Source: an optimization exercise on an open RTL-to-GDS flow (aim: small area, a short achievable clock period and few clock cycles). Production flows keep margins and buffers that such runs may drop. Function was checked by simulation only, so behaviour that the tests miss may differ from the original. Not every run is shown, and edits may drop behaviour that the tests do not exercise. Power figures rest on the tool's default switching activity, not on a simulated workload.

**run.sh**
```bash
#!/bin/bash
# synth_recipe.tcl (not shown) runs the flow's synth.tcl, then flattens the netlist and writes it again
# the make line also repeats each setting of config.mk as NAME=value (left out here)
make -C /OpenROAD-flow-scripts/flow DESIGN_CONFIG=/design/flow/config.mk WORK_HOME=/design/flow/orfs CLKGATE_MAP_FILE= SYNTH_SCRIPT=/design/flow/synth_recipe.tcl finish
```
**config.mk**
```make
export PLATFORM = sky130hd
export DESIGN_NAME = RV32Core
export DESIGN_NICKNAME = RV32Core
export VERILOG_FILES = /design/flow/design.v
export SDC_FILE = /design/flow/constraint.sdc
export NUM_CORES = 4
export LEC_CHECK = 0
export CAP_MARGIN = 20
export CORE_MARGIN = 2
export CORE_UTILIZATION = 40
export SLEW_MARGIN = 20
```
**constraint.sdc**
```tcl
create_clock -name core_clock -period 10.0 [get_ports {CPU_CLK}]
set_input_delay 2.0000 -clock core_clock [delete_from_list [all_inputs] [get_ports {CPU_CLK}]]
set_output_delay 2.0000 -clock core_clock [all_outputs]
set_load 0.01 [all_outputs]
```
**design.v**
```verilog
`timescale 1ns / 1ps
`timescale 1ns / 1ps
 `timescale 1ns / 1ps
module ALU(
    input wire [31:0] Operand1,
    input wire [31:0] Operand2,
    input wire [3:0] AluContrl,
    output reg [31:0] AluOut
    );
    always@(*)
    begin
        case(AluContrl)
            4'd0: AluOut <= Operand1 << Operand2[4:0];
            4'd1: AluOut <= Operand1 >> Operand2[4:0];
            4'd2: AluOut <= $signed(Operand1) >>> Operand2[4:0];
            4'd3: AluOut <= $signed(Operand1) + $signed(Operand2);
            4'd4: AluOut <= $signed(Operand1) - $signed(Operand2);
            4'd5: AluOut <= Operand1 ^ Operand2;
            4'd6:  AluOut <= Operand1 | Operand2;
            4'd7: AluOut <= Operand1 & Operand2;
            4'd8: AluOut <= ($signed(Operand1) < $signed(Operand2)) ? 32'b1:32'b0;
            4'd9: AluOut<= (Operand1 < Operand2) ? 32'b1:32'b0;
            4'd10: AluOut <= Operand2; 
            default: AluOut <= 32'b0;
        endcase
    end
endmodule
`timescale 1ns / 1ps
 `timescale 1ns / 1ps
module BranchDecisionMaking(
    input wire [2:0] BranchTypeE,
    input wire [31:0] Operand1,Operand2,
    output reg BranchE);
    always@(*)
    begin
        case(BranchTypeE)
            3'd0: BranchE <= 0;
            3'd1: BranchE <= (Operand1 == Operand2);
            3'd2: BranchE <= (Operand1 != Operand2);
            3'd3: BranchE <= ($signed(Operand1) < $signed(Operand2));
            3'd4: BranchE <= (Operand1 < Operand2);
            3'd5: BranchE <= ($signed(Operand1) >= $signed(Operand2));
            3'd6:BranchE <= (Operand1 >= Operand2);
            default: BranchE <= 0;
        endcase
    end
endmodule
`timescale 1ns / 1ps
 `timescale 1ns / 1ps
module ControlUnit(
    input wire [6:0] Op,
    input wire [2:0] Fn3,
    input wire [6:0] Fn7,
    output wire JalD,
    output wire JalrD,
    output reg [2:0] RegWriteD,
    output wire MemToRegD,
    output reg [3:0] MemWriteD,
    output wire LoadNpcD,
    output wire [1:0] RegReadD, 
    output reg [2:0] BranchTypeD,
    output reg [3:0] AluContrlD,
    output wire [1:0] AluSrc2D,
    output wire AluSrc1D,
    output reg [2:0] ImmType        
    );
    localparam lui_op=  7'b0110111;
    localparam auipc_op=7'b0010111;
    localparam jal_op=  7'b1101111;
    localparam jalr_op= 7'b1100111;
    localparam br_op=   7'b1100011;
    localparam load_op= 7'b0000011;
    localparam store_op=7'b0100011;
    localparam IType_op=7'b0010011;  
    localparam RType_op=7'b0110011; 
    wire LUI,AUIPC,JAL,JALR;
    wire BEQ,BNE,BLT,BGE,BLTU,BGEU;
    wire LB,LH,LW,LBU,LHU;
    wire SB,SH,SW;
    wire ADDI,SLTI,SLTIU,XORI,ORI,ANDI,SLLI,SRLI,SRAI;
    wire ADD,SUB,SLL,SLT,SLTU,XOR,SRL,SRA,OR,AND;
    assign LUI= (Op == lui_op);
    assign AUIPC= (Op == auipc_op);
    assign JAL = (Op == jal_op);
    assign JALR = (Op == jalr_op);
    assign BEQ = (Op == br_op)&&(Fn3 == 3'b000);
    assign BNE = (Op == br_op)&&(Fn3 == 3'b001);
    assign BLT = (Op == br_op)&&(Fn3 == 3'b100);
    assign BGE = (Op == br_op)&&(Fn3 == 3'b101);
    assign BLTU = (Op == br_op)&&(Fn3 == 3'b110);
    assign BGEU = (Op == br_op)&&(Fn3 == 3'b111);
    assign LB = (Op == load_op)&&(Fn3 == 3'b000);
    assign LH = (Op == load_op)&&(Fn3 == 3'b001);
    assign LW = (Op == load_op)&&(Fn3 == 3'b010);
    assign LBU = (Op == load_op)&&(Fn3 == 3'b100);
    assign LHU = (Op == load_op)&&(Fn3 == 3'b101);
    assign SB = (Op == store_op)&&(Fn3 == 3'b000);
    assign SH = (Op == store_op)&&(Fn3 == 3'b001);
    assign SW = (Op == store_op)&&(Fn3 == 3'b010);
    assign ADDI = (Op == IType_op )&&(Fn3 == 3'b000);
    assign SLTI = (Op == IType_op )&&(Fn3 == 3'b010);
    assign SLTIU = (Op == IType_op )&&(Fn3 == 3'b011);
    assign XORI = (Op == IType_op )&&(Fn3 == 3'b100);
    assign ORI = (Op == IType_op )&&(Fn3 == 3'b110);
    assign ANDI = (Op == IType_op )&&(Fn3 == 3'b111);
    localparam Fn7_0=7'b0000000;
    localparam Fn7_1=7'b0100000;
    assign SLLI= (Op == IType_op)&&(Fn3 == 3'b001)&&(Fn7 == Fn7_0);
    assign SRLI= (Op == IType_op)&&(Fn3 == 3'b101)&&(Fn7 == Fn7_0);
    assign SRAI= (Op == IType_op)&&(Fn3 == 3'b101)&&(Fn7 == Fn7_1);
    assign ADD = (Op == RType_op)&&(Fn3 == 3'b000)&&(Fn7 == Fn7_0);
    assign SUB = (Op == RType_op)&&(Fn3 == 3'b000)&&(Fn7 == Fn7_1);
    assign SLL = (Op == RType_op)&&(Fn3 == 3'b001)&&(Fn7 == Fn7_0);
    assign SLT = (Op == RType_op)&&(Fn3 == 3'b010)&&(Fn7 == Fn7_0);
    assign SLTU = (Op == RType_op)&&(Fn3 == 3'b011)&&(Fn7 == Fn7_0);
    assign XOR = (Op == RType_op)&&(Fn3 == 3'b100)&&(Fn7 == Fn7_0);
    assign SRL = (Op == RType_op)&&(Fn3 == 3'b101)&&(Fn7 == Fn7_0);
    assign SRA = (Op == RType_op)&&(Fn3 == 3'b101)&&(Fn7 == Fn7_1);
    assign OR = (Op == RType_op)&&(Fn3 == 3'b110)&&(Fn7 == Fn7_0);
    assign AND = (Op == RType_op)&&(Fn3 == 3'b111)&&(Fn7 == Fn7_0);
    assign JalD=JAL;
    assign JalrD=JALR;
    wire OtherWriteReg; 
    assign OtherWriteReg=(LUI||AUIPC||JAL||JALR)||(Op==IType_op)||(Op==RType_op);
    always@(*)
    begin
        case ({LB,LH,LW,LBU,LHU,OtherWriteReg})
            6'b100000: RegWriteD <= 3'd1;
            6'b010000: RegWriteD <= 3'd2;
            6'b001000: RegWriteD <= 3'd3;
            6'b000100: RegWriteD <= 3'd4;
            6'b000010: RegWriteD <= 3'd5;
            6'b000001: RegWriteD <= 3'd3;
            default: RegWriteD <= 3'b0;
        endcase
    end
    assign MemToRegD=(LB || LH || LW || LBU || LHU);
    always@(*)
    begin
        case ({SB,SH,SW})
            3'b100: MemWriteD <= 4'b0001;
            3'b010: MemWriteD <= 4'b0011;
            3'b001: MemWriteD <= 4'b1111;
            default: MemWriteD <= 4'b0000;
        endcase
    end
    assign LoadNpcD=(JAL||JALR);
    assign RegReadD[1]=JALR||(Op==br_op)||(Op==load_op)||(Op==store_op)||(Op==IType_op)||(Op==RType_op);
    assign RegReadD[0]=(Op==br_op)||(Op==store_op)||(Op==RType_op);
    always@(*)
    begin
        case ({BEQ,BNE,BLT,BLTU,BGE,BGEU})
            6'b100000: BranchTypeD <= 3'd1;
            6'b010000: BranchTypeD <= 3'd2;
            6'b001000: BranchTypeD <= 3'd3;
            6'b000100: BranchTypeD <= 3'd4;
            6'b000010: BranchTypeD <= 3'd5;
            6'b000001: BranchTypeD <= 3'd6;
            default: BranchTypeD <= 3'd0;
        endcase
    end
    always@(*)
    begin
        if((Op==load_op)||(Op==store_op)||ADD||ADDI||AUIPC||JALR)begin AluContrlD <= 4'd3; end
        else if(SUB)begin AluContrlD <= 4'd4; end
        else if(LUI)begin AluContrlD <= 4'd10; end 
        else if(XOR||XORI)begin AluContrlD <= 4'd5; end
        else if(OR||ORI)begin AluContrlD <= 4'd6;  end
        else if(AND||ANDI)begin AluContrlD <= 4'd7; end
        else if(SLL||SLLI)begin AluContrlD <= 4'd0; end
        else if(SRL||SRLI)begin AluContrlD <= 4'd1; end
        else if(SRA||SRAI)begin AluContrlD <= 4'd2; end
        else if(SLT||SLTI)begin AluContrlD <= 4'd8; end
        else if(SLTU||SLTIU)begin AluContrlD <= 4'd9; end
        else begin AluContrlD <= 4'd0; end
    end
    assign AluSrc1D = (AUIPC);
    assign AluSrc2D = (SLLI||SRLI||SRAI)? 2'b01 : ((Op==br_op||Op==RType_op)? 2'b00 : 2'b10);
    always@(*)
    begin
        if(Op==RType_op)begin ImmType<=3'd0; end
        else if(Op==IType_op || Op==load_op || JALR) begin ImmType<=3'd1; end
        else if(Op==store_op)begin ImmType<=3'd2; end
        else if(Op==br_op)begin ImmType<=3'd3; end
        else if(LUI||AUIPC)begin ImmType<=3'd4; end
        else if(JAL)begin ImmType<=3'd5; end
        else begin ImmType<=3'd0; end
    end
endmodule
`timescale 1ns / 1ps
 `timescale 1ns / 1ps
module DataExt(
    input wire [31:0] IN,
    input wire [1:0] LoadedBytesSelect,
    input wire [2:0] RegWriteW,
    output reg [31:0] OUT
    );    
    always@(*)
    begin
        case (RegWriteW)
            3'b0: OUT <= 32'b0;
            3'd1: begin
                case (LoadedBytesSelect)
                    2'b00: OUT <= {{25{IN[7]}},IN[6:0]};
                    2'b01: OUT <= {{25{IN[15]}},IN[14:8]};
                    2'b10: OUT <= {{25{IN[23]}},IN[22:16]};
                    2'b11: OUT <= {{25{IN[31]}},IN[30:24]};
                    default: OUT <= 32'b0;
                endcase
            end
            3'd2: begin
                casex (LoadedBytesSelect)
                    2'b0x: OUT <= {{17{IN[15]}},IN[14:0]};
                    2'b1x: OUT <= {{17{IN[31]}},IN[30:16]}; 
                    default: OUT <= 32'b0;
                endcase
            end
            3'd3: OUT <= IN;
            3'd4: begin
                case (LoadedBytesSelect)
                    2'b00: OUT <= {24'b0,IN[7:0]};
                    2'b01: OUT <= {24'b0,IN[15:8]};
                    2'b10: OUT <= {24'b0,IN[23:16]};
                    2'b11: OUT <= {24'b0,IN[31:24]};
                    default: OUT <= 32'b0;
                endcase
            end
            3'd5: begin
                casex (LoadedBytesSelect)
                    2'b0x: OUT <= {16'b0,IN[15:0]};
                    2'b1x: OUT <= {16'b0,IN[31:16]};
                    default: OUT <= 32'b0;
                endcase
            end
            default: OUT <= 32'b0;
        endcase
    end
endmodule
`timescale 1ns / 1ps
module EXSegReg(
    input wire clk,
    input wire en,
    input wire clear,
    input wire [31:0] PCD,
    output reg [31:0] PCE, 
    input wire [31:0] JalNPC,
    output reg [31:0] BrNPC, 
    input wire [31:0] ImmD,
    output reg [31:0] ImmE,
    input wire [4:0] RdD,
    output reg [4:0] RdE,
    input wire [4:0] Rs1D,
    output reg [4:0] Rs1E,
    input wire [4:0] Rs2D,
    output reg [4:0] Rs2E,
    input wire [31:0] RegOut1D,
    output reg [31:0] RegOut1E,
    input wire [31:0] RegOut2D,
    output reg [31:0] RegOut2E,
    input wire JalrD,
    output reg JalrE,
    input wire [2:0] RegWriteD,
    output reg [2:0] RegWriteE,
    input wire MemToRegD,
    output reg MemToRegE,
    input wire [3:0] MemWriteD,
    output reg [3:0] MemWriteE,
    input wire LoadNpcD,
    output reg LoadNpcE,
    input wire [1:0] RegReadD,
    output reg [1:0] RegReadE, 
    input wire [2:0] BranchTypeD,
    output reg [2:0] BranchTypeE,
    input wire [4:0] AluContrlD,
    output reg [4:0] AluContrlE,
    input wire AluSrc1D,
    output reg AluSrc1E,
    input wire [1:0] AluSrc2D,
    output reg [1:0] AluSrc2E
    );
    always@(posedge clk) begin
        if(en)
            if(clear)
                begin
                PCE<=32'b0; 
                BrNPC<=32'b0; 
                ImmE<=32'b0;
                RdE<=32'b0;
                Rs1E<=5'b0;
                Rs2E<=5'b0;
                RegOut1E<=32'b0;
                RegOut2E<=32'b0;
                JalrE<=1'b0;
                RegWriteE<=1'b0;
                MemToRegE<=1'b0;
                MemWriteE<=1'b0;
                LoadNpcE<=1'b0;
                RegReadE<=2'b00;
                BranchTypeE <= 3'b0;
                AluContrlE<=5'b0;
                AluSrc1E<=1'b0; 
                AluSrc2E<=2'b0;     
            end else begin
                PCE<=PCD; 
                BrNPC<=JalNPC; 
                ImmE<=ImmD;
                RdE<=RdD;
                Rs1E<=Rs1D;
                Rs2E<=Rs2D;
                RegOut1E<=RegOut1D;
                RegOut2E<=RegOut2D;
                JalrE<=JalrD;
                RegWriteE<=RegWriteD;
                MemToRegE<=MemToRegD;
                MemWriteE<=MemWriteD;
                LoadNpcE<=LoadNpcD;
                RegReadE<=RegReadD;
                BranchTypeE <= BranchTypeD;
                AluContrlE<=AluContrlD;
                AluSrc1E<=AluSrc1D;
                AluSrc2E<=AluSrc2D;         
            end
        end
endmodule
`timescale 1ns / 1ps
module HarzardUnit(
    input wire CpuRst, ICacheMiss, DCacheMiss, 
    input wire BranchE, JalrE, JalD, 
    input wire [4:0] Rs1D, Rs2D, Rs1E, Rs2E, RdE, RdM, RdW,
    input wire [1:0] RegReadE,
    input wire [2:0] MemToRegE, RegWriteM, RegWriteW,
    output reg StallF, FlushF, StallD, FlushD, StallE, FlushE, StallM, FlushM, StallW, FlushW,
    output wire [1:0] Forward1E, Forward2E  
    );
    always@(*)
    begin
        if(CpuRst)begin
            StallF=1'b0;
            StallD=1'b0;
            StallE=1'b0;
            StallM=1'b0;
            StallW=1'b0;
            FlushF=1'b1;
            FlushD=1'b1;
            FlushE=1'b1;
            FlushM=1'b1;
            FlushW=1'b1;
        end
        else begin
            if(MemToRegE && ((RdE==Rs1D )||(RdE==Rs2D))&& RdE!=0)begin
                StallF=1'b1;  
                StallD=1'b1;
                StallE=1'b0;
                StallM=1'b0;
                StallW=1'b0;
                FlushF=1'b0;
                FlushD=1'b0;
                FlushE=1'b1;  
                FlushM=1'b0;
                FlushW=1'b0;
            end
            else if(BranchE || JalrE)begin
                StallF=1'b0;
                StallD=1'b0;
                StallE=1'b0;
                StallM=1'b0;
                StallW=1'b0;
                FlushF=1'b0;   
                FlushD=1'b1;
                FlushE=1'b1;
                FlushM=1'b0;
                FlushW=1'b0;
            end
            else if(JalD)begin
                StallF=1'b0;
                StallD=1'b0;
                StallE=1'b0;
                StallM=1'b0;
                StallW=1'b0;
                FlushF=1'b0;     
                FlushD=1'b1;
                FlushE=1'b0;
                FlushM=1'b0;
                FlushW=1'b0;
            end
            else begin
                StallF=1'b0;
                StallD=1'b0;
                StallE=1'b0;
                StallM=1'b0;
                StallW=1'b0;
                FlushF=1'b0;
                FlushD=1'b0;
                FlushE=1'b0;
                FlushM=1'b0;
                FlushW=1'b0;
            end
        end
    end
    assign Forward1E[0]=(|RegWriteW)&&(RdW!=0)&&(!((RdM==Rs1E)&&(|RegWriteM)))&&(RdW==Rs1E)&&RegReadE[1];
    assign Forward1E[1]=(|RegWriteM)&&(RdM!=0)&&(RdM==Rs1E)&&RegReadE[1];
    assign Forward2E[0]=(|RegWriteW)&&(RdW!=0)&&(!((RdM==Rs2E)&&(|RegWriteM)))&&(RdW==Rs2E)&&RegReadE[0];
    assign Forward2E[1]=(|RegWriteM)&&(RdM!=0)&&(RdM==Rs2E)&&RegReadE[1];
endmodule
`timescale 1ns / 1ps
module IDSegReg(
    input wire clk,
    input wire clear,
    input wire en,
    input wire [31:0] A,
    output wire [31:0] RD,
    input wire [31:0] RD_raw,
    input wire [31:0] PCF,
    output reg [31:0] PCD 
    );
    always@(posedge clk)
        if(en)
            PCD <= clear ? 0: PCF;
    reg stall_ff;
    reg clear_ff;
    reg [31:0] RD_old;
    always @ (posedge clk)
    begin
        stall_ff<=~en;
        clear_ff<=clear;
        RD_old<=RD_raw;
    end    
    assign RD = stall_ff ? RD_old : (clear_ff ? 32'b0 : RD_raw );
endmodule
`timescale 1ns / 1ps
module IFSegReg(
    input wire clk,
    input wire en, clear,
    input wire [31:0] PC_In,
    output reg [31:0] PCF
    );
    always@(posedge clk)
        if(en) begin
            if(clear)
                PCF <= 0;
            else 
                PCF <= PC_In;
        end
endmodule
`timescale 1ns / 1ps
 `timescale 1ns / 1ps
module ImmOperandUnit(
    input wire [31:7] In,
    input wire [2:0] Type,
    output reg [31:0] Out
    );
    always@(*)
    begin
        case(Type)
            3'd0: Out<=32'b0;
            3'd1: Out<={ {21{In[31]}}, In[30:20] };
            3'd2: Out<={ {21{In[31]}}, In[30:25],In[11:7]};
            3'd3: Out<={ {20{In[31]}},In[7],In[30:25],In[11:8],1'b0};   
            3'd4: Out<={ In[31:12],12'b0};
            3'd5: Out<={ {12{In[31]}},In[19:12],In[20],In[30:21],1'b0};                                     
            default:Out<=32'h00000000;
        endcase
    end
endmodule
`timescale 1ns / 1ps
module MEMSegReg(
    input wire clk,
    input wire en,
    input wire clear,
    input wire [31:0] AluOutE,
    output reg [31:0] AluOutM, 
    input wire [31:0] ForwardData2,
    output reg [31:0] StoreDataM, 
    input wire [4:0] RdE,
    output reg [4:0] RdM,
    input wire [31:0] PCE,
    output reg [31:0] PCM,
    input wire [2:0] RegWriteE,
    output reg [2:0] RegWriteM,
    input wire MemToRegE,
    output reg MemToRegM,
    input wire [3:0] MemWriteE,
    output reg [3:0] MemWriteM,
    input wire LoadNpcE,
    output reg LoadNpcM
    );
    always@(posedge clk)
        if(en) begin
            AluOutM    <= clear ?     0 : AluOutE;
            StoreDataM <= clear ?     0 : ForwardData2;
            RdM        <= clear ?  5'h0 : RdE;
            PCM        <= clear ?     0 : PCE;
            RegWriteM  <= clear ?  3'h0 : RegWriteE;
            MemToRegM  <= clear ?  1'b0 : MemToRegE;
            MemWriteM  <= clear ?  4'b0 : MemWriteE;
            LoadNpcM   <= clear ?     0 : LoadNpcE;
        end
endmodule
`timescale 1ns / 1ps
module NPC_Generator(
    input wire [31:0] PCF,JalrTarget, BranchTarget, JalTarget,
    input wire BranchE,JalD,JalrE,
    output reg [31:0] PC_In
    );
    always@(*)
    begin
        if(JalrE)begin PC_In<=JalrTarget; end
        else if(BranchE)begin PC_In<=BranchTarget; end
        else if(JalD)begin PC_In<=JalTarget; end
        else begin PC_In<=PCF+4; end
    end 
endmodule
`timescale 1ns / 1ps
module RegisterFile(
    input wire clk,
    input wire rst,
    input wire WE3,
    input wire [4:0] A1,
    input wire [4:0] A2,
    input wire [4:0] A3,
    input wire [31:0] WD3,
    output wire [31:0] RD1,
    output wire [31:0] RD2
    );
    reg [31:0] RegFile[31:1];
    integer i;
    always@(negedge clk or posedge rst) 
    begin 
        if(rst)                                 for(i=1;i<32;i=i+1) RegFile[i][31:0]<=32'b0;
        else if( (WE3==1'b1) && (A3!=5'b0) )    RegFile[A3]<=WD3;   
    end
    assign RD1= (A1==5'b0)?32'b0:RegFile[A1];
    assign RD2= (A2==5'b0)?32'b0:RegFile[A2];
endmodule
`timescale 1ns / 1ps
module WBSegReg(
    input wire clk,
    input wire en,
    input wire clear,
    input wire [31:0] A,
    input wire [31:0] WD,
    input wire [3:0] WE,
    output wire [31:0] RD,
    output reg [1:0] LoadedBytesSelect,
    input wire [31:0] RD_raw,
    output wire [3:0] WE_test,
    output wire [31:0] WD_test,
    input wire [31:0] ResultM,
    output reg [31:0] ResultW, 
    input wire [4:0] RdM,
    output reg [4:0] RdW,
    input wire [2:0] RegWriteM,
    output reg [2:0] RegWriteW,
    input wire MemToRegM,
    output reg MemToRegW
    );
    always@(posedge clk)
        if(en) begin
            LoadedBytesSelect <= clear ? 2'b00 : A[1:0];
            RegWriteW         <= clear ?  1'b0 : RegWriteM;
            MemToRegW         <= clear ?  1'b0 : MemToRegM;
            ResultW           <= clear ?     0 : ResultM;
            RdW               <= clear ?  5'b0 : RdM;
        end
	assign WE_test= (|WE)? ((WE==4'b0001)? (WE<<A[1:0]):((WE==4'b0011)? ((A[1]==1'b0)? 4'b0011:4'b1100):4'b1111)):WE;
	assign WD_test= (|WE)? ((WE==4'b0001)? ({WD[7:0],WD[7:0],WD[7:0],WD[7:0]}) : ((WE==4'b0011)? ({WD[15:0],WD[15:0]}) : WD)  ):WD;
    reg stall_ff;
    reg clear_ff;
    reg [31:0] RD_old;
    always @ (posedge clk)
    begin
        stall_ff<=~en;
        clear_ff<=clear;
        RD_old<=RD_raw;
    end    
    assign RD = stall_ff ? RD_old : (clear_ff ? 32'b0 : RD_raw );
endmodule
`timescale 1ns / 1ps
module RV32Core(
    input wire CPU_CLK,
    input wire CPU_RST,
    output wire [31:0] IMEM_Addr,
    input wire [31:0] IMEM_RData,
    output wire [31:0] DMEM_Addr,
    output wire [31:0] DMEM_WData,
    output wire [3:0] DMEM_WE,
    input wire [31:0] DMEM_RData
    );
    wire StallF, FlushF, StallD, FlushD, StallE, FlushE, StallM, FlushM, StallW, FlushW;
    wire [31:0] PC_In;
    wire [31:0] PCF;
    wire [31:0] Instr, PCD;
    wire JalD, JalrD, LoadNpcD, MemToRegD, AluSrc1D;
    wire [2:0] RegWriteD;
    wire [3:0] MemWriteD;
    wire [1:0] RegReadD;
    wire [2:0] BranchTypeD;
    wire [4:0] AluContrlD;
    wire [1:0] AluSrc2D;
    wire [2:0] RegWriteW;
    wire [4:0] RdW;
    wire [31:0] RegWriteData;
    wire [31:0] DM_RD_Ext;
    wire [2:0] ImmType;
    wire [31:0] ImmD;
    wire [31:0] JalNPC;
    wire [31:0] BrNPC; 
    wire [31:0] ImmE;
    wire [6:0] OpCodeD, Funct7D;
    wire [2:0] Funct3D;
    wire [4:0] Rs1D, Rs2D, RdD;
    wire [4:0] Rs1E, Rs2E, RdE;
    wire [31:0] RegOut1D;
    wire [31:0] RegOut1E;
    wire [31:0] RegOut2D;
    wire [31:0] RegOut2E;
    wire JalrE;
    wire [2:0] RegWriteE;
    wire MemToRegE;
    wire [3:0] MemWriteE;
    wire LoadNpcE;
    wire [1:0] RegReadE;
    wire [2:0] BranchTypeE;
    wire [3:0] AluContrlE;
    wire AluSrc1E;
    wire [1:0] AluSrc2E;
    wire [31:0] Operand1;
    wire [31:0] Operand2;
    wire BranchE;
    wire [31:0] AluOutE;
    wire [31:0] AluOutM; 
    wire [31:0] ForwardData1;
    wire [31:0] ForwardData2;
    wire [31:0] PCE;
    wire [31:0] StoreDataM; 
    wire [4:0] RdM;
    wire [31:0] PCM;
    wire [2:0] RegWriteM;
    wire MemToRegM;
    wire [3:0] MemWriteM;
    wire LoadNpcM;
    wire [31:0] DM_RD;
    wire [31:0] ResultM;
    wire [31:0] ResultW;
    wire MemToRegW;
    wire [1:0] Forward1E;
    wire [1:0] Forward2E;
    wire [1:0] LoadedBytesSelect;
    assign {Funct7D, Rs2D, Rs1D, Funct3D, RdD, OpCodeD} = Instr;
    assign JalNPC=ImmD+PCD;
    assign ForwardData1 = Forward1E[1]?(AluOutM):( Forward1E[0]?RegWriteData:RegOut1E );
    assign Operand1 = AluSrc1E?PCE:ForwardData1;
    assign ForwardData2 = Forward2E[1]?(AluOutM):( Forward2E[0]?RegWriteData:RegOut2E );
    assign Operand2 = AluSrc2E[1]?(ImmE):( AluSrc2E[0]?Rs2E:ForwardData2 );
    assign ResultM = LoadNpcM ? (PCM+4) : AluOutM;
    assign RegWriteData = ~MemToRegW?ResultW:DM_RD_Ext;
    assign IMEM_Addr = PCF;
    assign DMEM_Addr = AluOutM;
    NPC_Generator NPC_Generator1(
        .PCF(PCF),
        .JalrTarget(AluOutE), 
        .BranchTarget(BrNPC), 
        .JalTarget(JalNPC),
        .BranchE(BranchE),
        .JalD(JalD),
        .JalrE(JalrE),
        .PC_In(PC_In)
    );
    IFSegReg IFSegReg1(
        .clk(CPU_CLK),
        .en(~StallF),
        .clear(FlushF), 
        .PC_In(PC_In),
        .PCF(PCF)
    );
    IDSegReg IDSegReg1(
        .clk(CPU_CLK),
        .clear(FlushD),
        .en(~StallD),
        .A(PCF),
        .RD(Instr),
        .RD_raw(IMEM_RData),
        .PCF(PCF),
        .PCD(PCD) 
    );
    ControlUnit ControlUnit1(
        .Op(OpCodeD),
        .Fn3(Funct3D),
        .Fn7(Funct7D),
        .JalD(JalD),
        .JalrD(JalrD),
        .RegWriteD(RegWriteD),
        .MemToRegD(MemToRegD),
        .MemWriteD(MemWriteD),
        .LoadNpcD(LoadNpcD),
        .RegReadD(RegReadD),
        .BranchTypeD(BranchTypeD),
        .AluContrlD(AluContrlD),
        .AluSrc1D(AluSrc1D),
        .AluSrc2D(AluSrc2D),
        .ImmType(ImmType)
    );
    ImmOperandUnit ImmOperandUnit1(
        .In(Instr[31:7]),
        .Type(ImmType),
        .Out(ImmD)
    );
    RegisterFile RegisterFile1(
        .clk(CPU_CLK),
        .rst(CPU_RST),
        .WE3(|RegWriteW),
        .A1(Rs1D),
        .A2(Rs2D),
        .A3(RdW),
        .WD3(RegWriteData),
        .RD1(RegOut1D),
        .RD2(RegOut2D)
    );
    EXSegReg EXSegReg1(
        .clk(CPU_CLK),
        .en(~StallE),
        .clear(FlushE),
        .PCD(PCD),
        .PCE(PCE), 
        .JalNPC(JalNPC),
        .BrNPC(BrNPC), 
        .ImmD(ImmD),
        .ImmE(ImmE),
        .RdD(RdD),
        .RdE(RdE),
        .Rs1D(Rs1D),
        .Rs1E(Rs1E),
        .Rs2D(Rs2D),
        .Rs2E(Rs2E),
        .RegOut1D(RegOut1D),
        .RegOut1E(RegOut1E),
        .RegOut2D(RegOut2D),
        .RegOut2E(RegOut2E),
        .JalrD(JalrD),
        .JalrE(JalrE),
        .RegWriteD(RegWriteD),
        .RegWriteE(RegWriteE),
        .MemToRegD(MemToRegD),
        .MemToRegE(MemToRegE),
        .MemWriteD(MemWriteD),
        .MemWriteE(MemWriteE),
        .LoadNpcD(LoadNpcD),
        .LoadNpcE(LoadNpcE),
        .RegReadD(RegReadD),
        .RegReadE(RegReadE),
        .BranchTypeD(BranchTypeD),
        .BranchTypeE(BranchTypeE),
        .AluContrlD(AluContrlD),
        .AluContrlE(AluContrlE),
        .AluSrc1D(AluSrc1D),
        .AluSrc1E(AluSrc1E),
        .AluSrc2D(AluSrc2D),
        .AluSrc2E(AluSrc2E)
    	); 
    ALU ALU1(
        .Operand1(Operand1),
        .Operand2(Operand2),
        .AluContrl(AluContrlE),
        .AluOut(AluOutE)
    	);
    BranchDecisionMaking BranchDecisionMaking1(
        .BranchTypeE(BranchTypeE),
        .Operand1(Operand1),
        .Operand2(Operand2),
        .BranchE(BranchE)
        );
    MEMSegReg MEMSegReg1(
        .clk(CPU_CLK),
        .en(~StallM),
        .clear(FlushM),
        .AluOutE(AluOutE),
        .AluOutM(AluOutM), 
        .ForwardData2(ForwardData2),
        .StoreDataM(StoreDataM), 
        .RdE(RdE),
        .RdM(RdM),
        .PCE(PCE),
        .PCM(PCM),
        .RegWriteE(RegWriteE),
        .RegWriteM(RegWriteM),
        .MemToRegE(MemToRegE),
        .MemToRegM(MemToRegM),
        .MemWriteE(MemWriteE),
        .MemWriteM(MemWriteM),
        .LoadNpcE(LoadNpcE),
        .LoadNpcM(LoadNpcM)
    );
    WBSegReg WBSegReg1(
        .clk(CPU_CLK),
        .en(~StallW),
        .clear(FlushW),
        .A(AluOutM),
        .WD(StoreDataM),
        .WE(MemWriteM),
        .RD(DM_RD),
        .LoadedBytesSelect(LoadedBytesSelect),
        .RD_raw(DMEM_RData),
        .WE_test(DMEM_WE),
        .WD_test(DMEM_WData),
        .ResultM(ResultM),
        .ResultW(ResultW), 
        .RdM(RdM),
        .RdW(RdW),
        .RegWriteM(RegWriteM),
        .RegWriteW(RegWriteW),
        .MemToRegM(MemToRegM),
        .MemToRegW(MemToRegW)
    );
    DataExt DataExt1(
        .IN(DM_RD),
        .LoadedBytesSelect(LoadedBytesSelect),
        .RegWriteW(RegWriteW),
        .OUT(DM_RD_Ext)
    );
    HarzardUnit HarzardUnit1(
        .CpuRst(CPU_RST),
        .BranchE(BranchE),
        .JalrE(JalrE),
        .JalD(JalD),
        .Rs1D(Rs1D),
        .Rs2D(Rs2D),
        .Rs1E(Rs1E),
        .Rs2E(Rs2E),
        .RegReadE(RegReadE),
        .MemToRegE(MemToRegE),
        .RdE(RdE),
        .RdM(RdM),
        .RegWriteM(RegWriteM),
        .RdW(RdW),
        .RegWriteW(RegWriteW),
        .ICacheMiss(1'b0),
        .DCacheMiss(1'b0),
        .StallF(StallF),
        .FlushF(FlushF),
        .StallD(StallD),
        .FlushD(FlushD),
        .StallE(StallE),
        .FlushE(FlushE),
        .StallM(StallM),
        .FlushM(FlushM),
        .StallW(StallW),
        .FlushW(FlushW),
        .Forward1E(Forward1E),
        .Forward2E(Forward2E)
    	);    
endmodule
```
==> results.toml, run 1 <==
[status]
outcome = "finished clean"

[global_routing]
grt_max_degree = 133
antenna_found_initial = 27
grt_remaining_overflow = 0

[detailed_routing]
dr.pass1.iters = 13
drcViolationCount = 0
drt.antenna.violating_nets = 0
routed_wl_mm = 416.6

[placed_design]
gp_congestion = 1.058
pre_cts_slack_ns = 0.2575

[finish]
largest_register_ffs = 992
design.seq.count = 1439
final_common_cell = "nand2_1"
final_layout_size_suffix_gt1_frac = 0.1048
nFillCells = 18180
clock_area_frac = 0.05804

[setup_path]
worstPathMaxFanout = 33
worstPathArrival_ns = 9.96
path_depth = 27
start_kind = "input port"
cpMostUsedCell = "buf_4"

[clock_network]
clk_pin_slew_ns = 0.07
clk_path_buf_depth = 3
cts_sinks = 1439
clockRootBuffer = "clkbuf_16"

[sta]
hold_slack_ns = 0.4463
period_share = 0.9434
rsz0062_at_grt = "no"
timing.fmax_mhz = 106.0

[worst_hold_path]
min_to = "MEMSegReg1.RegWriteM[1]$_SDFF_PP0_"
hold_path_class = "register to register"

[power_and_ir_drop]
p_total_mw = 14.47

[floorplan]
num_io_pins = 166

[synthesis]
synth_edf_count = 64
Testbench counts for the RTL of run 1, summed over its fixed seeds: cycles 14,393.
run 1: routing by layer:
layer	vias to the layer above	global-route usage	part of all wire
met5	-	0.01563	0.00094
li1	31750	-	-
met3	1995	0.1807	0.16
met4	19	0.2515	0.077
met2	7081	0.5651	0.39
met1	37860	0.5492	0.38
run 1: synth_stat cells, types with 47 or more instances:
master,n,area [um2]
inv_1,136,510.5
nor2_1,402,1509
dfxtp_1,383,7667
o21ai_0,1207,6041
a31oi_1,47,294.0
xnor2_1,72,630.6
nand3_1,174,870.8
buf_2,47,235.2
and2_1,112,700.7
nand2_1,1269,4763
a222oi_1,60,600.6
a22oi_1,673,5052
ha_1,130,1627
nor4_1,60,375.4
a21oi_1,431,2157
a22o_1,142,1244
clkbuf_1,645,2421
nor3_1,160,800.8
o211ai_1,69,518.0
nor2b_1,107,669.4
nand4_1,189,1182
mux2i_1,135,1351
a211oi_1,92,690.7
dfrtn_1,992,24820
xor2_1,56,490.5
edfxtp_1,64,1922
nand2b_1,48,300.3
a221oi_1,148,1296
run 1: report_power, final:
part           switching [mW]  leakage (nW)  internal (mW)
sequential              0.134          12.6           5.96
clock                    2.59          2.50           3.32
combinational            1.70          21.6          0.766
total                    4.42          36.7           10.0
Run 1, gate-type map:
The bar under the picture is 100 um long.
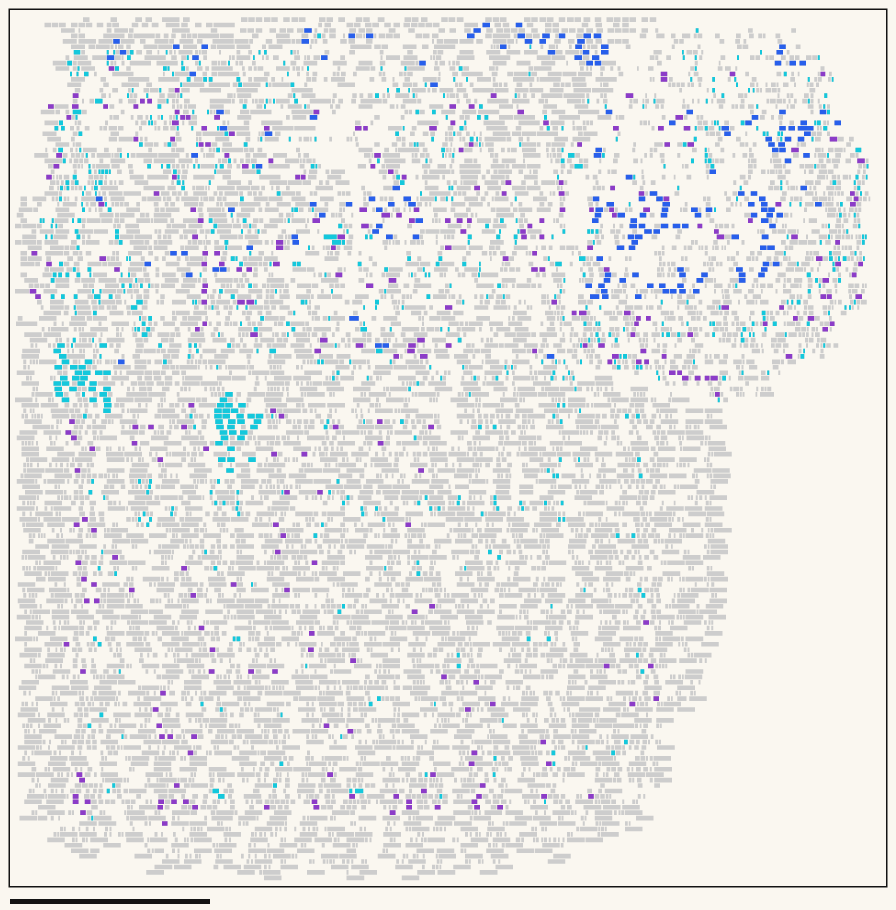
- non-inverting ao/oa cells: purple (cells 300; most used a22o_1; where all over the die)
- mux cells: blue (cells 181; most used mux2i_1)
- nor cells: cyan (cells 746; most used nor2_1)

Run 1, wires at chosen ports, followed through buffers:
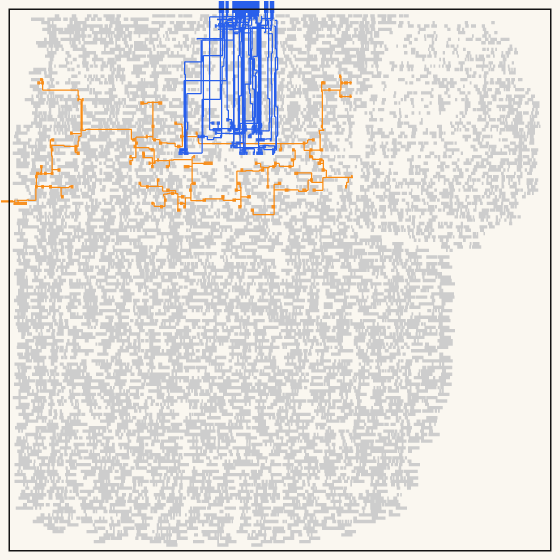
- DMEM_RData: blue (bits 32; direction input; edge north; end cells 56; buffers 32; wire 3790 um)
- CPU_RST: orange (bits 1; direction input; edge west; end cells 110; buffers 3; wire 1440 um)

Run 1, full-chip view from the flow's report step:
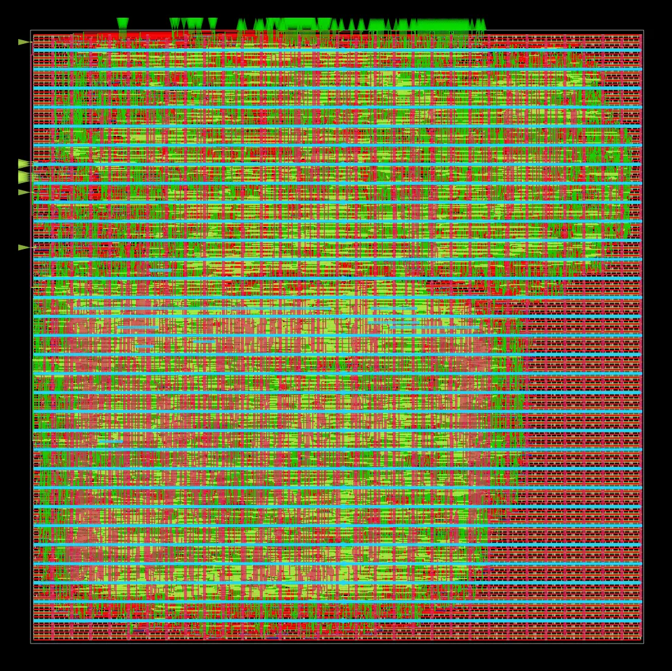
final cell count without fillers: 11280
fin area: 87110 um2

Run 1, signal wires on met2:
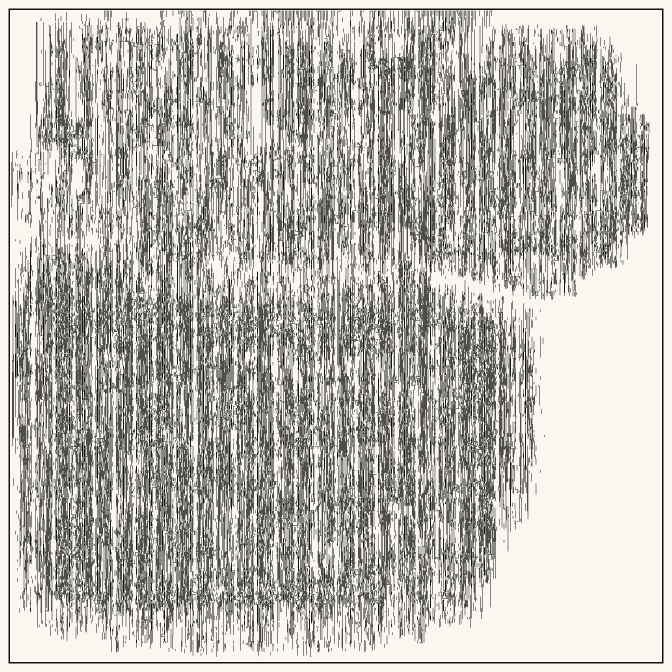
- longest straight run: 123 um
- nets with wire on the layer: 7002
- main direction: vertical
- wire length on this layer: 162 mm

## Run 2: files that changed since run 1, shown whole
==> design.v <==
`timescale 1ns / 1ps
module RV32Core(
    input  wire        CPU_CLK,
    input  wire        CPU_RST,
    output wire [31:0] IMEM_Addr,
    input  wire [31:0] IMEM_RData,
    output wire [31:0] DMEM_Addr,
    output wire [31:0] DMEM_WData,
    output wire [3:0]  DMEM_WE,
    input  wire [31:0] DMEM_RData
    );
    wire clk = CPU_CLK;
    wire rst = CPU_RST;
    reg  [31:2] pc;                  
    reg  [31:2] f_pc;                
    reg         f_v;                 
    reg  [31:0] s_ir;                
    reg  [31:2] s_pc;
    reg         s_v;
    reg  [31:0] d_ir;                
    reg  [31:2] d_pc;
    reg         d_v;
    reg  [31:0] e_a, e_b, e_c;       
    reg  [3:0]  e_fa, e_fb, e_fc;    
    reg  [4:0]  e_rd;
    reg         e_wen, e_ld, e_st, e_jalr;
    reg         e_beq, e_bne, e_blt, e_bge, e_bltu, e_bgeu;
    reg         e_sub, e_sra;
    reg         e_sadd, e_sslt, e_ssltu, e_sxor, e_sor, e_sand, e_ssll, e_ssr, e_sc;
    reg  [2:0]  e_f3;
    reg  [31:0] m_res;
    reg  [31:0] m_wdata;
    reg  [3:0]  m_we;
    reg  [4:0]  m_rd;
    reg         m_wen, m_ld;
    reg  [2:0]  m_f3;
    reg  [31:0] w_res;
    reg  [4:0]  w_rd;
    reg         w_wen, w_ld;
    reg  [2:0]  w_f3;
    reg  [31:0] x_res;
    reg  [4:0]  x_rd;
    reg         x_wen;
    reg  [31:0] rf [1:31];
    wire [4:0] d_opc   = d_ir[6:2];
    wire       d_lui   = d_opc == 5'b01101;
    wire       d_auipc = d_opc == 5'b00101;
    wire       d_jal   = d_opc == 5'b11011;
    wire       d_jalr  = d_opc == 5'b11001;
    wire       d_br    = d_opc == 5'b11000;
    wire       d_ld    = d_opc == 5'b00000;
    wire       d_st    = d_opc == 5'b01000;
    wire       d_opi   = d_opc == 5'b00100;
    wire       d_opr   = d_opc == 5'b01100;
    wire [2:0] d_f3    = d_ir[14:12];
    wire [4:0] d_rd    = d_ir[11:7];
    wire [4:0] d_rs1   = d_ir[19:15];
    wire [4:0] d_rs2   = d_ir[24:20];
    wire       d_alu   = d_opi | d_opr;
    wire d_use1 = d_jalr | d_br | d_ld | d_st | d_alu;
    wire d_use2 = d_br | d_st | d_opr;
    wire d_wen  = (d_lui | d_auipc | d_jal | d_jalr | d_ld | d_alu) & (d_rd != 5'd0);
    wire [31:0] imm_i = {{20{d_ir[31]}}, d_ir[31:20]};
    wire [31:0] imm_s = {{20{d_ir[31]}}, d_ir[31:25], d_ir[11:7]};
    wire [31:0] imm_u = {d_ir[31:12], 12'b0};
    wire [31:2] imm_b = {{19{d_ir[31]}}, d_ir[31], d_ir[7], d_ir[30:25], d_ir[11:9]};
    wire [31:2] imm_j = {{11{d_ir[31]}}, d_ir[31], d_ir[19:12], d_ir[20], d_ir[30:22]};
    wire [31:2] d_tgt  = d_pc + (d_br ? imm_b : imm_j);
    wire [31:2] d_link = d_pc + 30'd1;
    wire [31:0] rf1 = (d_rs1 == 5'd0) ? 32'b0 : (x_wen && x_rd == d_rs1) ? x_res : rf[d_rs1];
    wire [31:0] rf2 = (d_rs2 == 5'd0) ? 32'b0 : (x_wen && x_rd == d_rs2) ? x_res : rf[d_rs2];
    wire e_hit1 = e_wen && e_rd == d_rs1;
    wire m_hit1 = m_wen && m_rd == d_rs1;
    wire w_hit1 = w_wen && w_rd == d_rs1;
    wire e_hit2 = e_wen && e_rd == d_rs2;
    wire m_hit2 = m_wen && m_rd == d_rs2;
    wire w_hit2 = w_wen && w_rd == d_rs2;
    wire lu1 = e_hit1 ? e_ld : (m_hit1 & m_ld);
    wire lu2 = e_hit2 ? e_ld : (m_hit2 & m_ld);
    wire hold = d_v & ((d_use1 & lu1) | (d_use2 & lu2));
    wire [3:0] fs1 = e_hit1 ? 4'b0010 : m_hit1 ? 4'b0100 : w_hit1 ? 4'b1000 : 4'b0001;
    wire [3:0] fs2 = e_hit2 ? 4'b0010 : m_hit2 ? 4'b0100 : w_hit2 ? 4'b1000 : 4'b0001;
    wire [31:0] a_val = d_auipc ? {d_pc, 2'b00} : d_lui ? 32'b0 : rf1;
    wire [31:0] b_val = (d_opr | d_br) ? rf2 : d_st ? imm_s : (d_lui | d_auipc) ? imm_u : imm_i;
    wire [31:0] c_val = d_st ? rf2 : d_br ? {d_tgt, 2'b00} : {d_link, 2'b00};
    wire [31:0] A = ({32{e_fa[0]}} & e_a) | ({32{e_fa[1]}} & m_res) |
                    ({32{e_fa[2]}} & w_res) | ({32{e_fa[3]}} & x_res);
    wire [31:0] B = ({32{e_fb[0]}} & e_b) | ({32{e_fb[1]}} & m_res) |
                    ({32{e_fb[2]}} & w_res) | ({32{e_fb[3]}} & x_res);
    wire [31:0] C = ({32{e_fc[0]}} & e_c) | ({32{e_fc[1]}} & m_res) |
                    ({32{e_fc[2]}} & w_res) | ({32{e_fc[3]}} & x_res);
    wire [32:0] sum = {1'b0, A} + {1'b0, B ^ {32{e_sub}}} + {32'b0, e_sub};
    wire        ltu = ~sum[32];
    wire        lt  = (A[31] ^ B[31]) ? A[31] : sum[31];
    wire        eq  = (A == B);
    wire [31:0] a_rev;
    genvar gi;
    generate
        for (gi = 0; gi < 32; gi = gi + 1) begin : g_rev
            assign a_rev[gi] = A[31 - gi];
        end
    endgenerate
    wire [31:0] sh_in  = e_ssll ? a_rev : A;
    wire [31:0] sh_out = $signed({e_sra & A[31], sh_in}) >>> B[4:0];
    wire [31:0] sh_rev;
    generate
        for (gi = 0; gi < 32; gi = gi + 1) begin : g_rev2
            assign sh_rev[gi] = sh_out[31 - gi];
        end
    endgenerate
    wire [31:0] res = ({32{e_sadd}}  & sum[31:0]) |
                      ({32{e_sslt}}  & {31'b0, lt}) |
                      ({32{e_ssltu}} & {31'b0, ltu}) |
                      ({32{e_sxor}}  & (A ^ B)) |
                      ({32{e_sor}}   & (A | B)) |
                      ({32{e_sand}}  & (A & B)) |
                      ({32{e_ssll}}  & sh_rev) |
                      ({32{e_ssr}}   & sh_out) |
                      ({32{e_sc}}    & e_c);
    wire taken = (e_beq & eq) | (e_bne & ~eq) | (e_blt & lt) | (e_bge & ~lt) |
                 (e_bltu & ltu) | (e_bgeu & ~ltu);
    wire redir_e = taken | e_jalr;
    wire [31:2] tgt_e = e_jalr ? sum[31:2] : e_c[31:2];
    wire [3:0] st_we = (e_f3[1:0] == 2'b00) ? (4'b0001 << sum[1:0]) :
                       (e_f3[1:0] == 2'b01) ? (sum[1] ? 4'b1100 : 4'b0011) : 4'b1111;
    wire [31:0] st_data = (e_f3[1:0] == 2'b00) ? {4{C[7:0]}} :
                          (e_f3[1:0] == 2'b01) ? {2{C[15:0]}} : C;
    wire [1:0]  w_off = w_res[1:0];
    wire [15:0] ld_h  = w_off[1] ? DMEM_RData[31:16] : DMEM_RData[15:0];
    wire [7:0]  ld_b  = w_off[0] ? ld_h[15:8] : ld_h[7:0];
    wire [31:0] ld_val = (w_f3[1:0] == 2'b00) ? {{24{ld_b[7] & ~w_f3[2]}}, ld_b} :
                         (w_f3[1:0] == 2'b01) ? {{16{ld_h[15] & ~w_f3[2]}}, ld_h} :
                         DMEM_RData;
    wire jal_d = d_v & d_jal & ~redir_e;
    wire d_go  = d_v & ~hold & ~redir_e;
    always @(posedge clk or posedge rst) begin
        if (rst) begin
            pc  <= 30'b0;
            f_v <= 1'b0;
            s_v <= 1'b0;
            d_v <= 1'b0;
        end else begin
            f_v <= ~(redir_e | jal_d);
            if (redir_e)     pc <= tgt_e;
            else if (jal_d)  pc <= d_tgt;
            else if (!hold)  pc <= pc + 30'd1;
            if (redir_e | jal_d) begin
                s_v <= 1'b0;
                d_v <= 1'b0;
            end else if (hold) begin
                if (!s_v) s_v <= f_v;
            end else begin
                s_v <= 1'b0;
                d_v <= s_v | f_v;
            end
        end
    end
    always @(posedge clk) begin
        f_pc <= pc;
        if (hold) begin
            if (!s_v) begin
                s_ir <= IMEM_RData;
                s_pc <= f_pc;
            end
        end else begin
            d_ir <= s_v ? s_ir : IMEM_RData;
            d_pc <= s_v ? s_pc : f_pc;
        end
    end
    always @(posedge clk or posedge rst) begin
        if (rst) begin
            e_wen <= 1'b0; e_ld <= 1'b0; e_st <= 1'b0; e_jalr <= 1'b0;
            e_beq <= 1'b0; e_bne <= 1'b0; e_blt <= 1'b0; e_bge <= 1'b0;
            e_bltu <= 1'b0; e_bgeu <= 1'b0;
        end else begin
            e_wen  <= d_go & d_wen;
            e_ld   <= d_go & d_ld;
            e_st   <= d_go & d_st;
            e_jalr <= d_go & d_jalr;
            e_beq  <= d_go & d_br & (d_f3 == 3'b000);
            e_bne  <= d_go & d_br & (d_f3 == 3'b001);
            e_blt  <= d_go & d_br & (d_f3 == 3'b100);
            e_bge  <= d_go & d_br & (d_f3 == 3'b101);
            e_bltu <= d_go & d_br & (d_f3 == 3'b110);
            e_bgeu <= d_go & d_br & (d_f3 == 3'b111);
        end
    end
    always @(posedge clk) begin
        e_a   <= a_val;
        e_b   <= b_val;
        e_c   <= c_val;
        e_fa  <= (d_use1 & ~d_lui & ~d_auipc) ? fs1 : 4'b0001;
        e_fb  <= (d_opr | d_br) ? fs2 : 4'b0001;
        e_fc  <= d_st ? fs2 : 4'b0001;
        e_rd  <= d_rd;
        e_f3  <= d_f3;
        e_sub <= d_br | (d_alu & (d_f3 == 3'b010 || d_f3 == 3'b011)) |
                 (d_opr & d_f3 == 3'b000 & d_ir[30]);
        e_sra <= d_ir[30];
        e_sadd  <= d_lui | d_auipc | d_ld | d_st | (d_alu & d_f3 == 3'b000);
        e_sslt  <= d_alu & d_f3 == 3'b010;
        e_ssltu <= d_alu & d_f3 == 3'b011;
        e_sxor  <= d_alu & d_f3 == 3'b100;
        e_sor   <= d_alu & d_f3 == 3'b110;
        e_sand  <= d_alu & d_f3 == 3'b111;
        e_ssll  <= d_alu & d_f3 == 3'b001;
        e_ssr   <= d_alu & d_f3 == 3'b101;
        e_sc    <= d_jal | d_jalr;
    end
    always @(posedge clk or posedge rst) begin
        if (rst) begin
            m_we  <= 4'b0;
            m_wen <= 1'b0;
            m_ld  <= 1'b0;
        end else begin
            m_we  <= e_st ? st_we : 4'b0;
            m_wen <= e_wen;
            m_ld  <= e_ld;
        end
    end
    always @(posedge clk) begin
        m_res   <= res;
        m_wdata <= st_data;
        m_rd    <= e_rd;
        m_f3    <= e_f3;
    end
    always @(posedge clk or posedge rst) begin
        if (rst) begin
            w_wen <= 1'b0;
            w_ld  <= 1'b0;
            x_wen <= 1'b0;
        end else begin
            w_wen <= m_wen;
            w_ld  <= m_ld;
            x_wen <= w_wen;
        end
    end
    always @(posedge clk) begin
        w_res <= m_res;
        w_rd  <= m_rd;
        w_f3  <= m_f3;
        x_res <= w_ld ? ld_val : w_res;
        x_rd  <= w_rd;
    end
    always @(posedge clk) begin
        if (x_wen) rf[x_rd] <= x_res;
    end
    assign IMEM_Addr  = {pc, 2'b00};
    assign DMEM_Addr  = m_res;
    assign DMEM_WData = m_wdata;
    assign DMEM_WE    = m_we;
endmodule
==> config.mk <==
export PLATFORM = sky130hd
export DESIGN_NAME = RV32Core
export DESIGN_NICKNAME = RV32Core
export VERILOG_FILES = /design/flow/design.v
export SDC_FILE = /design/flow/constraint.sdc
export NUM_CORES = 4
export LEC_CHECK = 0
export ABC_CLOCK_PERIOD_IN_PS = 3000
export CAP_MARGIN = 20
export CORE_MARGIN = 2
export CORE_UTILIZATION = 50
export SETUP_SLACK_MARGIN = 5
export SLEW_MARGIN = 20
export TNS_END_PERCENT = 100
Run 2, gate-type map:
The bar under the picture is 100 um long.
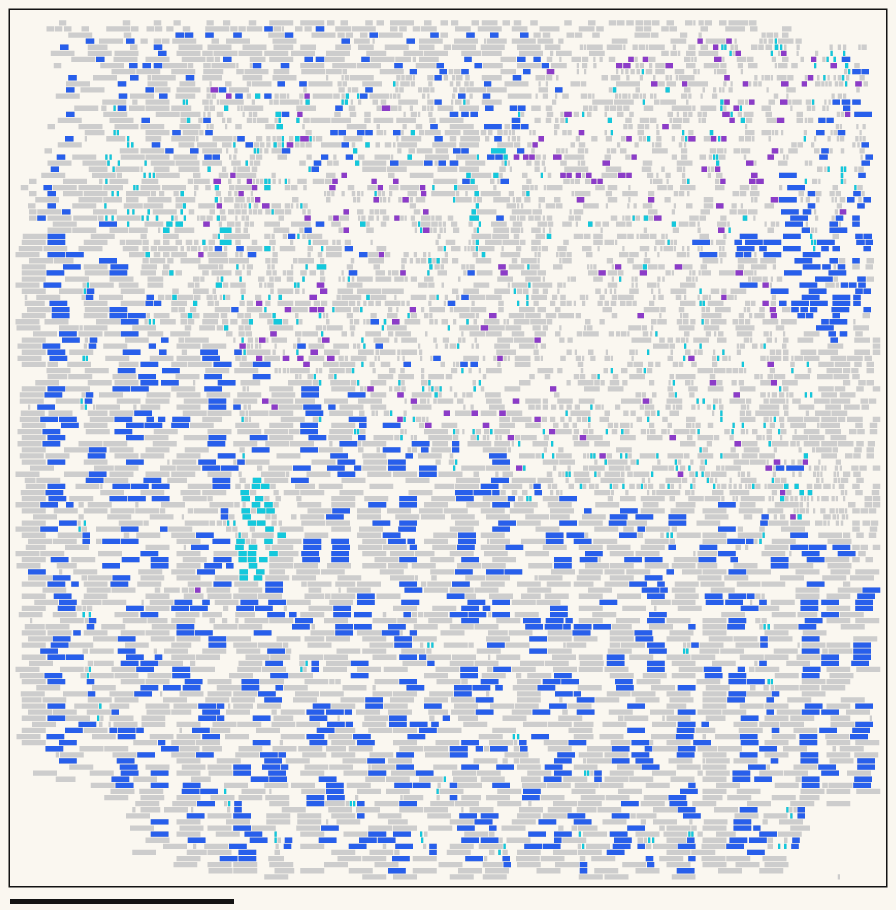
- nor cells: cyan (cells 436; most used nor2_1)
- non-inverting ao/oa cells: purple (cells 175; most used a21o_1)
- mux cells: blue (cells 928; most used mux4_2; where all over the die)

==> run 2 against run 1 <==
Sequential cell count is 41 higher; cell area shrank 3.0%; first-iteration DRC count down 50%; combinational power grew about 60%; synthesized cell count fell by 39%; count of clock-buffer cells in the layout decreased by 19; register-to-register slack improved by 4.0 ns; global-route usage down 6.4 points; largest power group unchanged.
==> results.toml, run 2 <==
[finish]
stdcell_area_um2 = 84460
nFillCells = 11800
design.seq.count = 1480
largest_register_ffs = 992
sh_seq_area = 0.4862
final_common_cell = "edfxtp_1"
stdcell_count = 7410
clock_area_frac = 0.06311
final_layout_size_suffix_gt1_frac = 0.2221

[worst_hold_path]
worstHoldPathCells = 0
min_to = "w_f3[0]$_DFF_P_"
hold_path_class = "register to register"

[global_routing]
grt_max_degree = 104
grt_remaining_overflow = 0
antenna_found_initial = 17

[clock_network]
htree_levels = 4
cts_tree = "yes"
clk_pin_slew_ns = 0.06
clk_path_buf_depth = 3
clockRootBuffer = "clkbuf_16"
cts_sinks = 1480

[floorplan]
tap_cells = 1930
num_io_pins = 166
initial_utilization = 0.5049

[detailed_routing]
dr.pass1.iters = 7
routed_wl_mm = 273.5
drt.antenna.violating_nets = 0

[setup_path]
worstPathMaxFanout = 38
start_kind = "register"
critPathCaptureType = "register"
worstPathArrival_ns = 5.58

[sta]
skew_ns = 0.03386
setup_ws_ns = 5.158
period_share = 0.4842
timing.fmax_mhz = 206.5
rsz0062_at_grt = "yes"
hold_slack_ns = 0.3268

[placed_design]
pre_cts_slack_ns = 3.826

[synthesis]
syn_area_per_cell_um2 = 14.27
synth_area_leader_cell = "edfxtp_1"
ys_top_cells_by_area = "edfxtp_1, mux4_2, dfxtp_1, mux2i_1, ha_1"
yosys.area.top_type_share = 0.4468
synthesis.instances = 5236
synthAdderAreaFrac = 0.02163
synth_common_cells = "edfxtp_1, mux4_2, nor2_1"
synth.most_common_cell = "edfxtp_1"

[status]
outcome = "finished clean"

[power_and_ir_drop]
p_total_mw = 18.10
Testbench counts for the RTL of run 2, summed over its fixed seeds: cycles 15,970.
Run 2, wires at chosen ports, followed through buffers:
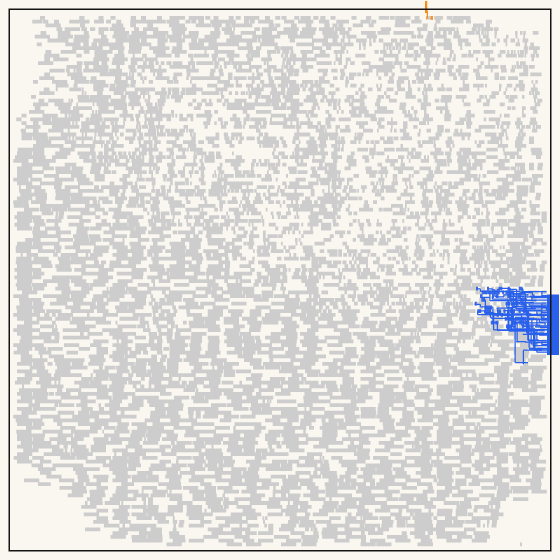
- CPU_RST: orange (bits 1; direction input; edge north; end cells 1; buffers 1; wire 8.00 um)
- DMEM_RData: blue (bits 32; direction input; edge east; end cells 57; buffers 32; wire 1740 um)

## run 2: cell types whose count changed after synthesis, moves of 165 or more
cell,previous run,this run
edfxtp_1,64,1112
a21oi_1,431,231
clkbuf_1,645,248
mux4_2,0,595
a22oi_1,673,192
nand4_1,189,24
o21ai_0,1207,129
nand2_1,1269,329
dfrtn_1,992,0
## run 2: where the power goes
part           switching [mW]  internal, mW
Clock                    2.54          3.48
Combinational            2.41          1.53
Sequential              0.925          7.22
## run 2: cells by family after synthesis
group	count (synthesis)
buf+inv	490
fa+ha+maj	128
mux	928
flops	1480
simple gates	982
compound gates	1062
xor+xnor	165
other cells	1
## run 2: metal layers
metal,global-route usage,part of all wire,up-vias
li1,-,-,21190
met1,0.4959,0.40,26740
met2,0.5397,0.45,3068
met3,0.08402,0.11,573
met4,0.1387,0.044,18
met5,0,0.00050,-
## run 2: critical path: cells and delay by family, from the launching register on
kind	cells	cell delay, ns
compound gates	7	1.95
buf+inv	1	0.40
flops	1	0.52
simple gates	3	0.60
mux	2	0.58
fa+ha+maj	2	0.69
--- run 3 (diff from run 2) ---
==> config.mk (replaced) <==
export PLATFORM = sky130hd
export DESIGN_NAME = RV32Core
export DESIGN_NICKNAME = RV32Core
export VERILOG_FILES = /design/flow/design.v
export SDC_FILE = /design/flow/constraint.sdc
export NUM_CORES = 4
export LEC_CHECK = 0
export CAP_MARGIN = 20
export CORE_MARGIN = 2
export CORE_UTILIZATION = 40
export SLEW_MARGIN = 20
Run 3, clock wires, drivers and flops:
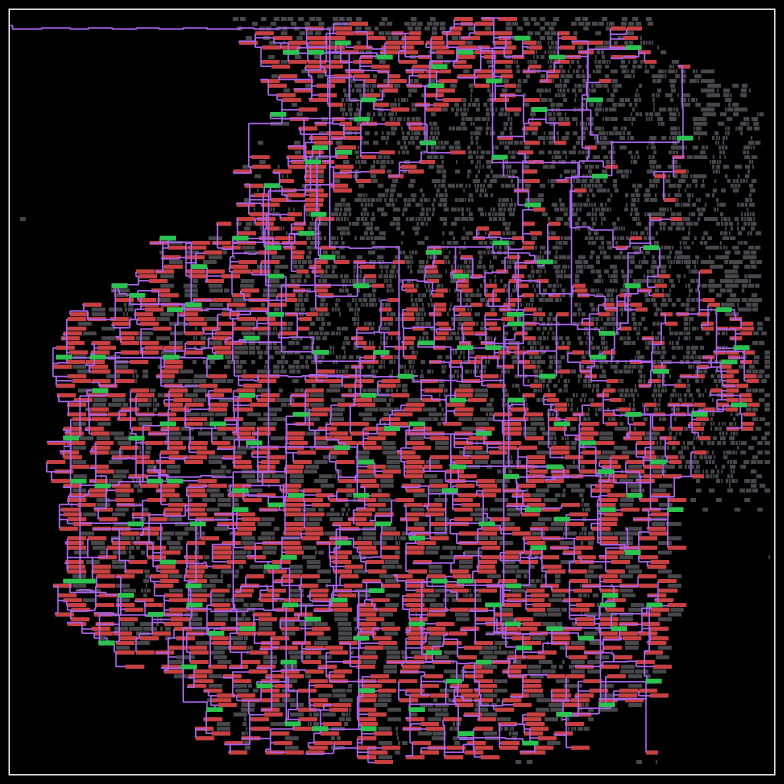
- flip-flops: red (count 1480)
- clock wires: purple (length 18600 um)
- clock-net drivers: green (count 161)
- routed clock nets: 162

Run 3, full-chip view from the flow's report step:
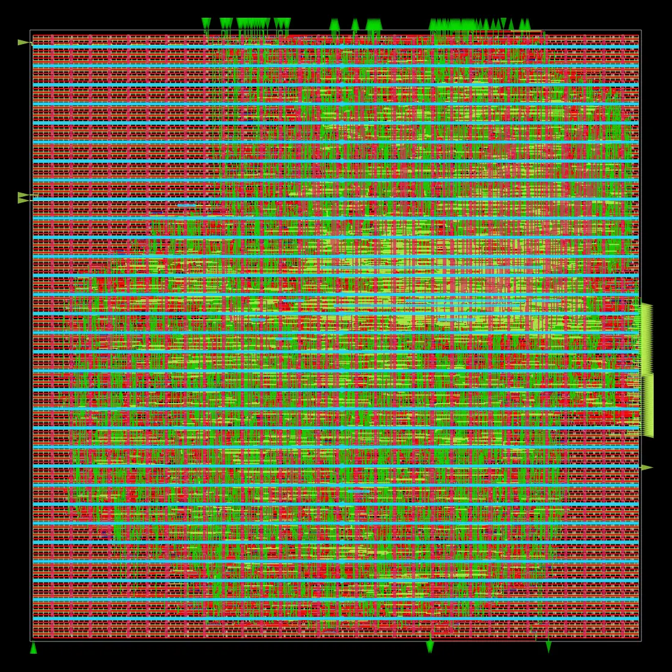
Util after Layout: 0.4574
die area: 190300 um2

==> run 3 against run 2 <==
Largest power group unchanged; die area grew 25%; critical path type unchanged; synthesized cell count is the same; sequential cell count is the same; global-route usage shrank 7.9 points; critical path depth grew 2; area after synthesis is the same; sequential share of layout area shrank 0.26 points.
==> results.toml, run 3 <==
[clock_network]
cts_tree = "yes"
clk_pin_slew_ns = 0.06
clockRootBuffer = "clkbuf_16"

[setup_path]
worstPathArrival_ns = 7.13
worstPathMaxFanout = 33
critPathBufInv = 4
start_kind = "register"

[worst_hold_path]
hold_path_class = "register to register"
worstHoldPathCells = 0
min_to = "w_f3[1]$_DFF_P_"

[finish]
clock_area_frac = 0.06537
largest_register_ffs = 992
stdcell_area_um2 = 84910
design.seq.count = 1480
nFillCells = 16120

[floorplan]
tap_cells = 2480
num_io_pins = 166
initial_utilization = 0.4026

[synthesis]
syn_area_per_cell_um2 = 14.27
synth_common_cells = "edfxtp_1, mux4_2, nor2_1"
ys_top_cells_by_area = "edfxtp_1, mux4_2, dfxtp_1, mux2i_1, ha_1"
synth.most_common_cell = "edfxtp_1"
yosys.area.top_type_share = 0.4468
synthAdderAreaFrac = 0.02163

[global_routing]
grtUsageMet3 = 0.07089
grt_max_degree = 128
antenna_found_initial = 16
grt_busiest_layer = "met2"
use_met2 = 0.4278

[status]
outcome = "finished clean"

[sta]
hold_slack_ns = 0.3253
skew_ns = 0.07852
timing.fmax_mhz = 155.4
rsz0062_at_grt = "no"

[detailed_routing]
wl_met2_mm = 122.2
drt.antenna.violating_nets = 0
routed_wl_mm = 267.8
dr.pass1.iters = 10

[placed_design]
pre_cts_slack_ns = 3.648
## run 3: how the worst max path moves through the flow
stage                             startpoint                 end  slack, ns  depth (start not counted)
after floorplan           d_ir[16]$_DFFE_PN_  s_ir[10]$_DFFE_PP_       5.28                          8
after global placement      w_res[1]$_DFF_P_   pc[6]$_DFFE_PP0P_       3.67                         17
after detailed placement    w_res[1]$_DFF_P_   pc[6]$_DFFE_PP0P_       3.65                         17
after CTS                   w_res[1]$_DFF_P_   pc[6]$_DFFE_PP0P_       3.62                         17
after global routing        w_res[1]$_DFF_P_   pc[6]$_DFFE_PP0P_       3.25                         17
final                       w_res[1]$_DFF_P_   pc[6]$_DFFE_PP0P_       3.56                         17
## run 3: logic make-up after synthesis
| family | after synthesis |
|---|---|
| flip-flops | 1480 |
| AO/OA/AOI/OAI | 1062 |
| AND/OR/NAND/NOR | 982 |
| multiplexers | 928 |
| buffers and inverters | 490 |
| XOR/XNOR | 165 |
| adder cells (fa/ha/maj) | 128 |
| other | 1 |
## run 3: power by group
part	switching [mW]	internal (mW)
sequential	0.927	7.22
clock	2.63	3.56
combinational	2.32	1.51
total	5.88	12.3
==> run 4: a larger rewrite; changed files in full <==
removed: run.sh
==> design.v <==
`timescale 1ns / 1ps
module RV32Core(
    input  wire        CPU_CLK,
    input  wire        CPU_RST,
    output wire [31:0] IMEM_Addr,
    input  wire [31:0] IMEM_RData,
    output wire [31:0] DMEM_Addr,
    output wire [31:0] DMEM_WData,
    output wire [3:0]  DMEM_WE,
    input  wire [31:0] DMEM_RData
    );
    wire clk = CPU_CLK;
    wire rst = CPU_RST;
    reg  [13:2] pc;                  
    reg         f_v;                 
    reg         d_old;               
    reg         r_ff;                
    reg  [31:0] ir_old;
    reg  [13:2] d_pc;                
    wire [31:0] d_ir = d_old ? ir_old : IMEM_RData;
    wire        d_v  = (d_old | f_v) & ~r_ff;
    reg  [31:0] e_a, e_b, e_c;       
    reg  [2:0]  e_fa, e_fb, e_fc;    
    reg  [4:0]  e_rd;
    reg         e_wen, e_ld, e_st, e_jalr;
    reg         e_br, e_beqne, e_binv;   
    reg         e_csgn;                  
    reg         e_sub, e_sra;
    reg         e_sadd, e_sslt, e_sxor, e_sor, e_sand, e_ssll, e_ssr, e_sc;
    reg  [2:0]  e_f3;
    reg  [31:0] m_res;
    reg  [31:0] m_wdata;
    reg  [3:0]  m_we;
    reg  [4:0]  m_rd;
    reg         m_wen, m_ld;
    reg  [2:0]  m_f3;
    reg  [31:0] w_res;
    reg  [4:0]  w_rd;
    reg         w_wen;
    reg         w_s00, w_s01, w_s02, w_s03, w_s11, w_s13, w_sw, w_alu;
    reg         w_f1, w_f23;         
    reg         w_g7, w_g15, w_g23, w_g31;   
    reg  [31:0] rf [1:31];
    wire [4:0] d_opc   = d_ir[6:2];
    wire       d_lui   = d_opc == 5'b01101;
    wire       d_auipc = d_opc == 5'b00101;
    wire       d_jal   = d_opc == 5'b11011;
    wire       d_jalr  = d_opc == 5'b11001;
    wire       d_br    = d_opc == 5'b11000;
    wire       d_ld    = d_opc == 5'b00000;
    wire       d_st    = d_opc == 5'b01000;
    wire       d_opi   = d_opc == 5'b00100;
    wire       d_opr   = d_opc == 5'b01100;
    wire [2:0] d_f3    = d_ir[14:12];
    wire [4:0] d_rd    = d_ir[11:7];
    wire [4:0] d_rs1   = d_ir[19:15];
    wire [4:0] d_rs2   = d_ir[24:20];
    wire       d_alu   = d_opi | d_opr;
    wire d_use1 = d_jalr | d_br | d_ld | d_st | d_alu;
    wire d_use2 = d_br | d_st | d_opr;
    wire d_wen  = (d_lui | d_auipc | d_jal | d_jalr | d_ld | d_alu) & (d_rd != 5'd0);
    wire [31:0] imm_i = {{20{d_ir[31]}}, d_ir[31:20]};
    wire [31:0] imm_s = {{20{d_ir[31]}}, d_ir[31:25], d_ir[11:7]};
    wire [31:0] imm_u = {d_ir[31:12], 12'b0};
    wire [31:2] imm_b = {{19{d_ir[31]}}, d_ir[31], d_ir[7], d_ir[30:25], d_ir[11:9]};
    wire [31:2] imm_j = {{11{d_ir[31]}}, d_ir[31], d_ir[19:12], d_ir[20], d_ir[30:22]};
    wire [13:2] tgt_b  = d_pc + imm_b[13:2];
    wire [13:2] tgt_j  = d_pc + imm_j[13:2];
    wire [13:2] d_tgt  = d_jal ? tgt_j : tgt_b;
    wire [14:2] d_link = {1'b0, d_pc} + 13'd1;
    wire [31:0] wb_data;
    reg  [31:0] rd1, rd2;
    integer ri;
    always @(*) begin
        rd1 = 32'b0;
        rd2 = 32'b0;
        for (ri = 1; ri < 32; ri = ri + 1) begin
            rd1 = rd1 | ({32{d_rs1 == ri}} & rf[ri]);
            rd2 = rd2 | ({32{d_rs2 == ri}} & rf[ri]);
        end
    end
    wire byp1 = w_wen && w_rd == d_rs1;
    wire byp2 = w_wen && w_rd == d_rs2;
    wire [31:0] rf1 = byp1 ? wb_data : rd1;
    wire [31:0] rf2 = byp2 ? wb_data : rd2;
    wire e_hit1 = e_wen && e_rd == d_rs1;
    wire m_hit1 = m_wen && m_rd == d_rs1;
    wire e_hit2 = e_wen && e_rd == d_rs2;
    wire m_hit2 = m_wen && m_rd == d_rs2;
    wire lu1 = e_hit1 ? e_ld : (m_hit1 & m_ld);
    wire lu2 = e_hit2 ? e_ld : (m_hit2 & m_ld);
    wire hold = d_v & ((d_use1 & lu1) | (d_use2 & lu2));
    wire [2:0] fs1 = e_hit1 ? 3'b010 : m_hit1 ? 3'b100 : 3'b001;
    wire [2:0] fs2 = e_hit2 ? 3'b010 : m_hit2 ? 3'b100 : 3'b001;
    wire [31:0] a_val = d_auipc ? {18'b0, d_pc, 2'b00} : d_lui ? 32'b0 : rf1;
    wire [31:0] b_val = (d_opr | d_br) ? rf2 : d_st ? imm_s : (d_lui | d_auipc) ? imm_u : imm_i;
    wire d_bpred = d_br & d_ir[31];
    wire [31:0] c_val = d_st ? rf2 : (d_br & ~d_bpred) ? {18'b0, tgt_b, 2'b00} : {17'b0, d_link, 2'b00};
    wire [31:0] A = ({32{e_fa[0]}} & e_a) | ({32{e_fa[1]}} & m_res) | ({32{e_fa[2]}} & w_res);
    wire [31:0] B = ({32{e_fb[0]}} & e_b) | ({32{e_fb[1]}} & m_res) | ({32{e_fb[2]}} & w_res);
    wire [31:0] C = ({32{e_fc[0]}} & e_c) | ({32{e_fc[1]}} & m_res) | ({32{e_fc[2]}} & w_res);
    wire [31:0] sum = A + (B ^ {32{e_sub}}) + {31'b0, e_sub};
    wire        lt  = {A[31] ^ e_csgn, A[30:0]} < {B[31] ^ e_csgn, B[30:0]};
    wire        eq  = (A == B);
    wire [31:0] a_rev;
    genvar gi;
    generate
        for (gi = 0; gi < 32; gi = gi + 1) begin : g_rev
            assign a_rev[gi] = A[31 - gi];
        end
    endgenerate
    wire [31:0] sh_in  = e_ssll ? a_rev : A;
    wire [31:0] sh_out = $signed({e_sra & A[31], sh_in}) >>> B[4:0];
    wire [31:0] sh_rev;
    generate
        for (gi = 0; gi < 32; gi = gi + 1) begin : g_rev2
            assign sh_rev[gi] = sh_out[31 - gi];
        end
    endgenerate
    wire [31:0] res = ({32{e_sadd}}  & sum[31:0]) |
                      ({32{e_sslt}}  & {31'b0, lt}) |
                      ({32{e_sxor}}  & (A ^ B)) |
                      ({32{e_sor}}   & (A | B)) |
                      ({32{e_sand}}  & (A & B)) |
                      ({32{e_ssll}}  & sh_rev) |
                      ({32{e_ssr}}   & sh_out) |
                      ({32{e_sc}}    & e_c);
    wire e_brk   = e_br & ~r_ff;
    wire e_jalrk = e_jalr & ~r_ff;
    wire redir_e = (e_brk & ((e_beqne ? eq : lt) ^ e_binv)) | e_jalrk;
    wire [13:2] tgt_e = e_jalr ? sum[13:2] : e_c[13:2];
    wire [3:0] st_we = (e_f3[1:0] == 2'b00) ? (4'b0001 << sum[1:0]) :
                       (e_f3[1:0] == 2'b01) ? (sum[1] ? 4'b1100 : 4'b0011) : 4'b1111;
    wire [31:0] st_data = (e_f3[1:0] == 2'b00) ? {4{C[7:0]}} :
                          (e_f3[1:0] == 2'b01) ? {2{C[15:0]}} : C;
    wire [31:0] R = DMEM_RData;
    wire        ld_sgn = (w_g7 & R[7]) | (w_g15 & R[15]) | (w_g23 & R[23]) | (w_g31 & R[31]);
    assign wb_data[7:0]   = ({8{w_s00}} & R[7:0]) | ({8{w_s01}} & R[15:8]) |
                            ({8{w_s02}} & R[23:16]) | ({8{w_s03}} & R[31:24]) |
                            ({8{w_alu}} & w_res[7:0]);
    assign wb_data[15:8]  = ({8{w_s11}} & R[15:8]) | ({8{w_s13}} & R[31:24]) |
                            {8{w_f1 & ld_sgn}} | ({8{w_alu}} & w_res[15:8]);
    assign wb_data[31:16] = ({16{w_sw}} & R[31:16]) | {16{w_f23 & ld_sgn}} |
                            ({16{w_alu}} & w_res[31:16]);
    wire d_go    = d_v & ~hold;
    wire redir_d = d_go & (d_jal | d_bpred);
    always @(posedge clk or posedge rst) begin
        if (rst) begin
            pc    <= 12'b0;
            f_v   <= 1'b0;
            d_old <= 1'b0;
            r_ff  <= 1'b0;
        end else begin
            f_v   <= ~redir_d;
            d_old <= hold;
            r_ff  <= redir_e;
            if (redir_e)      pc <= tgt_e;
            else if (redir_d) pc <= d_tgt;
            else if (!hold)  pc <= pc + 12'd1;
        end
    end
    always @(posedge clk) begin
        ir_old <= d_ir;
        if (!hold) d_pc <= pc;
    end
    always @(posedge clk or posedge rst) begin
        if (rst) begin
            e_wen <= 1'b0; e_ld <= 1'b0; e_st <= 1'b0; e_jalr <= 1'b0;
            e_br <= 1'b0;
        end else begin
            e_wen  <= d_go & d_wen;
            e_ld   <= d_go & d_ld;
            e_st   <= d_go & d_st;
            e_jalr <= d_go & d_jalr;
            e_br   <= d_go & d_br;
        end
    end
    always @(posedge clk) begin
        e_a   <= a_val;
        e_b   <= b_val;
        e_c   <= c_val;
        e_fa  <= (d_use1 & ~d_lui & ~d_auipc) ? fs1 : 3'b001;
        e_fb  <= (d_opr | d_br) ? fs2 : 3'b001;
        e_fc  <= d_st ? fs2 : 3'b001;
        e_rd  <= d_rd;
        e_f3  <= d_f3;
        e_sub <= d_opr & d_f3 == 3'b000 & d_ir[30];
        e_beqne <= ~d_f3[2];
        e_binv  <= d_f3[0] ^ d_bpred;
        e_csgn  <= d_br ? ~d_f3[1] : ~d_f3[0];
        e_sra <= d_ir[30];
        e_sadd  <= d_lui | d_auipc | d_ld | d_st | (d_alu & d_f3 == 3'b000);
        e_sslt  <= d_alu & d_f3[2:1] == 2'b01;
        e_sxor  <= d_alu & d_f3 == 3'b100;
        e_sor   <= d_alu & d_f3 == 3'b110;
        e_sand  <= d_alu & d_f3 == 3'b111;
        e_ssll  <= d_alu & d_f3 == 3'b001;
        e_ssr   <= d_alu & d_f3 == 3'b101;
        e_sc    <= d_jal | d_jalr;
    end
    always @(posedge clk or posedge rst) begin
        if (rst) begin
            m_we  <= 4'b0;
            m_wen <= 1'b0;
            m_ld  <= 1'b0;
        end else begin
            m_we  <= (e_st & ~r_ff) ? st_we : 4'b0;
            m_wen <= e_wen & ~r_ff;
            m_ld  <= e_ld & ~r_ff;
        end
    end
    always @(posedge clk) begin
        m_res   <= res;
        m_wdata <= st_data;
        m_rd    <= e_rd;
        m_f3    <= e_f3;
    end
    wire [1:0] m_a   = m_res[1:0];
    wire       m_isb = m_f3[1:0] == 2'b00;
    wire       m_ish = m_f3[1:0] == 2'b01;
    wire       m_isw = m_f3[1:0] == 2'b10;
    wire       m_sx  = ~m_f3[2];
    always @(posedge clk or posedge rst) begin
        if (rst) begin
            w_wen <= 1'b0;
        end else begin
            w_wen <= m_wen;
        end
    end
    always @(posedge clk) begin
        w_res <= m_res;
        w_rd  <= m_rd;
        w_alu <= ~m_ld;
        w_s00 <= m_ld & ((m_isb & m_a == 2'd0) | (m_ish & ~m_a[1]) | m_isw);
        w_s01 <= m_ld & m_isb & m_a == 2'd1;
        w_s02 <= m_ld & ((m_isb & m_a == 2'd2) | (m_ish & m_a[1]));
        w_s03 <= m_ld & m_isb & m_a == 2'd3;
        w_s11 <= m_ld & ((m_ish & ~m_a[1]) | m_isw);
        w_s13 <= m_ld & m_ish & m_a[1];
        w_sw  <= m_ld & m_isw;
        w_f1  <= m_ld & m_isb;
        w_f23 <= m_ld & (m_isb | m_ish);
        w_g7  <= m_ld & m_sx & m_isb & m_a == 2'd0;
        w_g15 <= m_ld & m_sx & ((m_isb & m_a == 2'd1) | (m_ish & ~m_a[1]));
        w_g23 <= m_ld & m_sx & m_isb & m_a == 2'd2;
        w_g31 <= m_ld & m_sx & ((m_isb & m_a == 2'd3) | (m_ish & m_a[1]));
    end
    always @(posedge clk) begin
        for (ri = 1; ri < 32; ri = ri + 1)
            if (w_wen && w_rd == ri) rf[ri] <= wb_data;
    end
    assign IMEM_Addr  = {18'b0, pc, 2'b00};
    assign DMEM_Addr  = m_res;
    assign DMEM_WData = m_wdata;
    assign DMEM_WE    = m_we;
endmodule
==> flow/run.sh <==
#!/bin/bash
# The standard layout (standard.sh: standard synthesis and ORFS flow) with:
#  - ABC area-oriented mapping (timing repair then works on the critical paths),
#  - sky130_fd_sc_hd__buf_4 as the port buffer (the default pick is a slow
#    delay cell that footprint-matched resizing cannot swap out),
#  - CTS without dummy loads.
# The make output goes to flow_make.log; ORFS writes each step's log under orfs/logs.
set -uo pipefail
bash standard.sh \
  SETUP_SLACK_MARGIN=6 \
  ABC_AREA=1 \
  TNS_END_PERCENT=100 \
  CORE_UTILIZATION=50 \
  "BUFFER_PORTS_ARGS=-buffer_cell sky130_fd_sc_hd__buf_4" \
  "CTS_ARGS=-sink_clustering_enable -repair_clock_nets -dont_use_dummy_load" \
  finish > flow_make.log 2>&1
==> standard.sh <==
#!/bin/bash
# synth_recipe.tcl (not shown) runs the flow's synth.tcl, then flattens the netlist and writes it again
# the make line also repeats each setting of config.mk as NAME=value (left out here)
make -C /OpenROAD-flow-scripts/flow DESIGN_CONFIG=/design/flow/config.mk WORK_HOME=/design/flow/orfs CLKGATE_MAP_FILE= SYNTH_SCRIPT=/design/flow/synth_recipe.tcl "${@:-finish}"
==> config.mk <==
export PLATFORM = sky130hd
export DESIGN_NAME = RV32Core
export DESIGN_NICKNAME = RV32Core
export VERILOG_FILES = /design/flow/design.v
export SDC_FILE = /design/flow/constraint.sdc
export NUM_CORES = 4
export LEC_CHECK = 0
export CAP_MARGIN = 20
export CORE_MARGIN = 2
export CORE_UTILIZATION = 50
export SLEW_MARGIN = 20
==> run 4 against run 3 <==
Still clean on timing, DRC and antenna; clock skew up 0.015 ns; die area shrank 29%; global-route usage rose by 25 points; total power is 23% lower; critical endpoint is now e_a[3]$_DFF_P_; sequential cell count down 179.
==> results.toml, run 4 <==
[worst_hold_path]
hold_path_class = "register to register"
worstHoldPathCells = 0
min_to = "w_rd[0]$_DFF_P_"

[global_routing]
grt_pass1_vias = 58820
antenna_found_initial = 44
grt_remaining_overflow = 0
grt_pass1_wl_mm = 483.4
grt_max_degree = 70
grt_util_all_layers = 0.5244

[sta]
skew_ns = 0.09366
hold_viol = 0
timing.fmax_mhz = 239.1
rsz0062_at_grt = "yes"
hold_slack_ns = 0.3858

[placed_design]
pre_cts_slack_ns = 4.276

[setup_path]
worstPathArrival_ns = 4.88
worstPathMaxFanout = 18
reg2reg_depth = 14
slowest_stage = "nand4_1"
critPathBufInv = 3
path_depth = 13
start_kind = "input port"

[floorplan]
num_io_pins = 166
dieArea_um2 = 135900
tap_cells = 1755
initial_utilization = 0.5046
fp.dieW_um = 368.7
core-area_um2 = 131800

[clock_network]
cts_hold_buffers = 0
clockRootBuffer = "clkbuf_16"
clk_pin_slew_ns = 0.06
cts_tree = "yes"

[synthesis]
synth_common_cells = "nand2_1, inv_1, edfxtp_1"
async_reset_ff_frac = 0.02075
synthAdderAreaFrac = 0.02799
syn_area_per_cell_um2 = 8.853
synth.most_common_cell = "nand2_1"
yosys.area.top_type_share = 0.4533
ys_top_cells_by_area = "edfxtp_1, nand2_1, dfxtp_1, inv_1, o22ai_1"

[finish]
design.seq.count = 1301
nFillCells = 11890
largest_register_ffs = 992
stdcell_area_um2 = 76150
fin_util = 0.5778
n_all_buffers = 442

[detailed_routing]
wl_met2_mm = 146.4
dr.pass1.iters = 10
routed_wl_mm = 368.1
drt.antenna.violating_nets = 0

[status]
outcome = "finished clean"

[power_and_ir_drop]
p_per_area_nw_per_um2 = 183.6
Testbench counts for the RTL of run 4, summed over its fixed seeds: cycles 14,695.
run 4: changes by cell type after synthesis, moves of 191 or more:
| cell | change |
|---|---|
| nand2_1 | +1455 |
| inv_1 | +974 |
| mux4_2 | -595 |
| o22ai_1 | +503 |
| nand3_1 | +484 |
| nor2_1 | +254 |
| mux2i_1 | -240 |
| a22oi_1 | -191 |
run 4: report_power, final:
group	internal, mW	leakage (nW)	switching [mW]	total [mW]
sequential	6.16	11.8	0.285	6.44
combinational	0.828	18.6	2.17	2.99
clock	2.48	1.75	2.06	4.54
run 4: worst max path at each step:
stage,slack [ns],end,startpoint
floorplan,6.00,e_c[12]$_DFF_P_,DMEM_RData[7]
global placement,4.33,e_c[4]$_DFF_P_,IMEM_RData[21]
detailed placement,4.28,e_c[4]$_DFF_P_,IMEM_RData[21]
CTS,5.96,e_c[4]$_DFF_P_,IMEM_RData[21]
global route,5.87,e_b[29]$_DFF_P_,DMEM_RData[7]
finish,5.82,e_a[3]$_DFF_P_,IMEM_RData[16]
run 4: metal layers:
layer / global-route usage / vias up
met5: 0.06161 / -
met4: 0.4418 / 47
met2: 0.7344 / 7028
li1: - / 26200
met1: 0.6024 / 31020
met3: 0.2418 / 2367
Run 4, wires at chosen ports, followed through buffers:
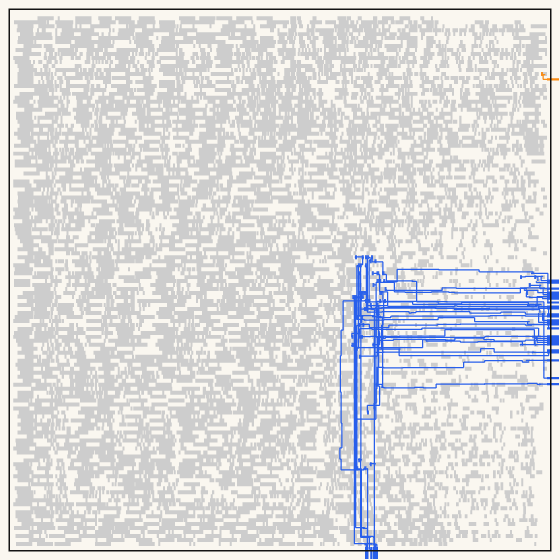
- DMEM_RData: blue (bits 32; direction input; edge 26 east, 6 south; end cells 60; buffers 32; wire 4960 um)
- CPU_RST: orange (bits 1; direction input; edge east; end cells 1; buffers 1; wire 10.8 um)

Run 4, signal wires on met2:
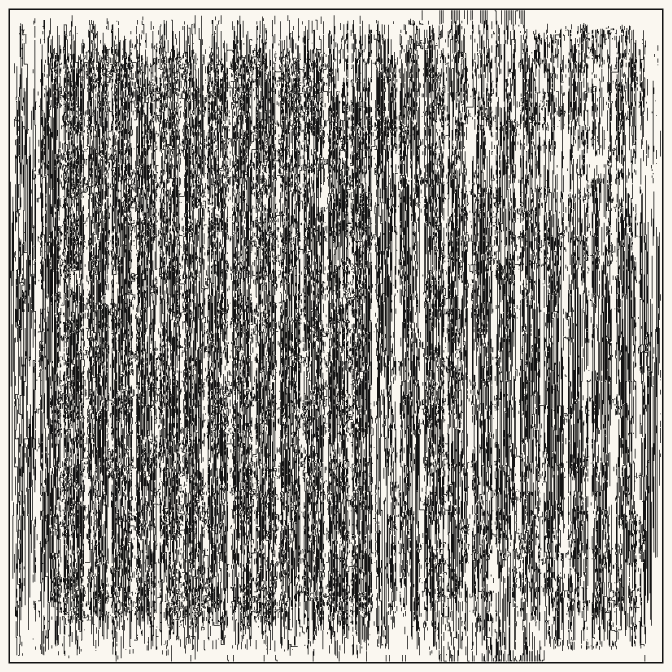
- wire length on this layer: 146 mm
- main direction: vertical
- nets with wire on the layer: 6398
- longest straight run: 181 um

--- run 5 (diff from run 4) ---
--- a/design.v
+++ b/design.v
@@ -13,12 +13,10 @@
     wire rst = CPU_RST;
     reg  [13:2] pc;                  
     reg         f_v;                 
-    reg         d_old;               
     reg         r_ff;                
-    reg  [31:0] ir_old;
     reg  [13:2] d_pc;                
-    wire [31:0] d_ir = d_old ? ir_old : IMEM_RData;
-    wire        d_v  = (d_old | f_v) & ~r_ff;
+    wire [31:0] d_ir = IMEM_RData;
+    wire        d_v  = f_v & ~r_ff;
     reg  [31:0] e_a, e_b, e_c;       
     reg  [2:0]  e_fa, e_fb, e_fc;    
     reg  [4:0]  e_rd;
@@ -148,20 +146,18 @@
         if (rst) begin
             pc    <= 12'b0;
             f_v   <= 1'b0;
-            d_old <= 1'b0;
             r_ff  <= 1'b0;
         end else begin
-            f_v   <= ~redir_d;
-            d_old <= hold;
+            f_v   <= ~(redir_d | hold);
             r_ff  <= redir_e;
             if (redir_e)      pc <= tgt_e;
+            else if (hold)    pc <= d_pc;
             else if (redir_d) pc <= d_tgt;
-            else if (!hold)  pc <= pc + 12'd1;
-        end
-    end
-    always @(posedge clk) begin
-        ir_old <= d_ir;
-        if (!hold) d_pc <= pc;
+            else              pc <= pc + 12'd1;
+        end
+    end
+    always @(posedge clk) begin
+        d_pc <= pc;
     end
     always @(posedge clk or posedge rst) begin
         if (rst) begin
--- a/flow/run.sh
+++ b/flow/run.sh
@@ -7,7 +7,7 @@
 # The make output goes to flow_make.log; ORFS writes each step's log under orfs/logs.
 set -uo pipefail
 bash standard.sh \
-  SETUP_SLACK_MARGIN=6 \
+  SETUP_SLACK_MARGIN=6.5 \
   ABC_AREA=1 \
   TNS_END_PERCENT=100 \
   CORE_UTILIZATION=50 \
Run 5, clock wires, drivers and flops:
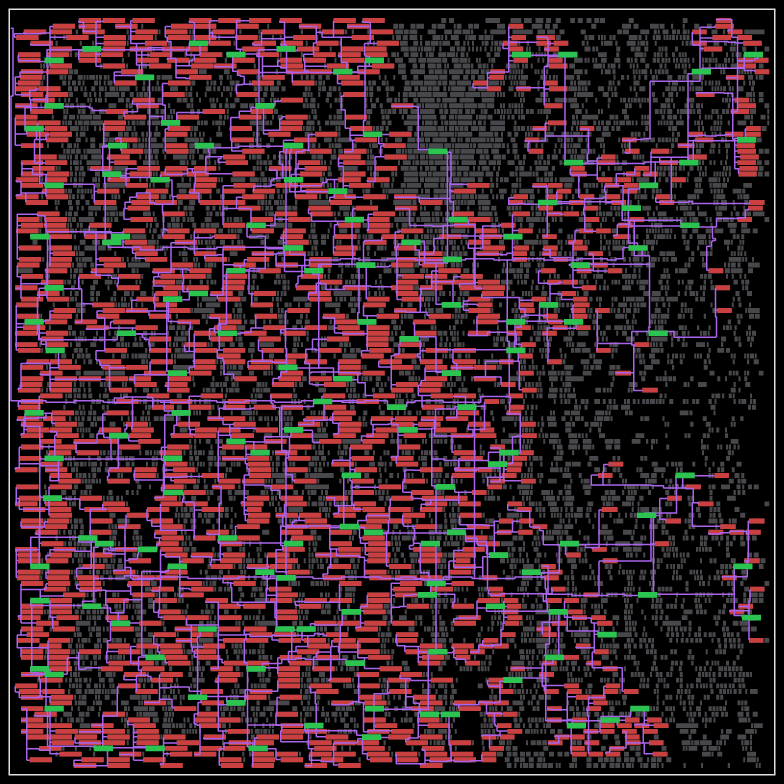
- clock-net drivers: green (count 140)
- flip-flops: red (count 1279)
- clock wires: purple (length 15800 um)
- flops lie: all over the die

Run 5, signal wires on met2:
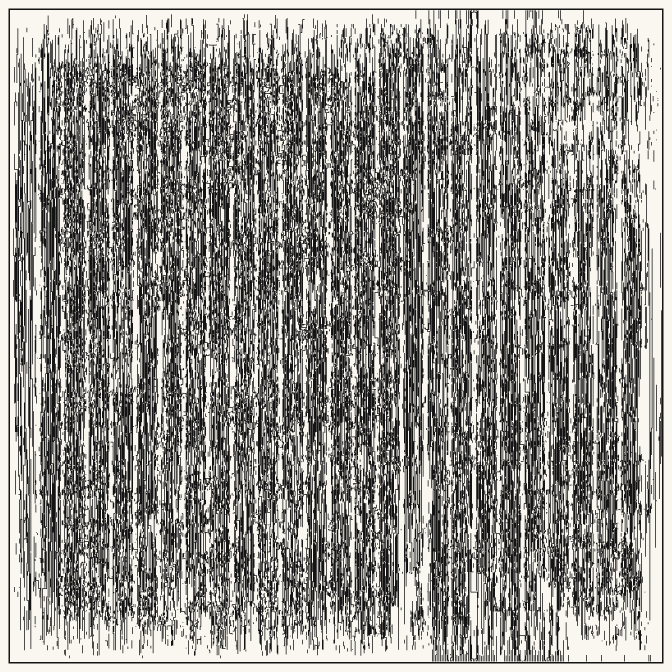
- wire length on this layer: 146 mm
- main direction: vertical
- nets with wire on the layer: 6381

==> run 5 against run 4 <==
Die area shrank 1.8%; sequential share of layout area shrank 1.7 points; clock power shrank 0.9%; core utilization grew 2.2 points; combinational power shrank 4%; count of clock-buffer cells in the layout shrank 2; first-iteration DRC count grew 2.6%; area after synthesis shrank 1.8%; non-clock buffer count grew 124; critical path type unchanged.
==> results.toml, run 5 <==
[status]
outcome = "finished clean"

[worst_hold_path]
hold_path_class = "register to register"

[sta]
hold_slack_ns = 0.3284
skew_ns = 0.09514
rsz0062_at_grt = "yes"

[detailed_routing]
dr.pass1.iters = 13
wl_met2_mm = 146.3
drt.antenna.violating_nets = 0

[power_and_ir_drop]
comb_power_share = 0.209
pg_comb_mw = 2.86
internal_power_mw = 9.306
swShare = 0.3193
p_per_area_nw_per_um2 = 175.7
top_power_group = "sequential cells"
seqPwrFrac = 0.462

[synthesis]
synth.most_common_cell = "nand2_1"
ys_top_cells_by_area = "edfxtp_1, nand2_1, dfxtp_1, inv_1, nand3_1"
syn_area_per_cell_um2 = 8.913

[global_routing]
grt_pass1_vias = 57800

[clock_network]
cts_hold_buffers = 0
clockRootBuffer = "clkbuf_16"
cts_tree = "yes"

[setup_path]
path_depth = 13
reg2reg_depth = 17
start_kind = "input port"
crit_start = "IMEM_RData[19]"

[floorplan]
core-area_um2 = 129600
fp.dieW_um = 365.4
num_io_pins = 166

[finish]
n_all_buffers = 566
largest_register_ffs = 992
Testbench counts for the RTL of run 5, summed over its fixed seeds: cycles 14,759.
## run 5: cell count changes after synthesis, moves of 23 or more
cell       change
nor2_1       -115
nand3_1       +60
a21oi_1       -32
a22oi_1       +43
o2111ai_1     +32
o21ai_0       +85
nand4_1       +77
a211oi_1      -75
nand2_1      +127
o22ai_1      -208
nor4_1        +23
inv_1        -191
## run 5: metal layers
metal  vias up  track usage
met1     31100       0.6010
li1      26010            -
met3      2405       0.2797
met4        44       0.4895
met5         -      0.05701
met2      7188       0.7446
## run 5: kinds of logic after synthesis
kind of cell / count (synthesis) / share of synthesized area
AND/OR/NAND/NOR: 3402 / 0.2242
buffers and inverters: 1261 / 0.07804
other: 1 / 0.00005742
XOR/XNOR: 70 / 0.009387
adder cells (fa/ha/maj): 147 / 0.02851
multiplexers: 1 / 0.0001533
AO/OA/AOI/OAI: 1167 / 0.1136
flip-flops: 1279 / 0.5460
## run 5: repair_timing
item | in CTS | in global routing
buffers inserted | 89 | 147
pin swaps | 37 | 72
gates cloned | 7 | 10
gates resized for setup | 453 | 291
endpoints found under the setup margin | 267 | 203
--- run 6 (diff from run 5) ---
==> flow/run.sh (replaced) <==
#!/bin/bash
# The standard layout (standard.sh: standard synthesis and ORFS flow) with:
#  - ABC area-oriented mapping (timing repair then works on the critical paths),
#  - sky130_fd_sc_hd__buf_4 as the port buffer (the default pick is a slow
#    delay cell that footprint-matched resizing cannot swap out),
#  - CTS with clkbuf_8 buffers and without dummy loads.
# The make output goes to flow_make.log; ORFS writes each step's log under orfs/logs.
set -uo pipefail
bash standard.sh \
  SETUP_SLACK_MARGIN=6.5 \
  ABC_AREA=1 \
  TNS_END_PERCENT=100 \
  CORE_UTILIZATION=50 \
  "BUFFER_PORTS_ARGS=-buffer_cell sky130_fd_sc_hd__buf_4" \
  "CTS_ARGS=-sink_clustering_enable -repair_clock_nets -dont_use_dummy_load -buf_list sky130_fd_sc_hd__clkbuf_8" \
  finish > flow_make.log 2>&1
Run 6, signal wires on met2:
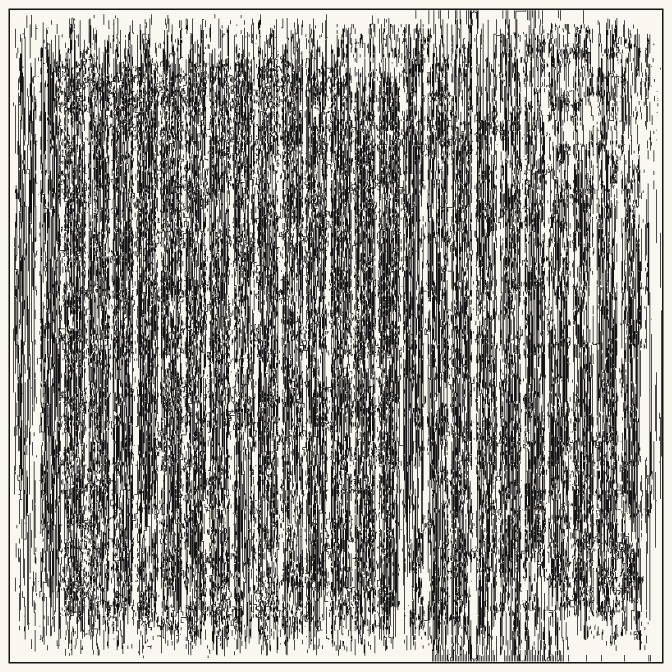
- nets with wire on the layer: 6306
- wire length on this layer: 144 mm
- main direction: vertical
- share of all routed wire: 39%

==> run 6 against run 5 <==
Sequential power about the same; wire length down 1.9%; largest cell class unchanged; still clean; fmax up 1.2%.
==> results.toml, run 6 <==
[status]
outcome = "finished clean"

[setup_path]
start_kind = "input port"
reg2reg_slack_ns = 6.51
reg2reg_depth = 17
worstReg2RegStart = "m_res[15]$_DFF_P_"
crit_start = "IMEM_RData[16]"
path_depth = 15
critPathCaptureType = "register"
worstReg2RegEnd = "pc[9]$_DFF_PP0_"
critPathRequiredTime_ns = 10.77

[finish]
regArea_um2 = 35770
top_register = "rf"
design.seq.count = 1279
n_all_buffers = 485
layout.clock_buffers = 213
clock_area_frac = 0.03863
n_antenna_cell = 67
stdcell_area_um2 = 75880
area_delta_synth_final_pct = 16.18
fin_util = 0.5853
stdcell_count = 9536
largest_register_ffs = 992

[worst_hold_path]
min_to = "m_f3[2]$_DFF_P_"
hold_path_class = "register to register"

[floorplan]
fp.dieW_um = 365.4
core-area_um2 = 129600
num_io_pins = 166

[clock_network]
postCtsSetupBuffers = 75
cts_hold_buffers = 0
clk_path_buf_depth = 3
clockRootBuffer = "clkbuf_8"
cts_resized = 393
cts_tree = "yes"

[power_and_ir_drop]
internal_power_mw = 8.741
leakage_nw = 30.93
seqPwrFrac = 0.482
p_per_area_nw_per_um2 = 172.1
p_sw_mw = 4.316
comb_power_share = 0.221
swShare = 0.3306

[synthesis]
ys_top_cells_by_area = "edfxtp_1, nand2_1, dfxtp_1, inv_1, nand3_1"
async_reset_ff_frac = 0.02033
synth.most_common_cell = "nand2_1"
ys.flop_type = "edfxtp_1"
syn-cell-area_um2 = 65310
ys_ff_latch = 1279
synth_cell_types = 66
synth_common_cells = "nand2_1, edfxtp_1, inv_1"
syn_area_per_cell_um2 = 8.913

[sta]
rsz0062_at_grt = "yes"
setup_tns_ns = 0
finalMaxSlewViolations = 0
skew_ns = 0.1714
hold_slack_ns = 0.3303
setup_ws_ns = 6.304

[global_routing]
grt_pass1_vias = 58050

[detailed_routing]
dr.pass1.iters = 13
drt.antenna.violating_nets = 0

[placed_design]
dpl_cell_area_um2 = 68840
Run 6, clock wires, drivers and flops:
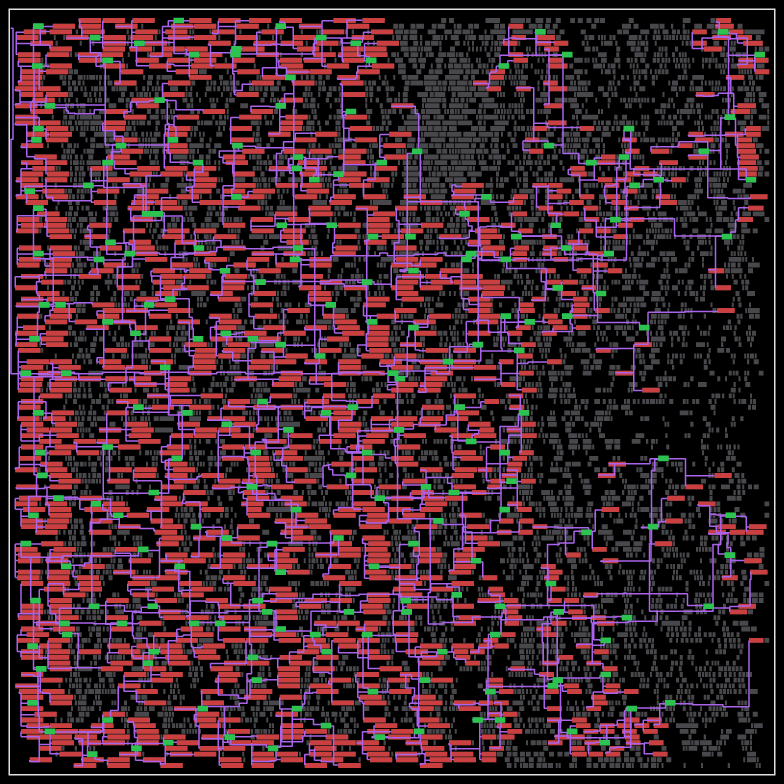
- clock wires: purple (length 16600 um)
- flip-flops: red (count 1279)
- clock-net drivers: green (count 213)
- flops lie: all over the die

## run 6: logic make-up after synthesis
logic type | count (synthesis) | synth area share
muxes | 1 | 0.0001533
and+or+nand+nor | 3402 | 0.2242
DFF | 1279 | 0.5460
AOI/OAI and AO/OA | 1167 | 0.1136
xor gates and xnor gates | 70 | 0.009387
adders and majority gates | 147 | 0.02851
other | 1 | 0.00005742
buffers and inverters | 1261 | 0.07804
## run 6: power by group through the flow
stage | Combinational [mW] | Clock, mW | Sequential [mW]
floorplan | 1.44 | 0 | 6.29
global placement | 2.51 | 0 | 6.40
detailed placement | 2.52 | 0 | 6.40
CTS | 2.67 | 3.82 | 6.28
global route | 3.02 | 4.03 | 6.30
finish | 2.88 | 3.88 | 6.30
## run 6: per-layer routing
layer,wire length (um),vias to the layer above,part of all wire,GRT usage
met3,60530,2344,0.17,0.2585
met2,144500,7097,0.39,0.7470
li1,-,26010,-,-
met5,1680,-,0.0046,0.05556
met4,44630,46,0.12,0.4815
met1,114800,30720,0.31,0.5997
Run 6, wires at chosen ports, followed through buffers:
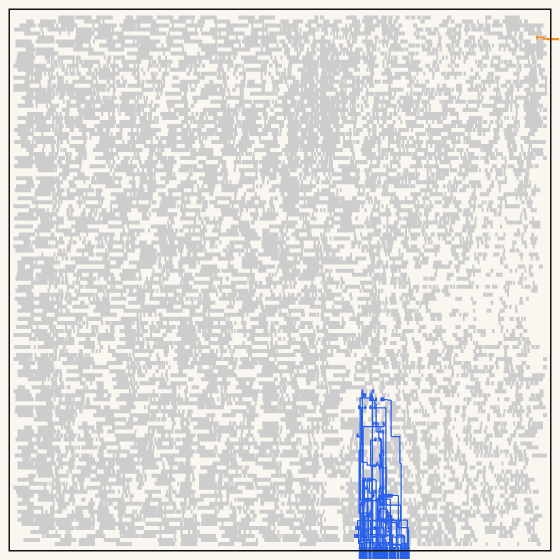

--- run 7 (diff from run 6) ---
--- a/design.v
+++ b/design.v
@@ -20,7 +20,7 @@
     reg  [31:0] e_a, e_b, e_c;       
     reg  [2:0]  e_fa, e_fb, e_fc;    
     reg  [4:0]  e_rd;
-    reg         e_wen, e_ld, e_st, e_jalr;
+    reg         e_wen, e_ld, e_st, e_jalr, e_auipc;
     reg         e_br, e_beqne, e_binv;   
     reg         e_csgn;                  
     reg         e_sub, e_sra;
@@ -64,7 +64,9 @@
     wire [31:2] imm_j = {{11{d_ir[31]}}, d_ir[31], d_ir[19:12], d_ir[20], d_ir[30:22]};
     wire [13:2] tgt_b  = d_pc + imm_b[13:2];
     wire [13:2] tgt_j  = d_pc + imm_j[13:2];
-    wire [13:2] d_tgt  = d_jal ? tgt_j : tgt_b;
+    wire [13:2] tgt_ai = e_a[13:2] + {e_b[13:12], 10'b0} + imm_i[13:2];
+    wire        d_fuse;
+    wire [13:2] d_tgt  = d_fuse ? tgt_ai : d_jal ? tgt_j : tgt_b;
     wire [14:2] d_link = {1'b0, d_pc} + 13'd1;
     wire [31:0] wb_data;
     reg  [31:0] rd1, rd2;
@@ -141,7 +143,8 @@
     assign wb_data[31:16] = ({16{w_sw}} & R[31:16]) | {16{w_f23 & ld_sgn}} |
                             ({16{w_alu}} & w_res[31:16]);
     wire d_go    = d_v & ~hold;
-    wire redir_d = d_go & (d_jal | d_bpred);
+    assign d_fuse  = d_jalr & e_auipc & e_hit1;
+    wire redir_d = d_go & (d_jal | d_bpred | d_fuse);
     always @(posedge clk or posedge rst) begin
         if (rst) begin
             pc    <= 12'b0;
@@ -161,13 +164,14 @@
     end
     always @(posedge clk or posedge rst) begin
         if (rst) begin
-            e_wen <= 1'b0; e_ld <= 1'b0; e_st <= 1'b0; e_jalr <= 1'b0;
+            e_wen <= 1'b0; e_ld <= 1'b0; e_st <= 1'b0; e_jalr <= 1'b0; e_auipc <= 1'b0;
             e_br <= 1'b0;
         end else begin
             e_wen  <= d_go & d_wen;
             e_ld   <= d_go & d_ld;
             e_st   <= d_go & d_st;
-            e_jalr <= d_go & d_jalr;
+            e_jalr <= d_go & d_jalr & ~d_fuse;
+            e_auipc <= d_go & d_auipc;
             e_br   <= d_go & d_br;
         end
     end
Run 7, wires at chosen ports, followed through buffers:
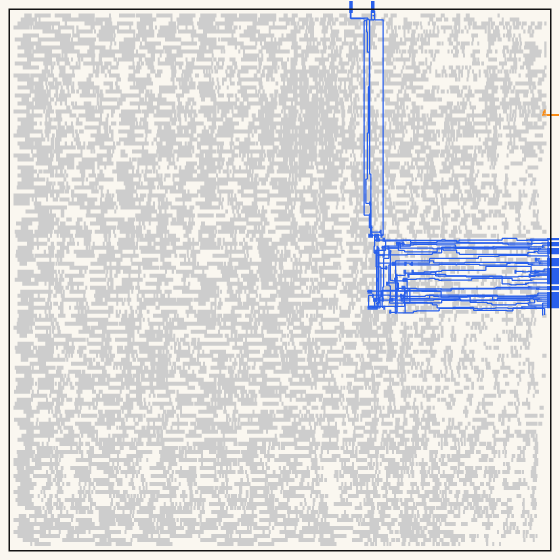
- CPU_RST: orange (bits 1; direction input; edge east; end cells 1; buffers 1; wire 8.60 um)
- DMEM_RData: blue (bits 32; direction input; edge 28 east, 4 north; end cells 60; buffers 32; wire 4080 um)

Run 7, gate-type map:
The bar under the picture is 100 um long.
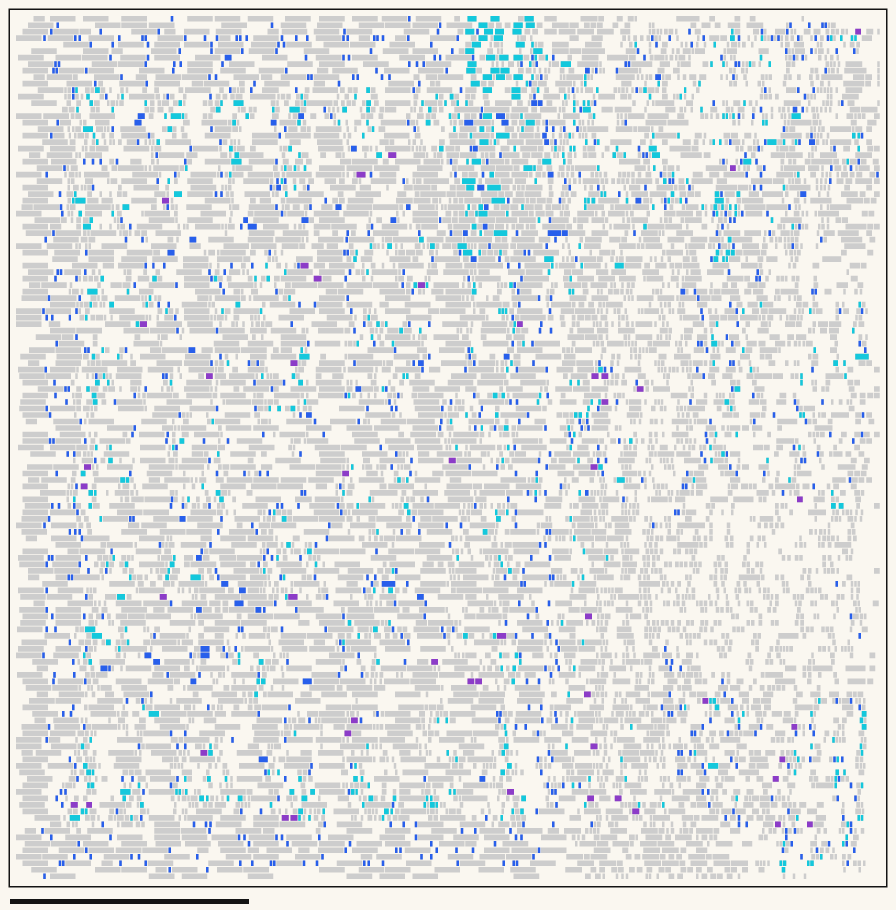
- nor cells: cyan (cells 618; most used nor2_1; where all over the die)
- non-inverting ao/oa cells: purple (cells 48; most used a22o_1; where all over the die)
- inv cells: blue (cells 977; most used inv_1; where all over the die)

==> run 7 against run 6 <==
Clock skew fell by 0.036 ns; wire length increased by 0.65%; area after synthesis rose by 0.75%; synthesized cell count up 1.7%; non-clock buffer count is 16 higher; count of clock-buffer cells in the layout shrank 4; first-iteration DRC count rose by 0.16%; sequential share of layout area down 0.71 points; worst hold slack better by 0.018 ns; register-to-register slack hardly changed; fmax decreased by 0.27%; via count is 1.8% higher; critical endpoint is now e_a[26]$_SDFF_PN0_.
==> results.toml, run 7 <==
[power_and_ir_drop]
p_per_area_nw_per_um2 = 171.6
p_sw_mw = 4.433
leakage_nw = 31.61
comb_power_share = 0.234
swShare = 0.3353
internal_power_mw = 8.789

[synthesis]
synth_common_cells = "nand2_1, edfxtp_1, inv_1"
syn-cell-area_um2 = 65800
ys_top_cells_by_area = "edfxtp_1, nand2_1, dfxtp_1, inv_1, nand3_1"
synth_cell_types = 56
ys.flop_type = "edfxtp_1"
synthAdderAreaFrac = 0.03270
ys_ff_latch = 1280
async_reset_ff_frac = 0.02109
syn_area_per_cell_um2 = 8.829
synth_compound_area_frac = 0.1132

[setup_path]
worstReg2RegEnd = "m_res[24]$_DFF_P_"
worstReg2RegStart = "e_fa[2]$_SDFF_PP0_"
critPathRequiredTime_ns = 10.80
reg2reg_depth = 16
critPathCaptureType = "register"

[floorplan]
fp.dieW_um = 366.8
num_io_pins = 166
core-area_um2 = 131000

[finish]
area_delta_synth_final_pct = 17.07
largest_register_ffs = 992
layout.clock_buffers = 209
regArea_um2 = 35770
design.seq.count = 1280

[status]
outcome = "finished clean"

[worst_hold_path]
min_to = "m_f3[2]$_DFF_P_"

[clock_network]
clockRootBuffer = "clkbuf_8"
clk_path_buf_depth = 3
cts_tree = "yes"

[sta]
setup_tns_ns = 0
skew_ns = 0.1358

[detailed_routing]
drt.antenna.violating_nets = 0
Testbench counts for the RTL of run 7, summed over its fixed seeds: cycles 14,593.
==> run 7: what timing repair did <==
action,in CTS,in global routing
cloned,6,10
setup endpoints to repair,204,114
setup buffers,59,97
hold buffers,0,0
gates resized for setup,378,247
pin swaps,31,45
==> run 7: routing by layer <==
metal / global-route usage / vias up / share of wire
li1: - / 26420 / -
met1: 0.6082 / 31350 / 0.32
met2: 0.7260 / 7188 / 0.40
met3: 0.2384 / 2443 / 0.17
met4: 0.4537 / 36 / 0.12
met5: 0.01318 / - / 0.0022
==> run 7: stage by stage <==
step                utilization  cell area (um2)  cells  hold slack (ns)
finish                   0.5882            77040   9688           0.3486
global route             0.5870            76870   9622           0.3478
global placement         0.5332            69830   9231           0.3150
floorplan                     -            66400   7472           0.3096
CTS                      0.5704            74700   9505           0.3473
detailed placement       0.5332            69830   9231           0.3249
==> run 7: power groups by stage <==
stage	sequential (mW)	combinational [mW]	clock, mW
6_report	6.32	3.09	3.81
5_1_grt	6.31	3.24	3.97
4_1_cts	6.30	2.85	3.77
3_5_place_dp	6.41	2.74	0
3_3_place_gp	6.41	2.72	0
2_1_floorplan	6.30	1.59	0
--- run 8 (diff from run 7) ---
--- a/flow/run.sh
+++ b/flow/run.sh
@@ -7,7 +7,7 @@
 # The make output goes to flow_make.log; ORFS writes each step's log under orfs/logs.
 set -uo pipefail
 bash standard.sh \
-  SETUP_SLACK_MARGIN=6.5 \
+  SETUP_SLACK_MARGIN=6.75 \
   ABC_AREA=1 \
   TNS_END_PERCENT=100 \
   CORE_UTILIZATION=50 \
==> run 8 against run 7 <==
Final cell count increased by 1.8%; critical path depth grew 4; first-iteration DRC count up 7.1%; wire length up 4.5%; sequential cell count unchanged; combinational power up 9.4%; fmax increased by 4.9%; cell area is 5.5% higher; via count is 3.0% higher; core utilization grew 3.2 points; setup slack better by 0.17 ns; highest routed layer unchanged.
==> results.toml, run 8 <==
[status]
outcome = "finished clean"

[clock_network]
cts_tree = "yes"
clockRootBuffer = "clkbuf_8"
clk_path_buf_depth = 3
postCtsSetupBuffers = 199
cts_resized = 568
cts_hold_buffers = 0

[power_and_ir_drop]
p_sw_mw = 4.567
pg_comb_mw = 3.38
p_total_mw = 13.52
swShare = 0.3377
internal_power_mw = 8.957
leakage_nw = 33.10
clk-power_mw = 3.84
comb_power_share = 0.250
top_power_group = "sequential cells"
p_seq_mw = 6.31

[global_routing]
grt_busiest_layer = "met2"
grt_use_met1 = 0.6098
grtUsageMet3 = 0.2688
use_met2 = 0.7441

[setup_path]
critPathCaptureType = "register"
critPathRequiredTime_ns = 10.84
worstReg2RegStart = "e_fb[1]$_SDFF_PN0_"

[finish]
nFillCells = 11350
largest_register_ffs = 992
regArea_um2 = 35880
multiInputGateArea_um2 = 28630
area_delta_synth_final_pct = 23.51

[synthesis]
ys_ff_latch = 1280
synth_common_cells = "nand2_1, edfxtp_1, inv_1"
synthAdderAreaFrac = 0.03270
synth_cell_types = 56
synth_compound_area_frac = 0.1132
async_reset_ff_frac = 0.02109
ys_top_cells_by_area = "edfxtp_1, nand2_1, dfxtp_1, inv_1, nand3_1"
syn_area_per_cell_um2 = 8.829
syn-cell-area_um2 = 65800

[sta]
period_share = 0.3533
setup_tns_ns = 0
hold_slack_ns = 0.3939
skew_ns = 0.08891

[detailed_routing]
wl_met2_mm = 151.1
topRoutingLayerUsed = "met5"
viasPerCell = 7.041
drt.antenna.violating_nets = 0
met3WireLength_mm = 65.70
dr.first_iter.drc_count = 14390
wl_met1_mm = 120.5

[floorplan]
core-area_um2 = 131000

[placed_design]
dpl_cell_area_um2 = 70470
place_inst = 9156
[run 8: worst reg2reg max path, delay by kind of cell, from the launching register on]
kind | cells | cell delay, ns
buffers and inverters | 2 | 0.38
adders and majority gates | 1 | 0.28
and+or+nand+nor | 6 | 0.79
DFF | 1 | 0.40
xor gates and xnor gates | 1 | 0.29
AOI/OAI and AO/OA | 4 | 0.91
[run 8: final cells by class]
type | count | area share
repair inverters | 8 | 0.0008006
well taps | 1755 | 0.02702
inverters | 975 | 0.05314
diodes | 69 | 0.002125
repair buffers | 672 | 0.08797
clock buffers | 208 | 0.03522
multi-input cells | 4899 | 0.3523
flip-flops and latches | 1280 | 0.4414
[run 8: worst paths after layout]
kind,cells after the start,to,slack [ns]
setup / recovery,13,e_a[5]$_DFF_P_,6.47
hold / removal,0,m_rd[2]$_DFF_P_,0.39
setup reg to reg,14,m_res[24]$_DFF_P_,6.80
hold reg to reg,0,m_rd[2]$_DFF_P_,0.39
max in group asynchronous,3,pc[4]$_DFF_PP0_,8.53
min in group asynchronous,3,pc[11]$_DFF_PP0_,1.14
Run 8, signal wires on met2:
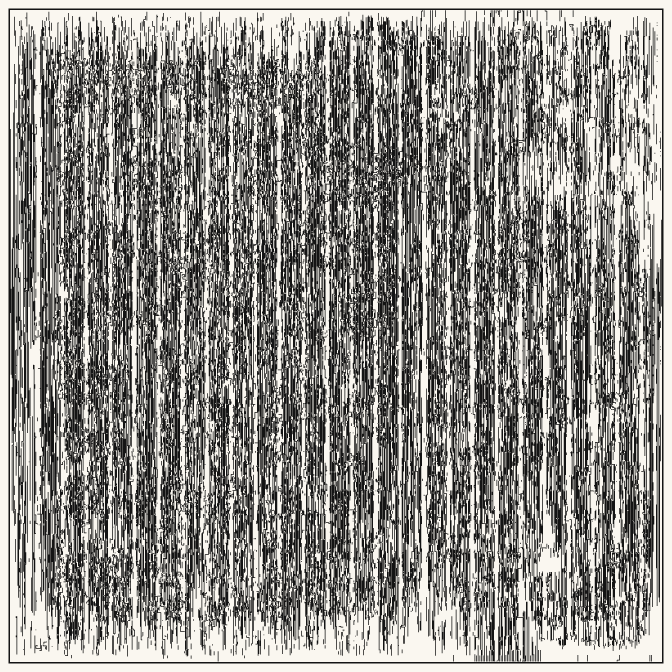
- wire length on this layer: 151 mm
- main direction: vertical
- longest straight run: 215 um
- share of all routed wire: 39%
- nets with wire on the layer: 6819

Run 8, full-chip view from the flow's report step:
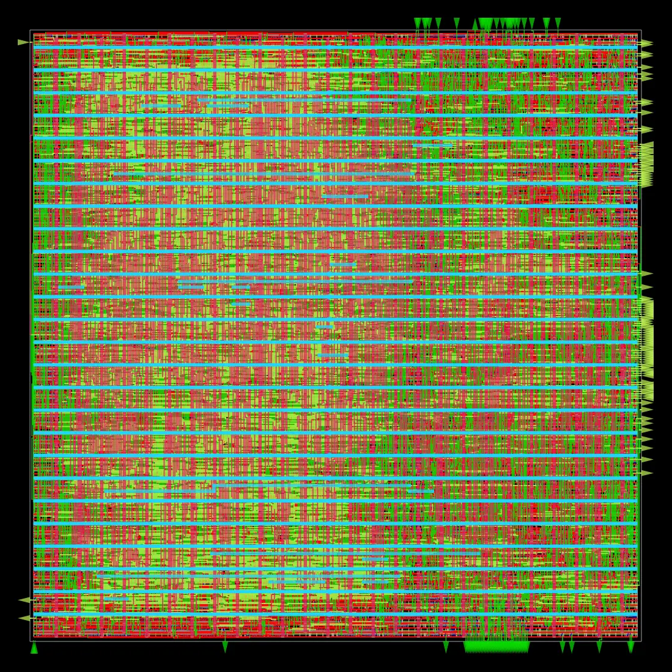
IO Count: 166
fin area: 81270 um2
final cell count without fillers: 9866
Die Height: 366.8 um
Util after Layout: 0.6206


==> layout pictures side by side <==
Wires at chosen ports, followed through buffers.
(a)
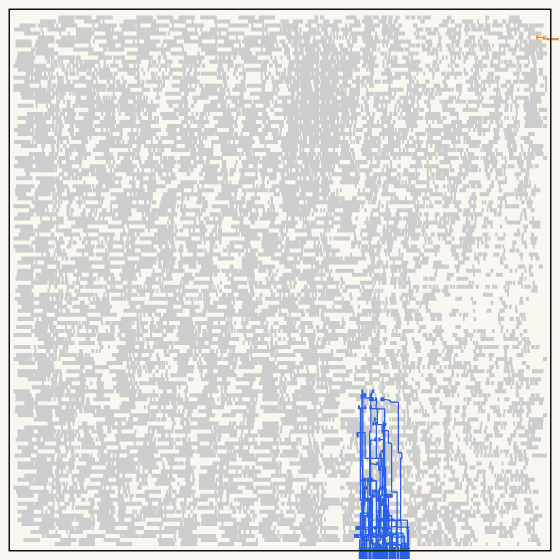
(b)
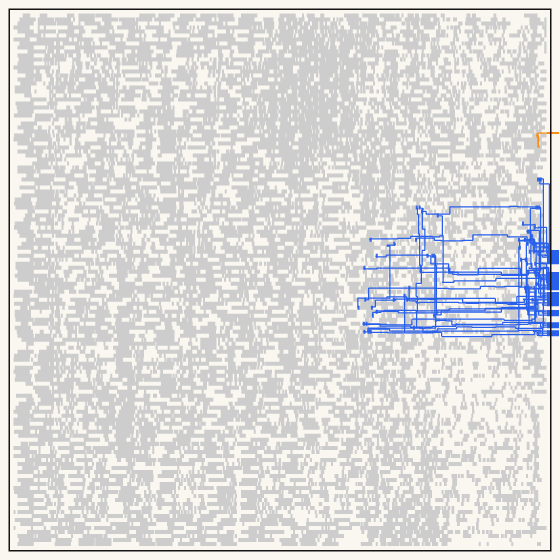
(c)
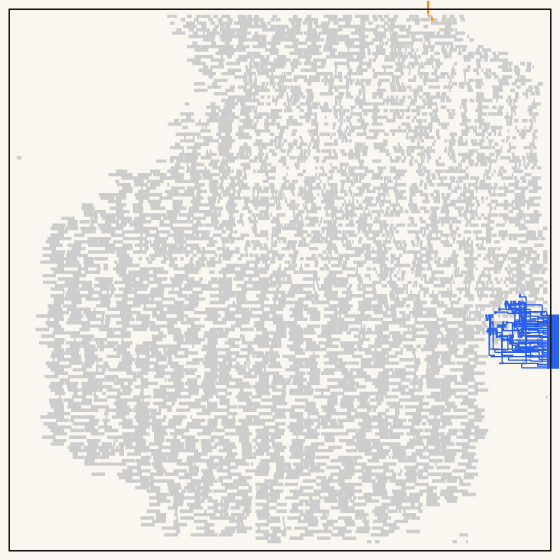
Run 3 is (c).
Run 5 is (a).
Run 8 is (b).
The one with the fewest cells is (c).


==> layout pictures side by side <==
Full-chip view from the flow's report step.
panel A
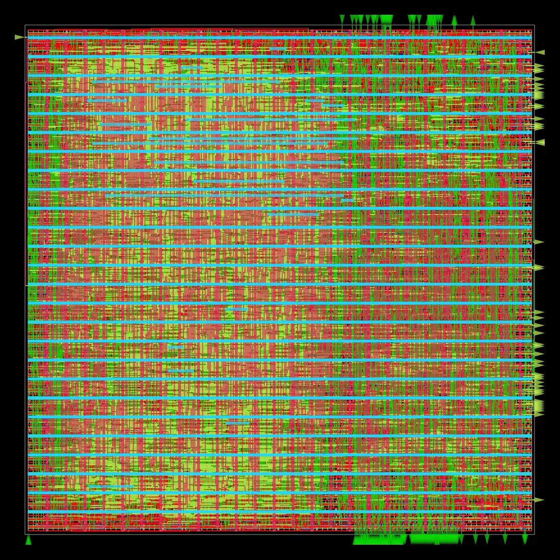
panel B
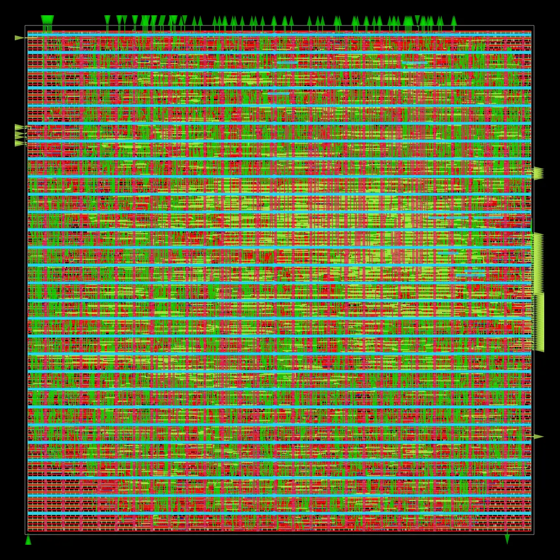
Of these, most wire: panel A
Of these, most cells: panel A
Run 2 is panel B.
Run 5 is panel A.

-- re-timing with driven ports --
How much do the figures lean on ideal ports? The routed layouts below were timed once more, with nothing changed but the port constraints. Step 1: set_driving_cell puts a clkbuf_16 on CPU_CLK and a buf_2 on each other input, an assumption about the parent block. Step 2 times the ports against the registers' clock, not the clock port: input delays grow and output delays shrink by t, the midpoint of the rising clock arrivals with the driver on. Three values: ideal ports, drivers, drivers and shift; two values: the first two.
run | t (ns) | setup slack, ns | hold WS [ns] | slew at the worst register clock pin (ns)
run 2 | 0.885 | 5.158 / 5.158 / 5.158 | 0.327 / 0.327 / 0.327 | 0.07 / 0.07
run 3 | 0.902 | 3.563 / 3.563 / 3.563 | 0.325 / 0.325 / 0.325 | 0.07 / 0.07
run 4 | 0.859 | 5.817 / 5.877 / 5.018 | 0.386 / 0.386 / 0.386 | 0.07 / 0.07
run 5 | 0.843 | 6.261 / 6.144 / 5.301 | 0.328 / 0.328 / 0.328 | 0.06 / 0.06
run 6 | 1.001 | 6.304 / 6.293 / 5.292 | 0.330 / 0.330 / 0.330 | 0.07 / 0.07
run 7 | 1.009 | 6.294 / 6.219 / 5.210 | 0.349 / 0.349 / 0.349 | 0.07 / 0.07
run 8 | 1.044 | 6.467 / 6.404 / 5.412 | 0.394 / 0.394 / 0.394 | 0.07 / 0.07
After both steps every run listed still meets setup and hold. For run 7, which loses most, drivers alone change the setup slack by -0.075 ns; drivers and shift together by -1.084 ns.
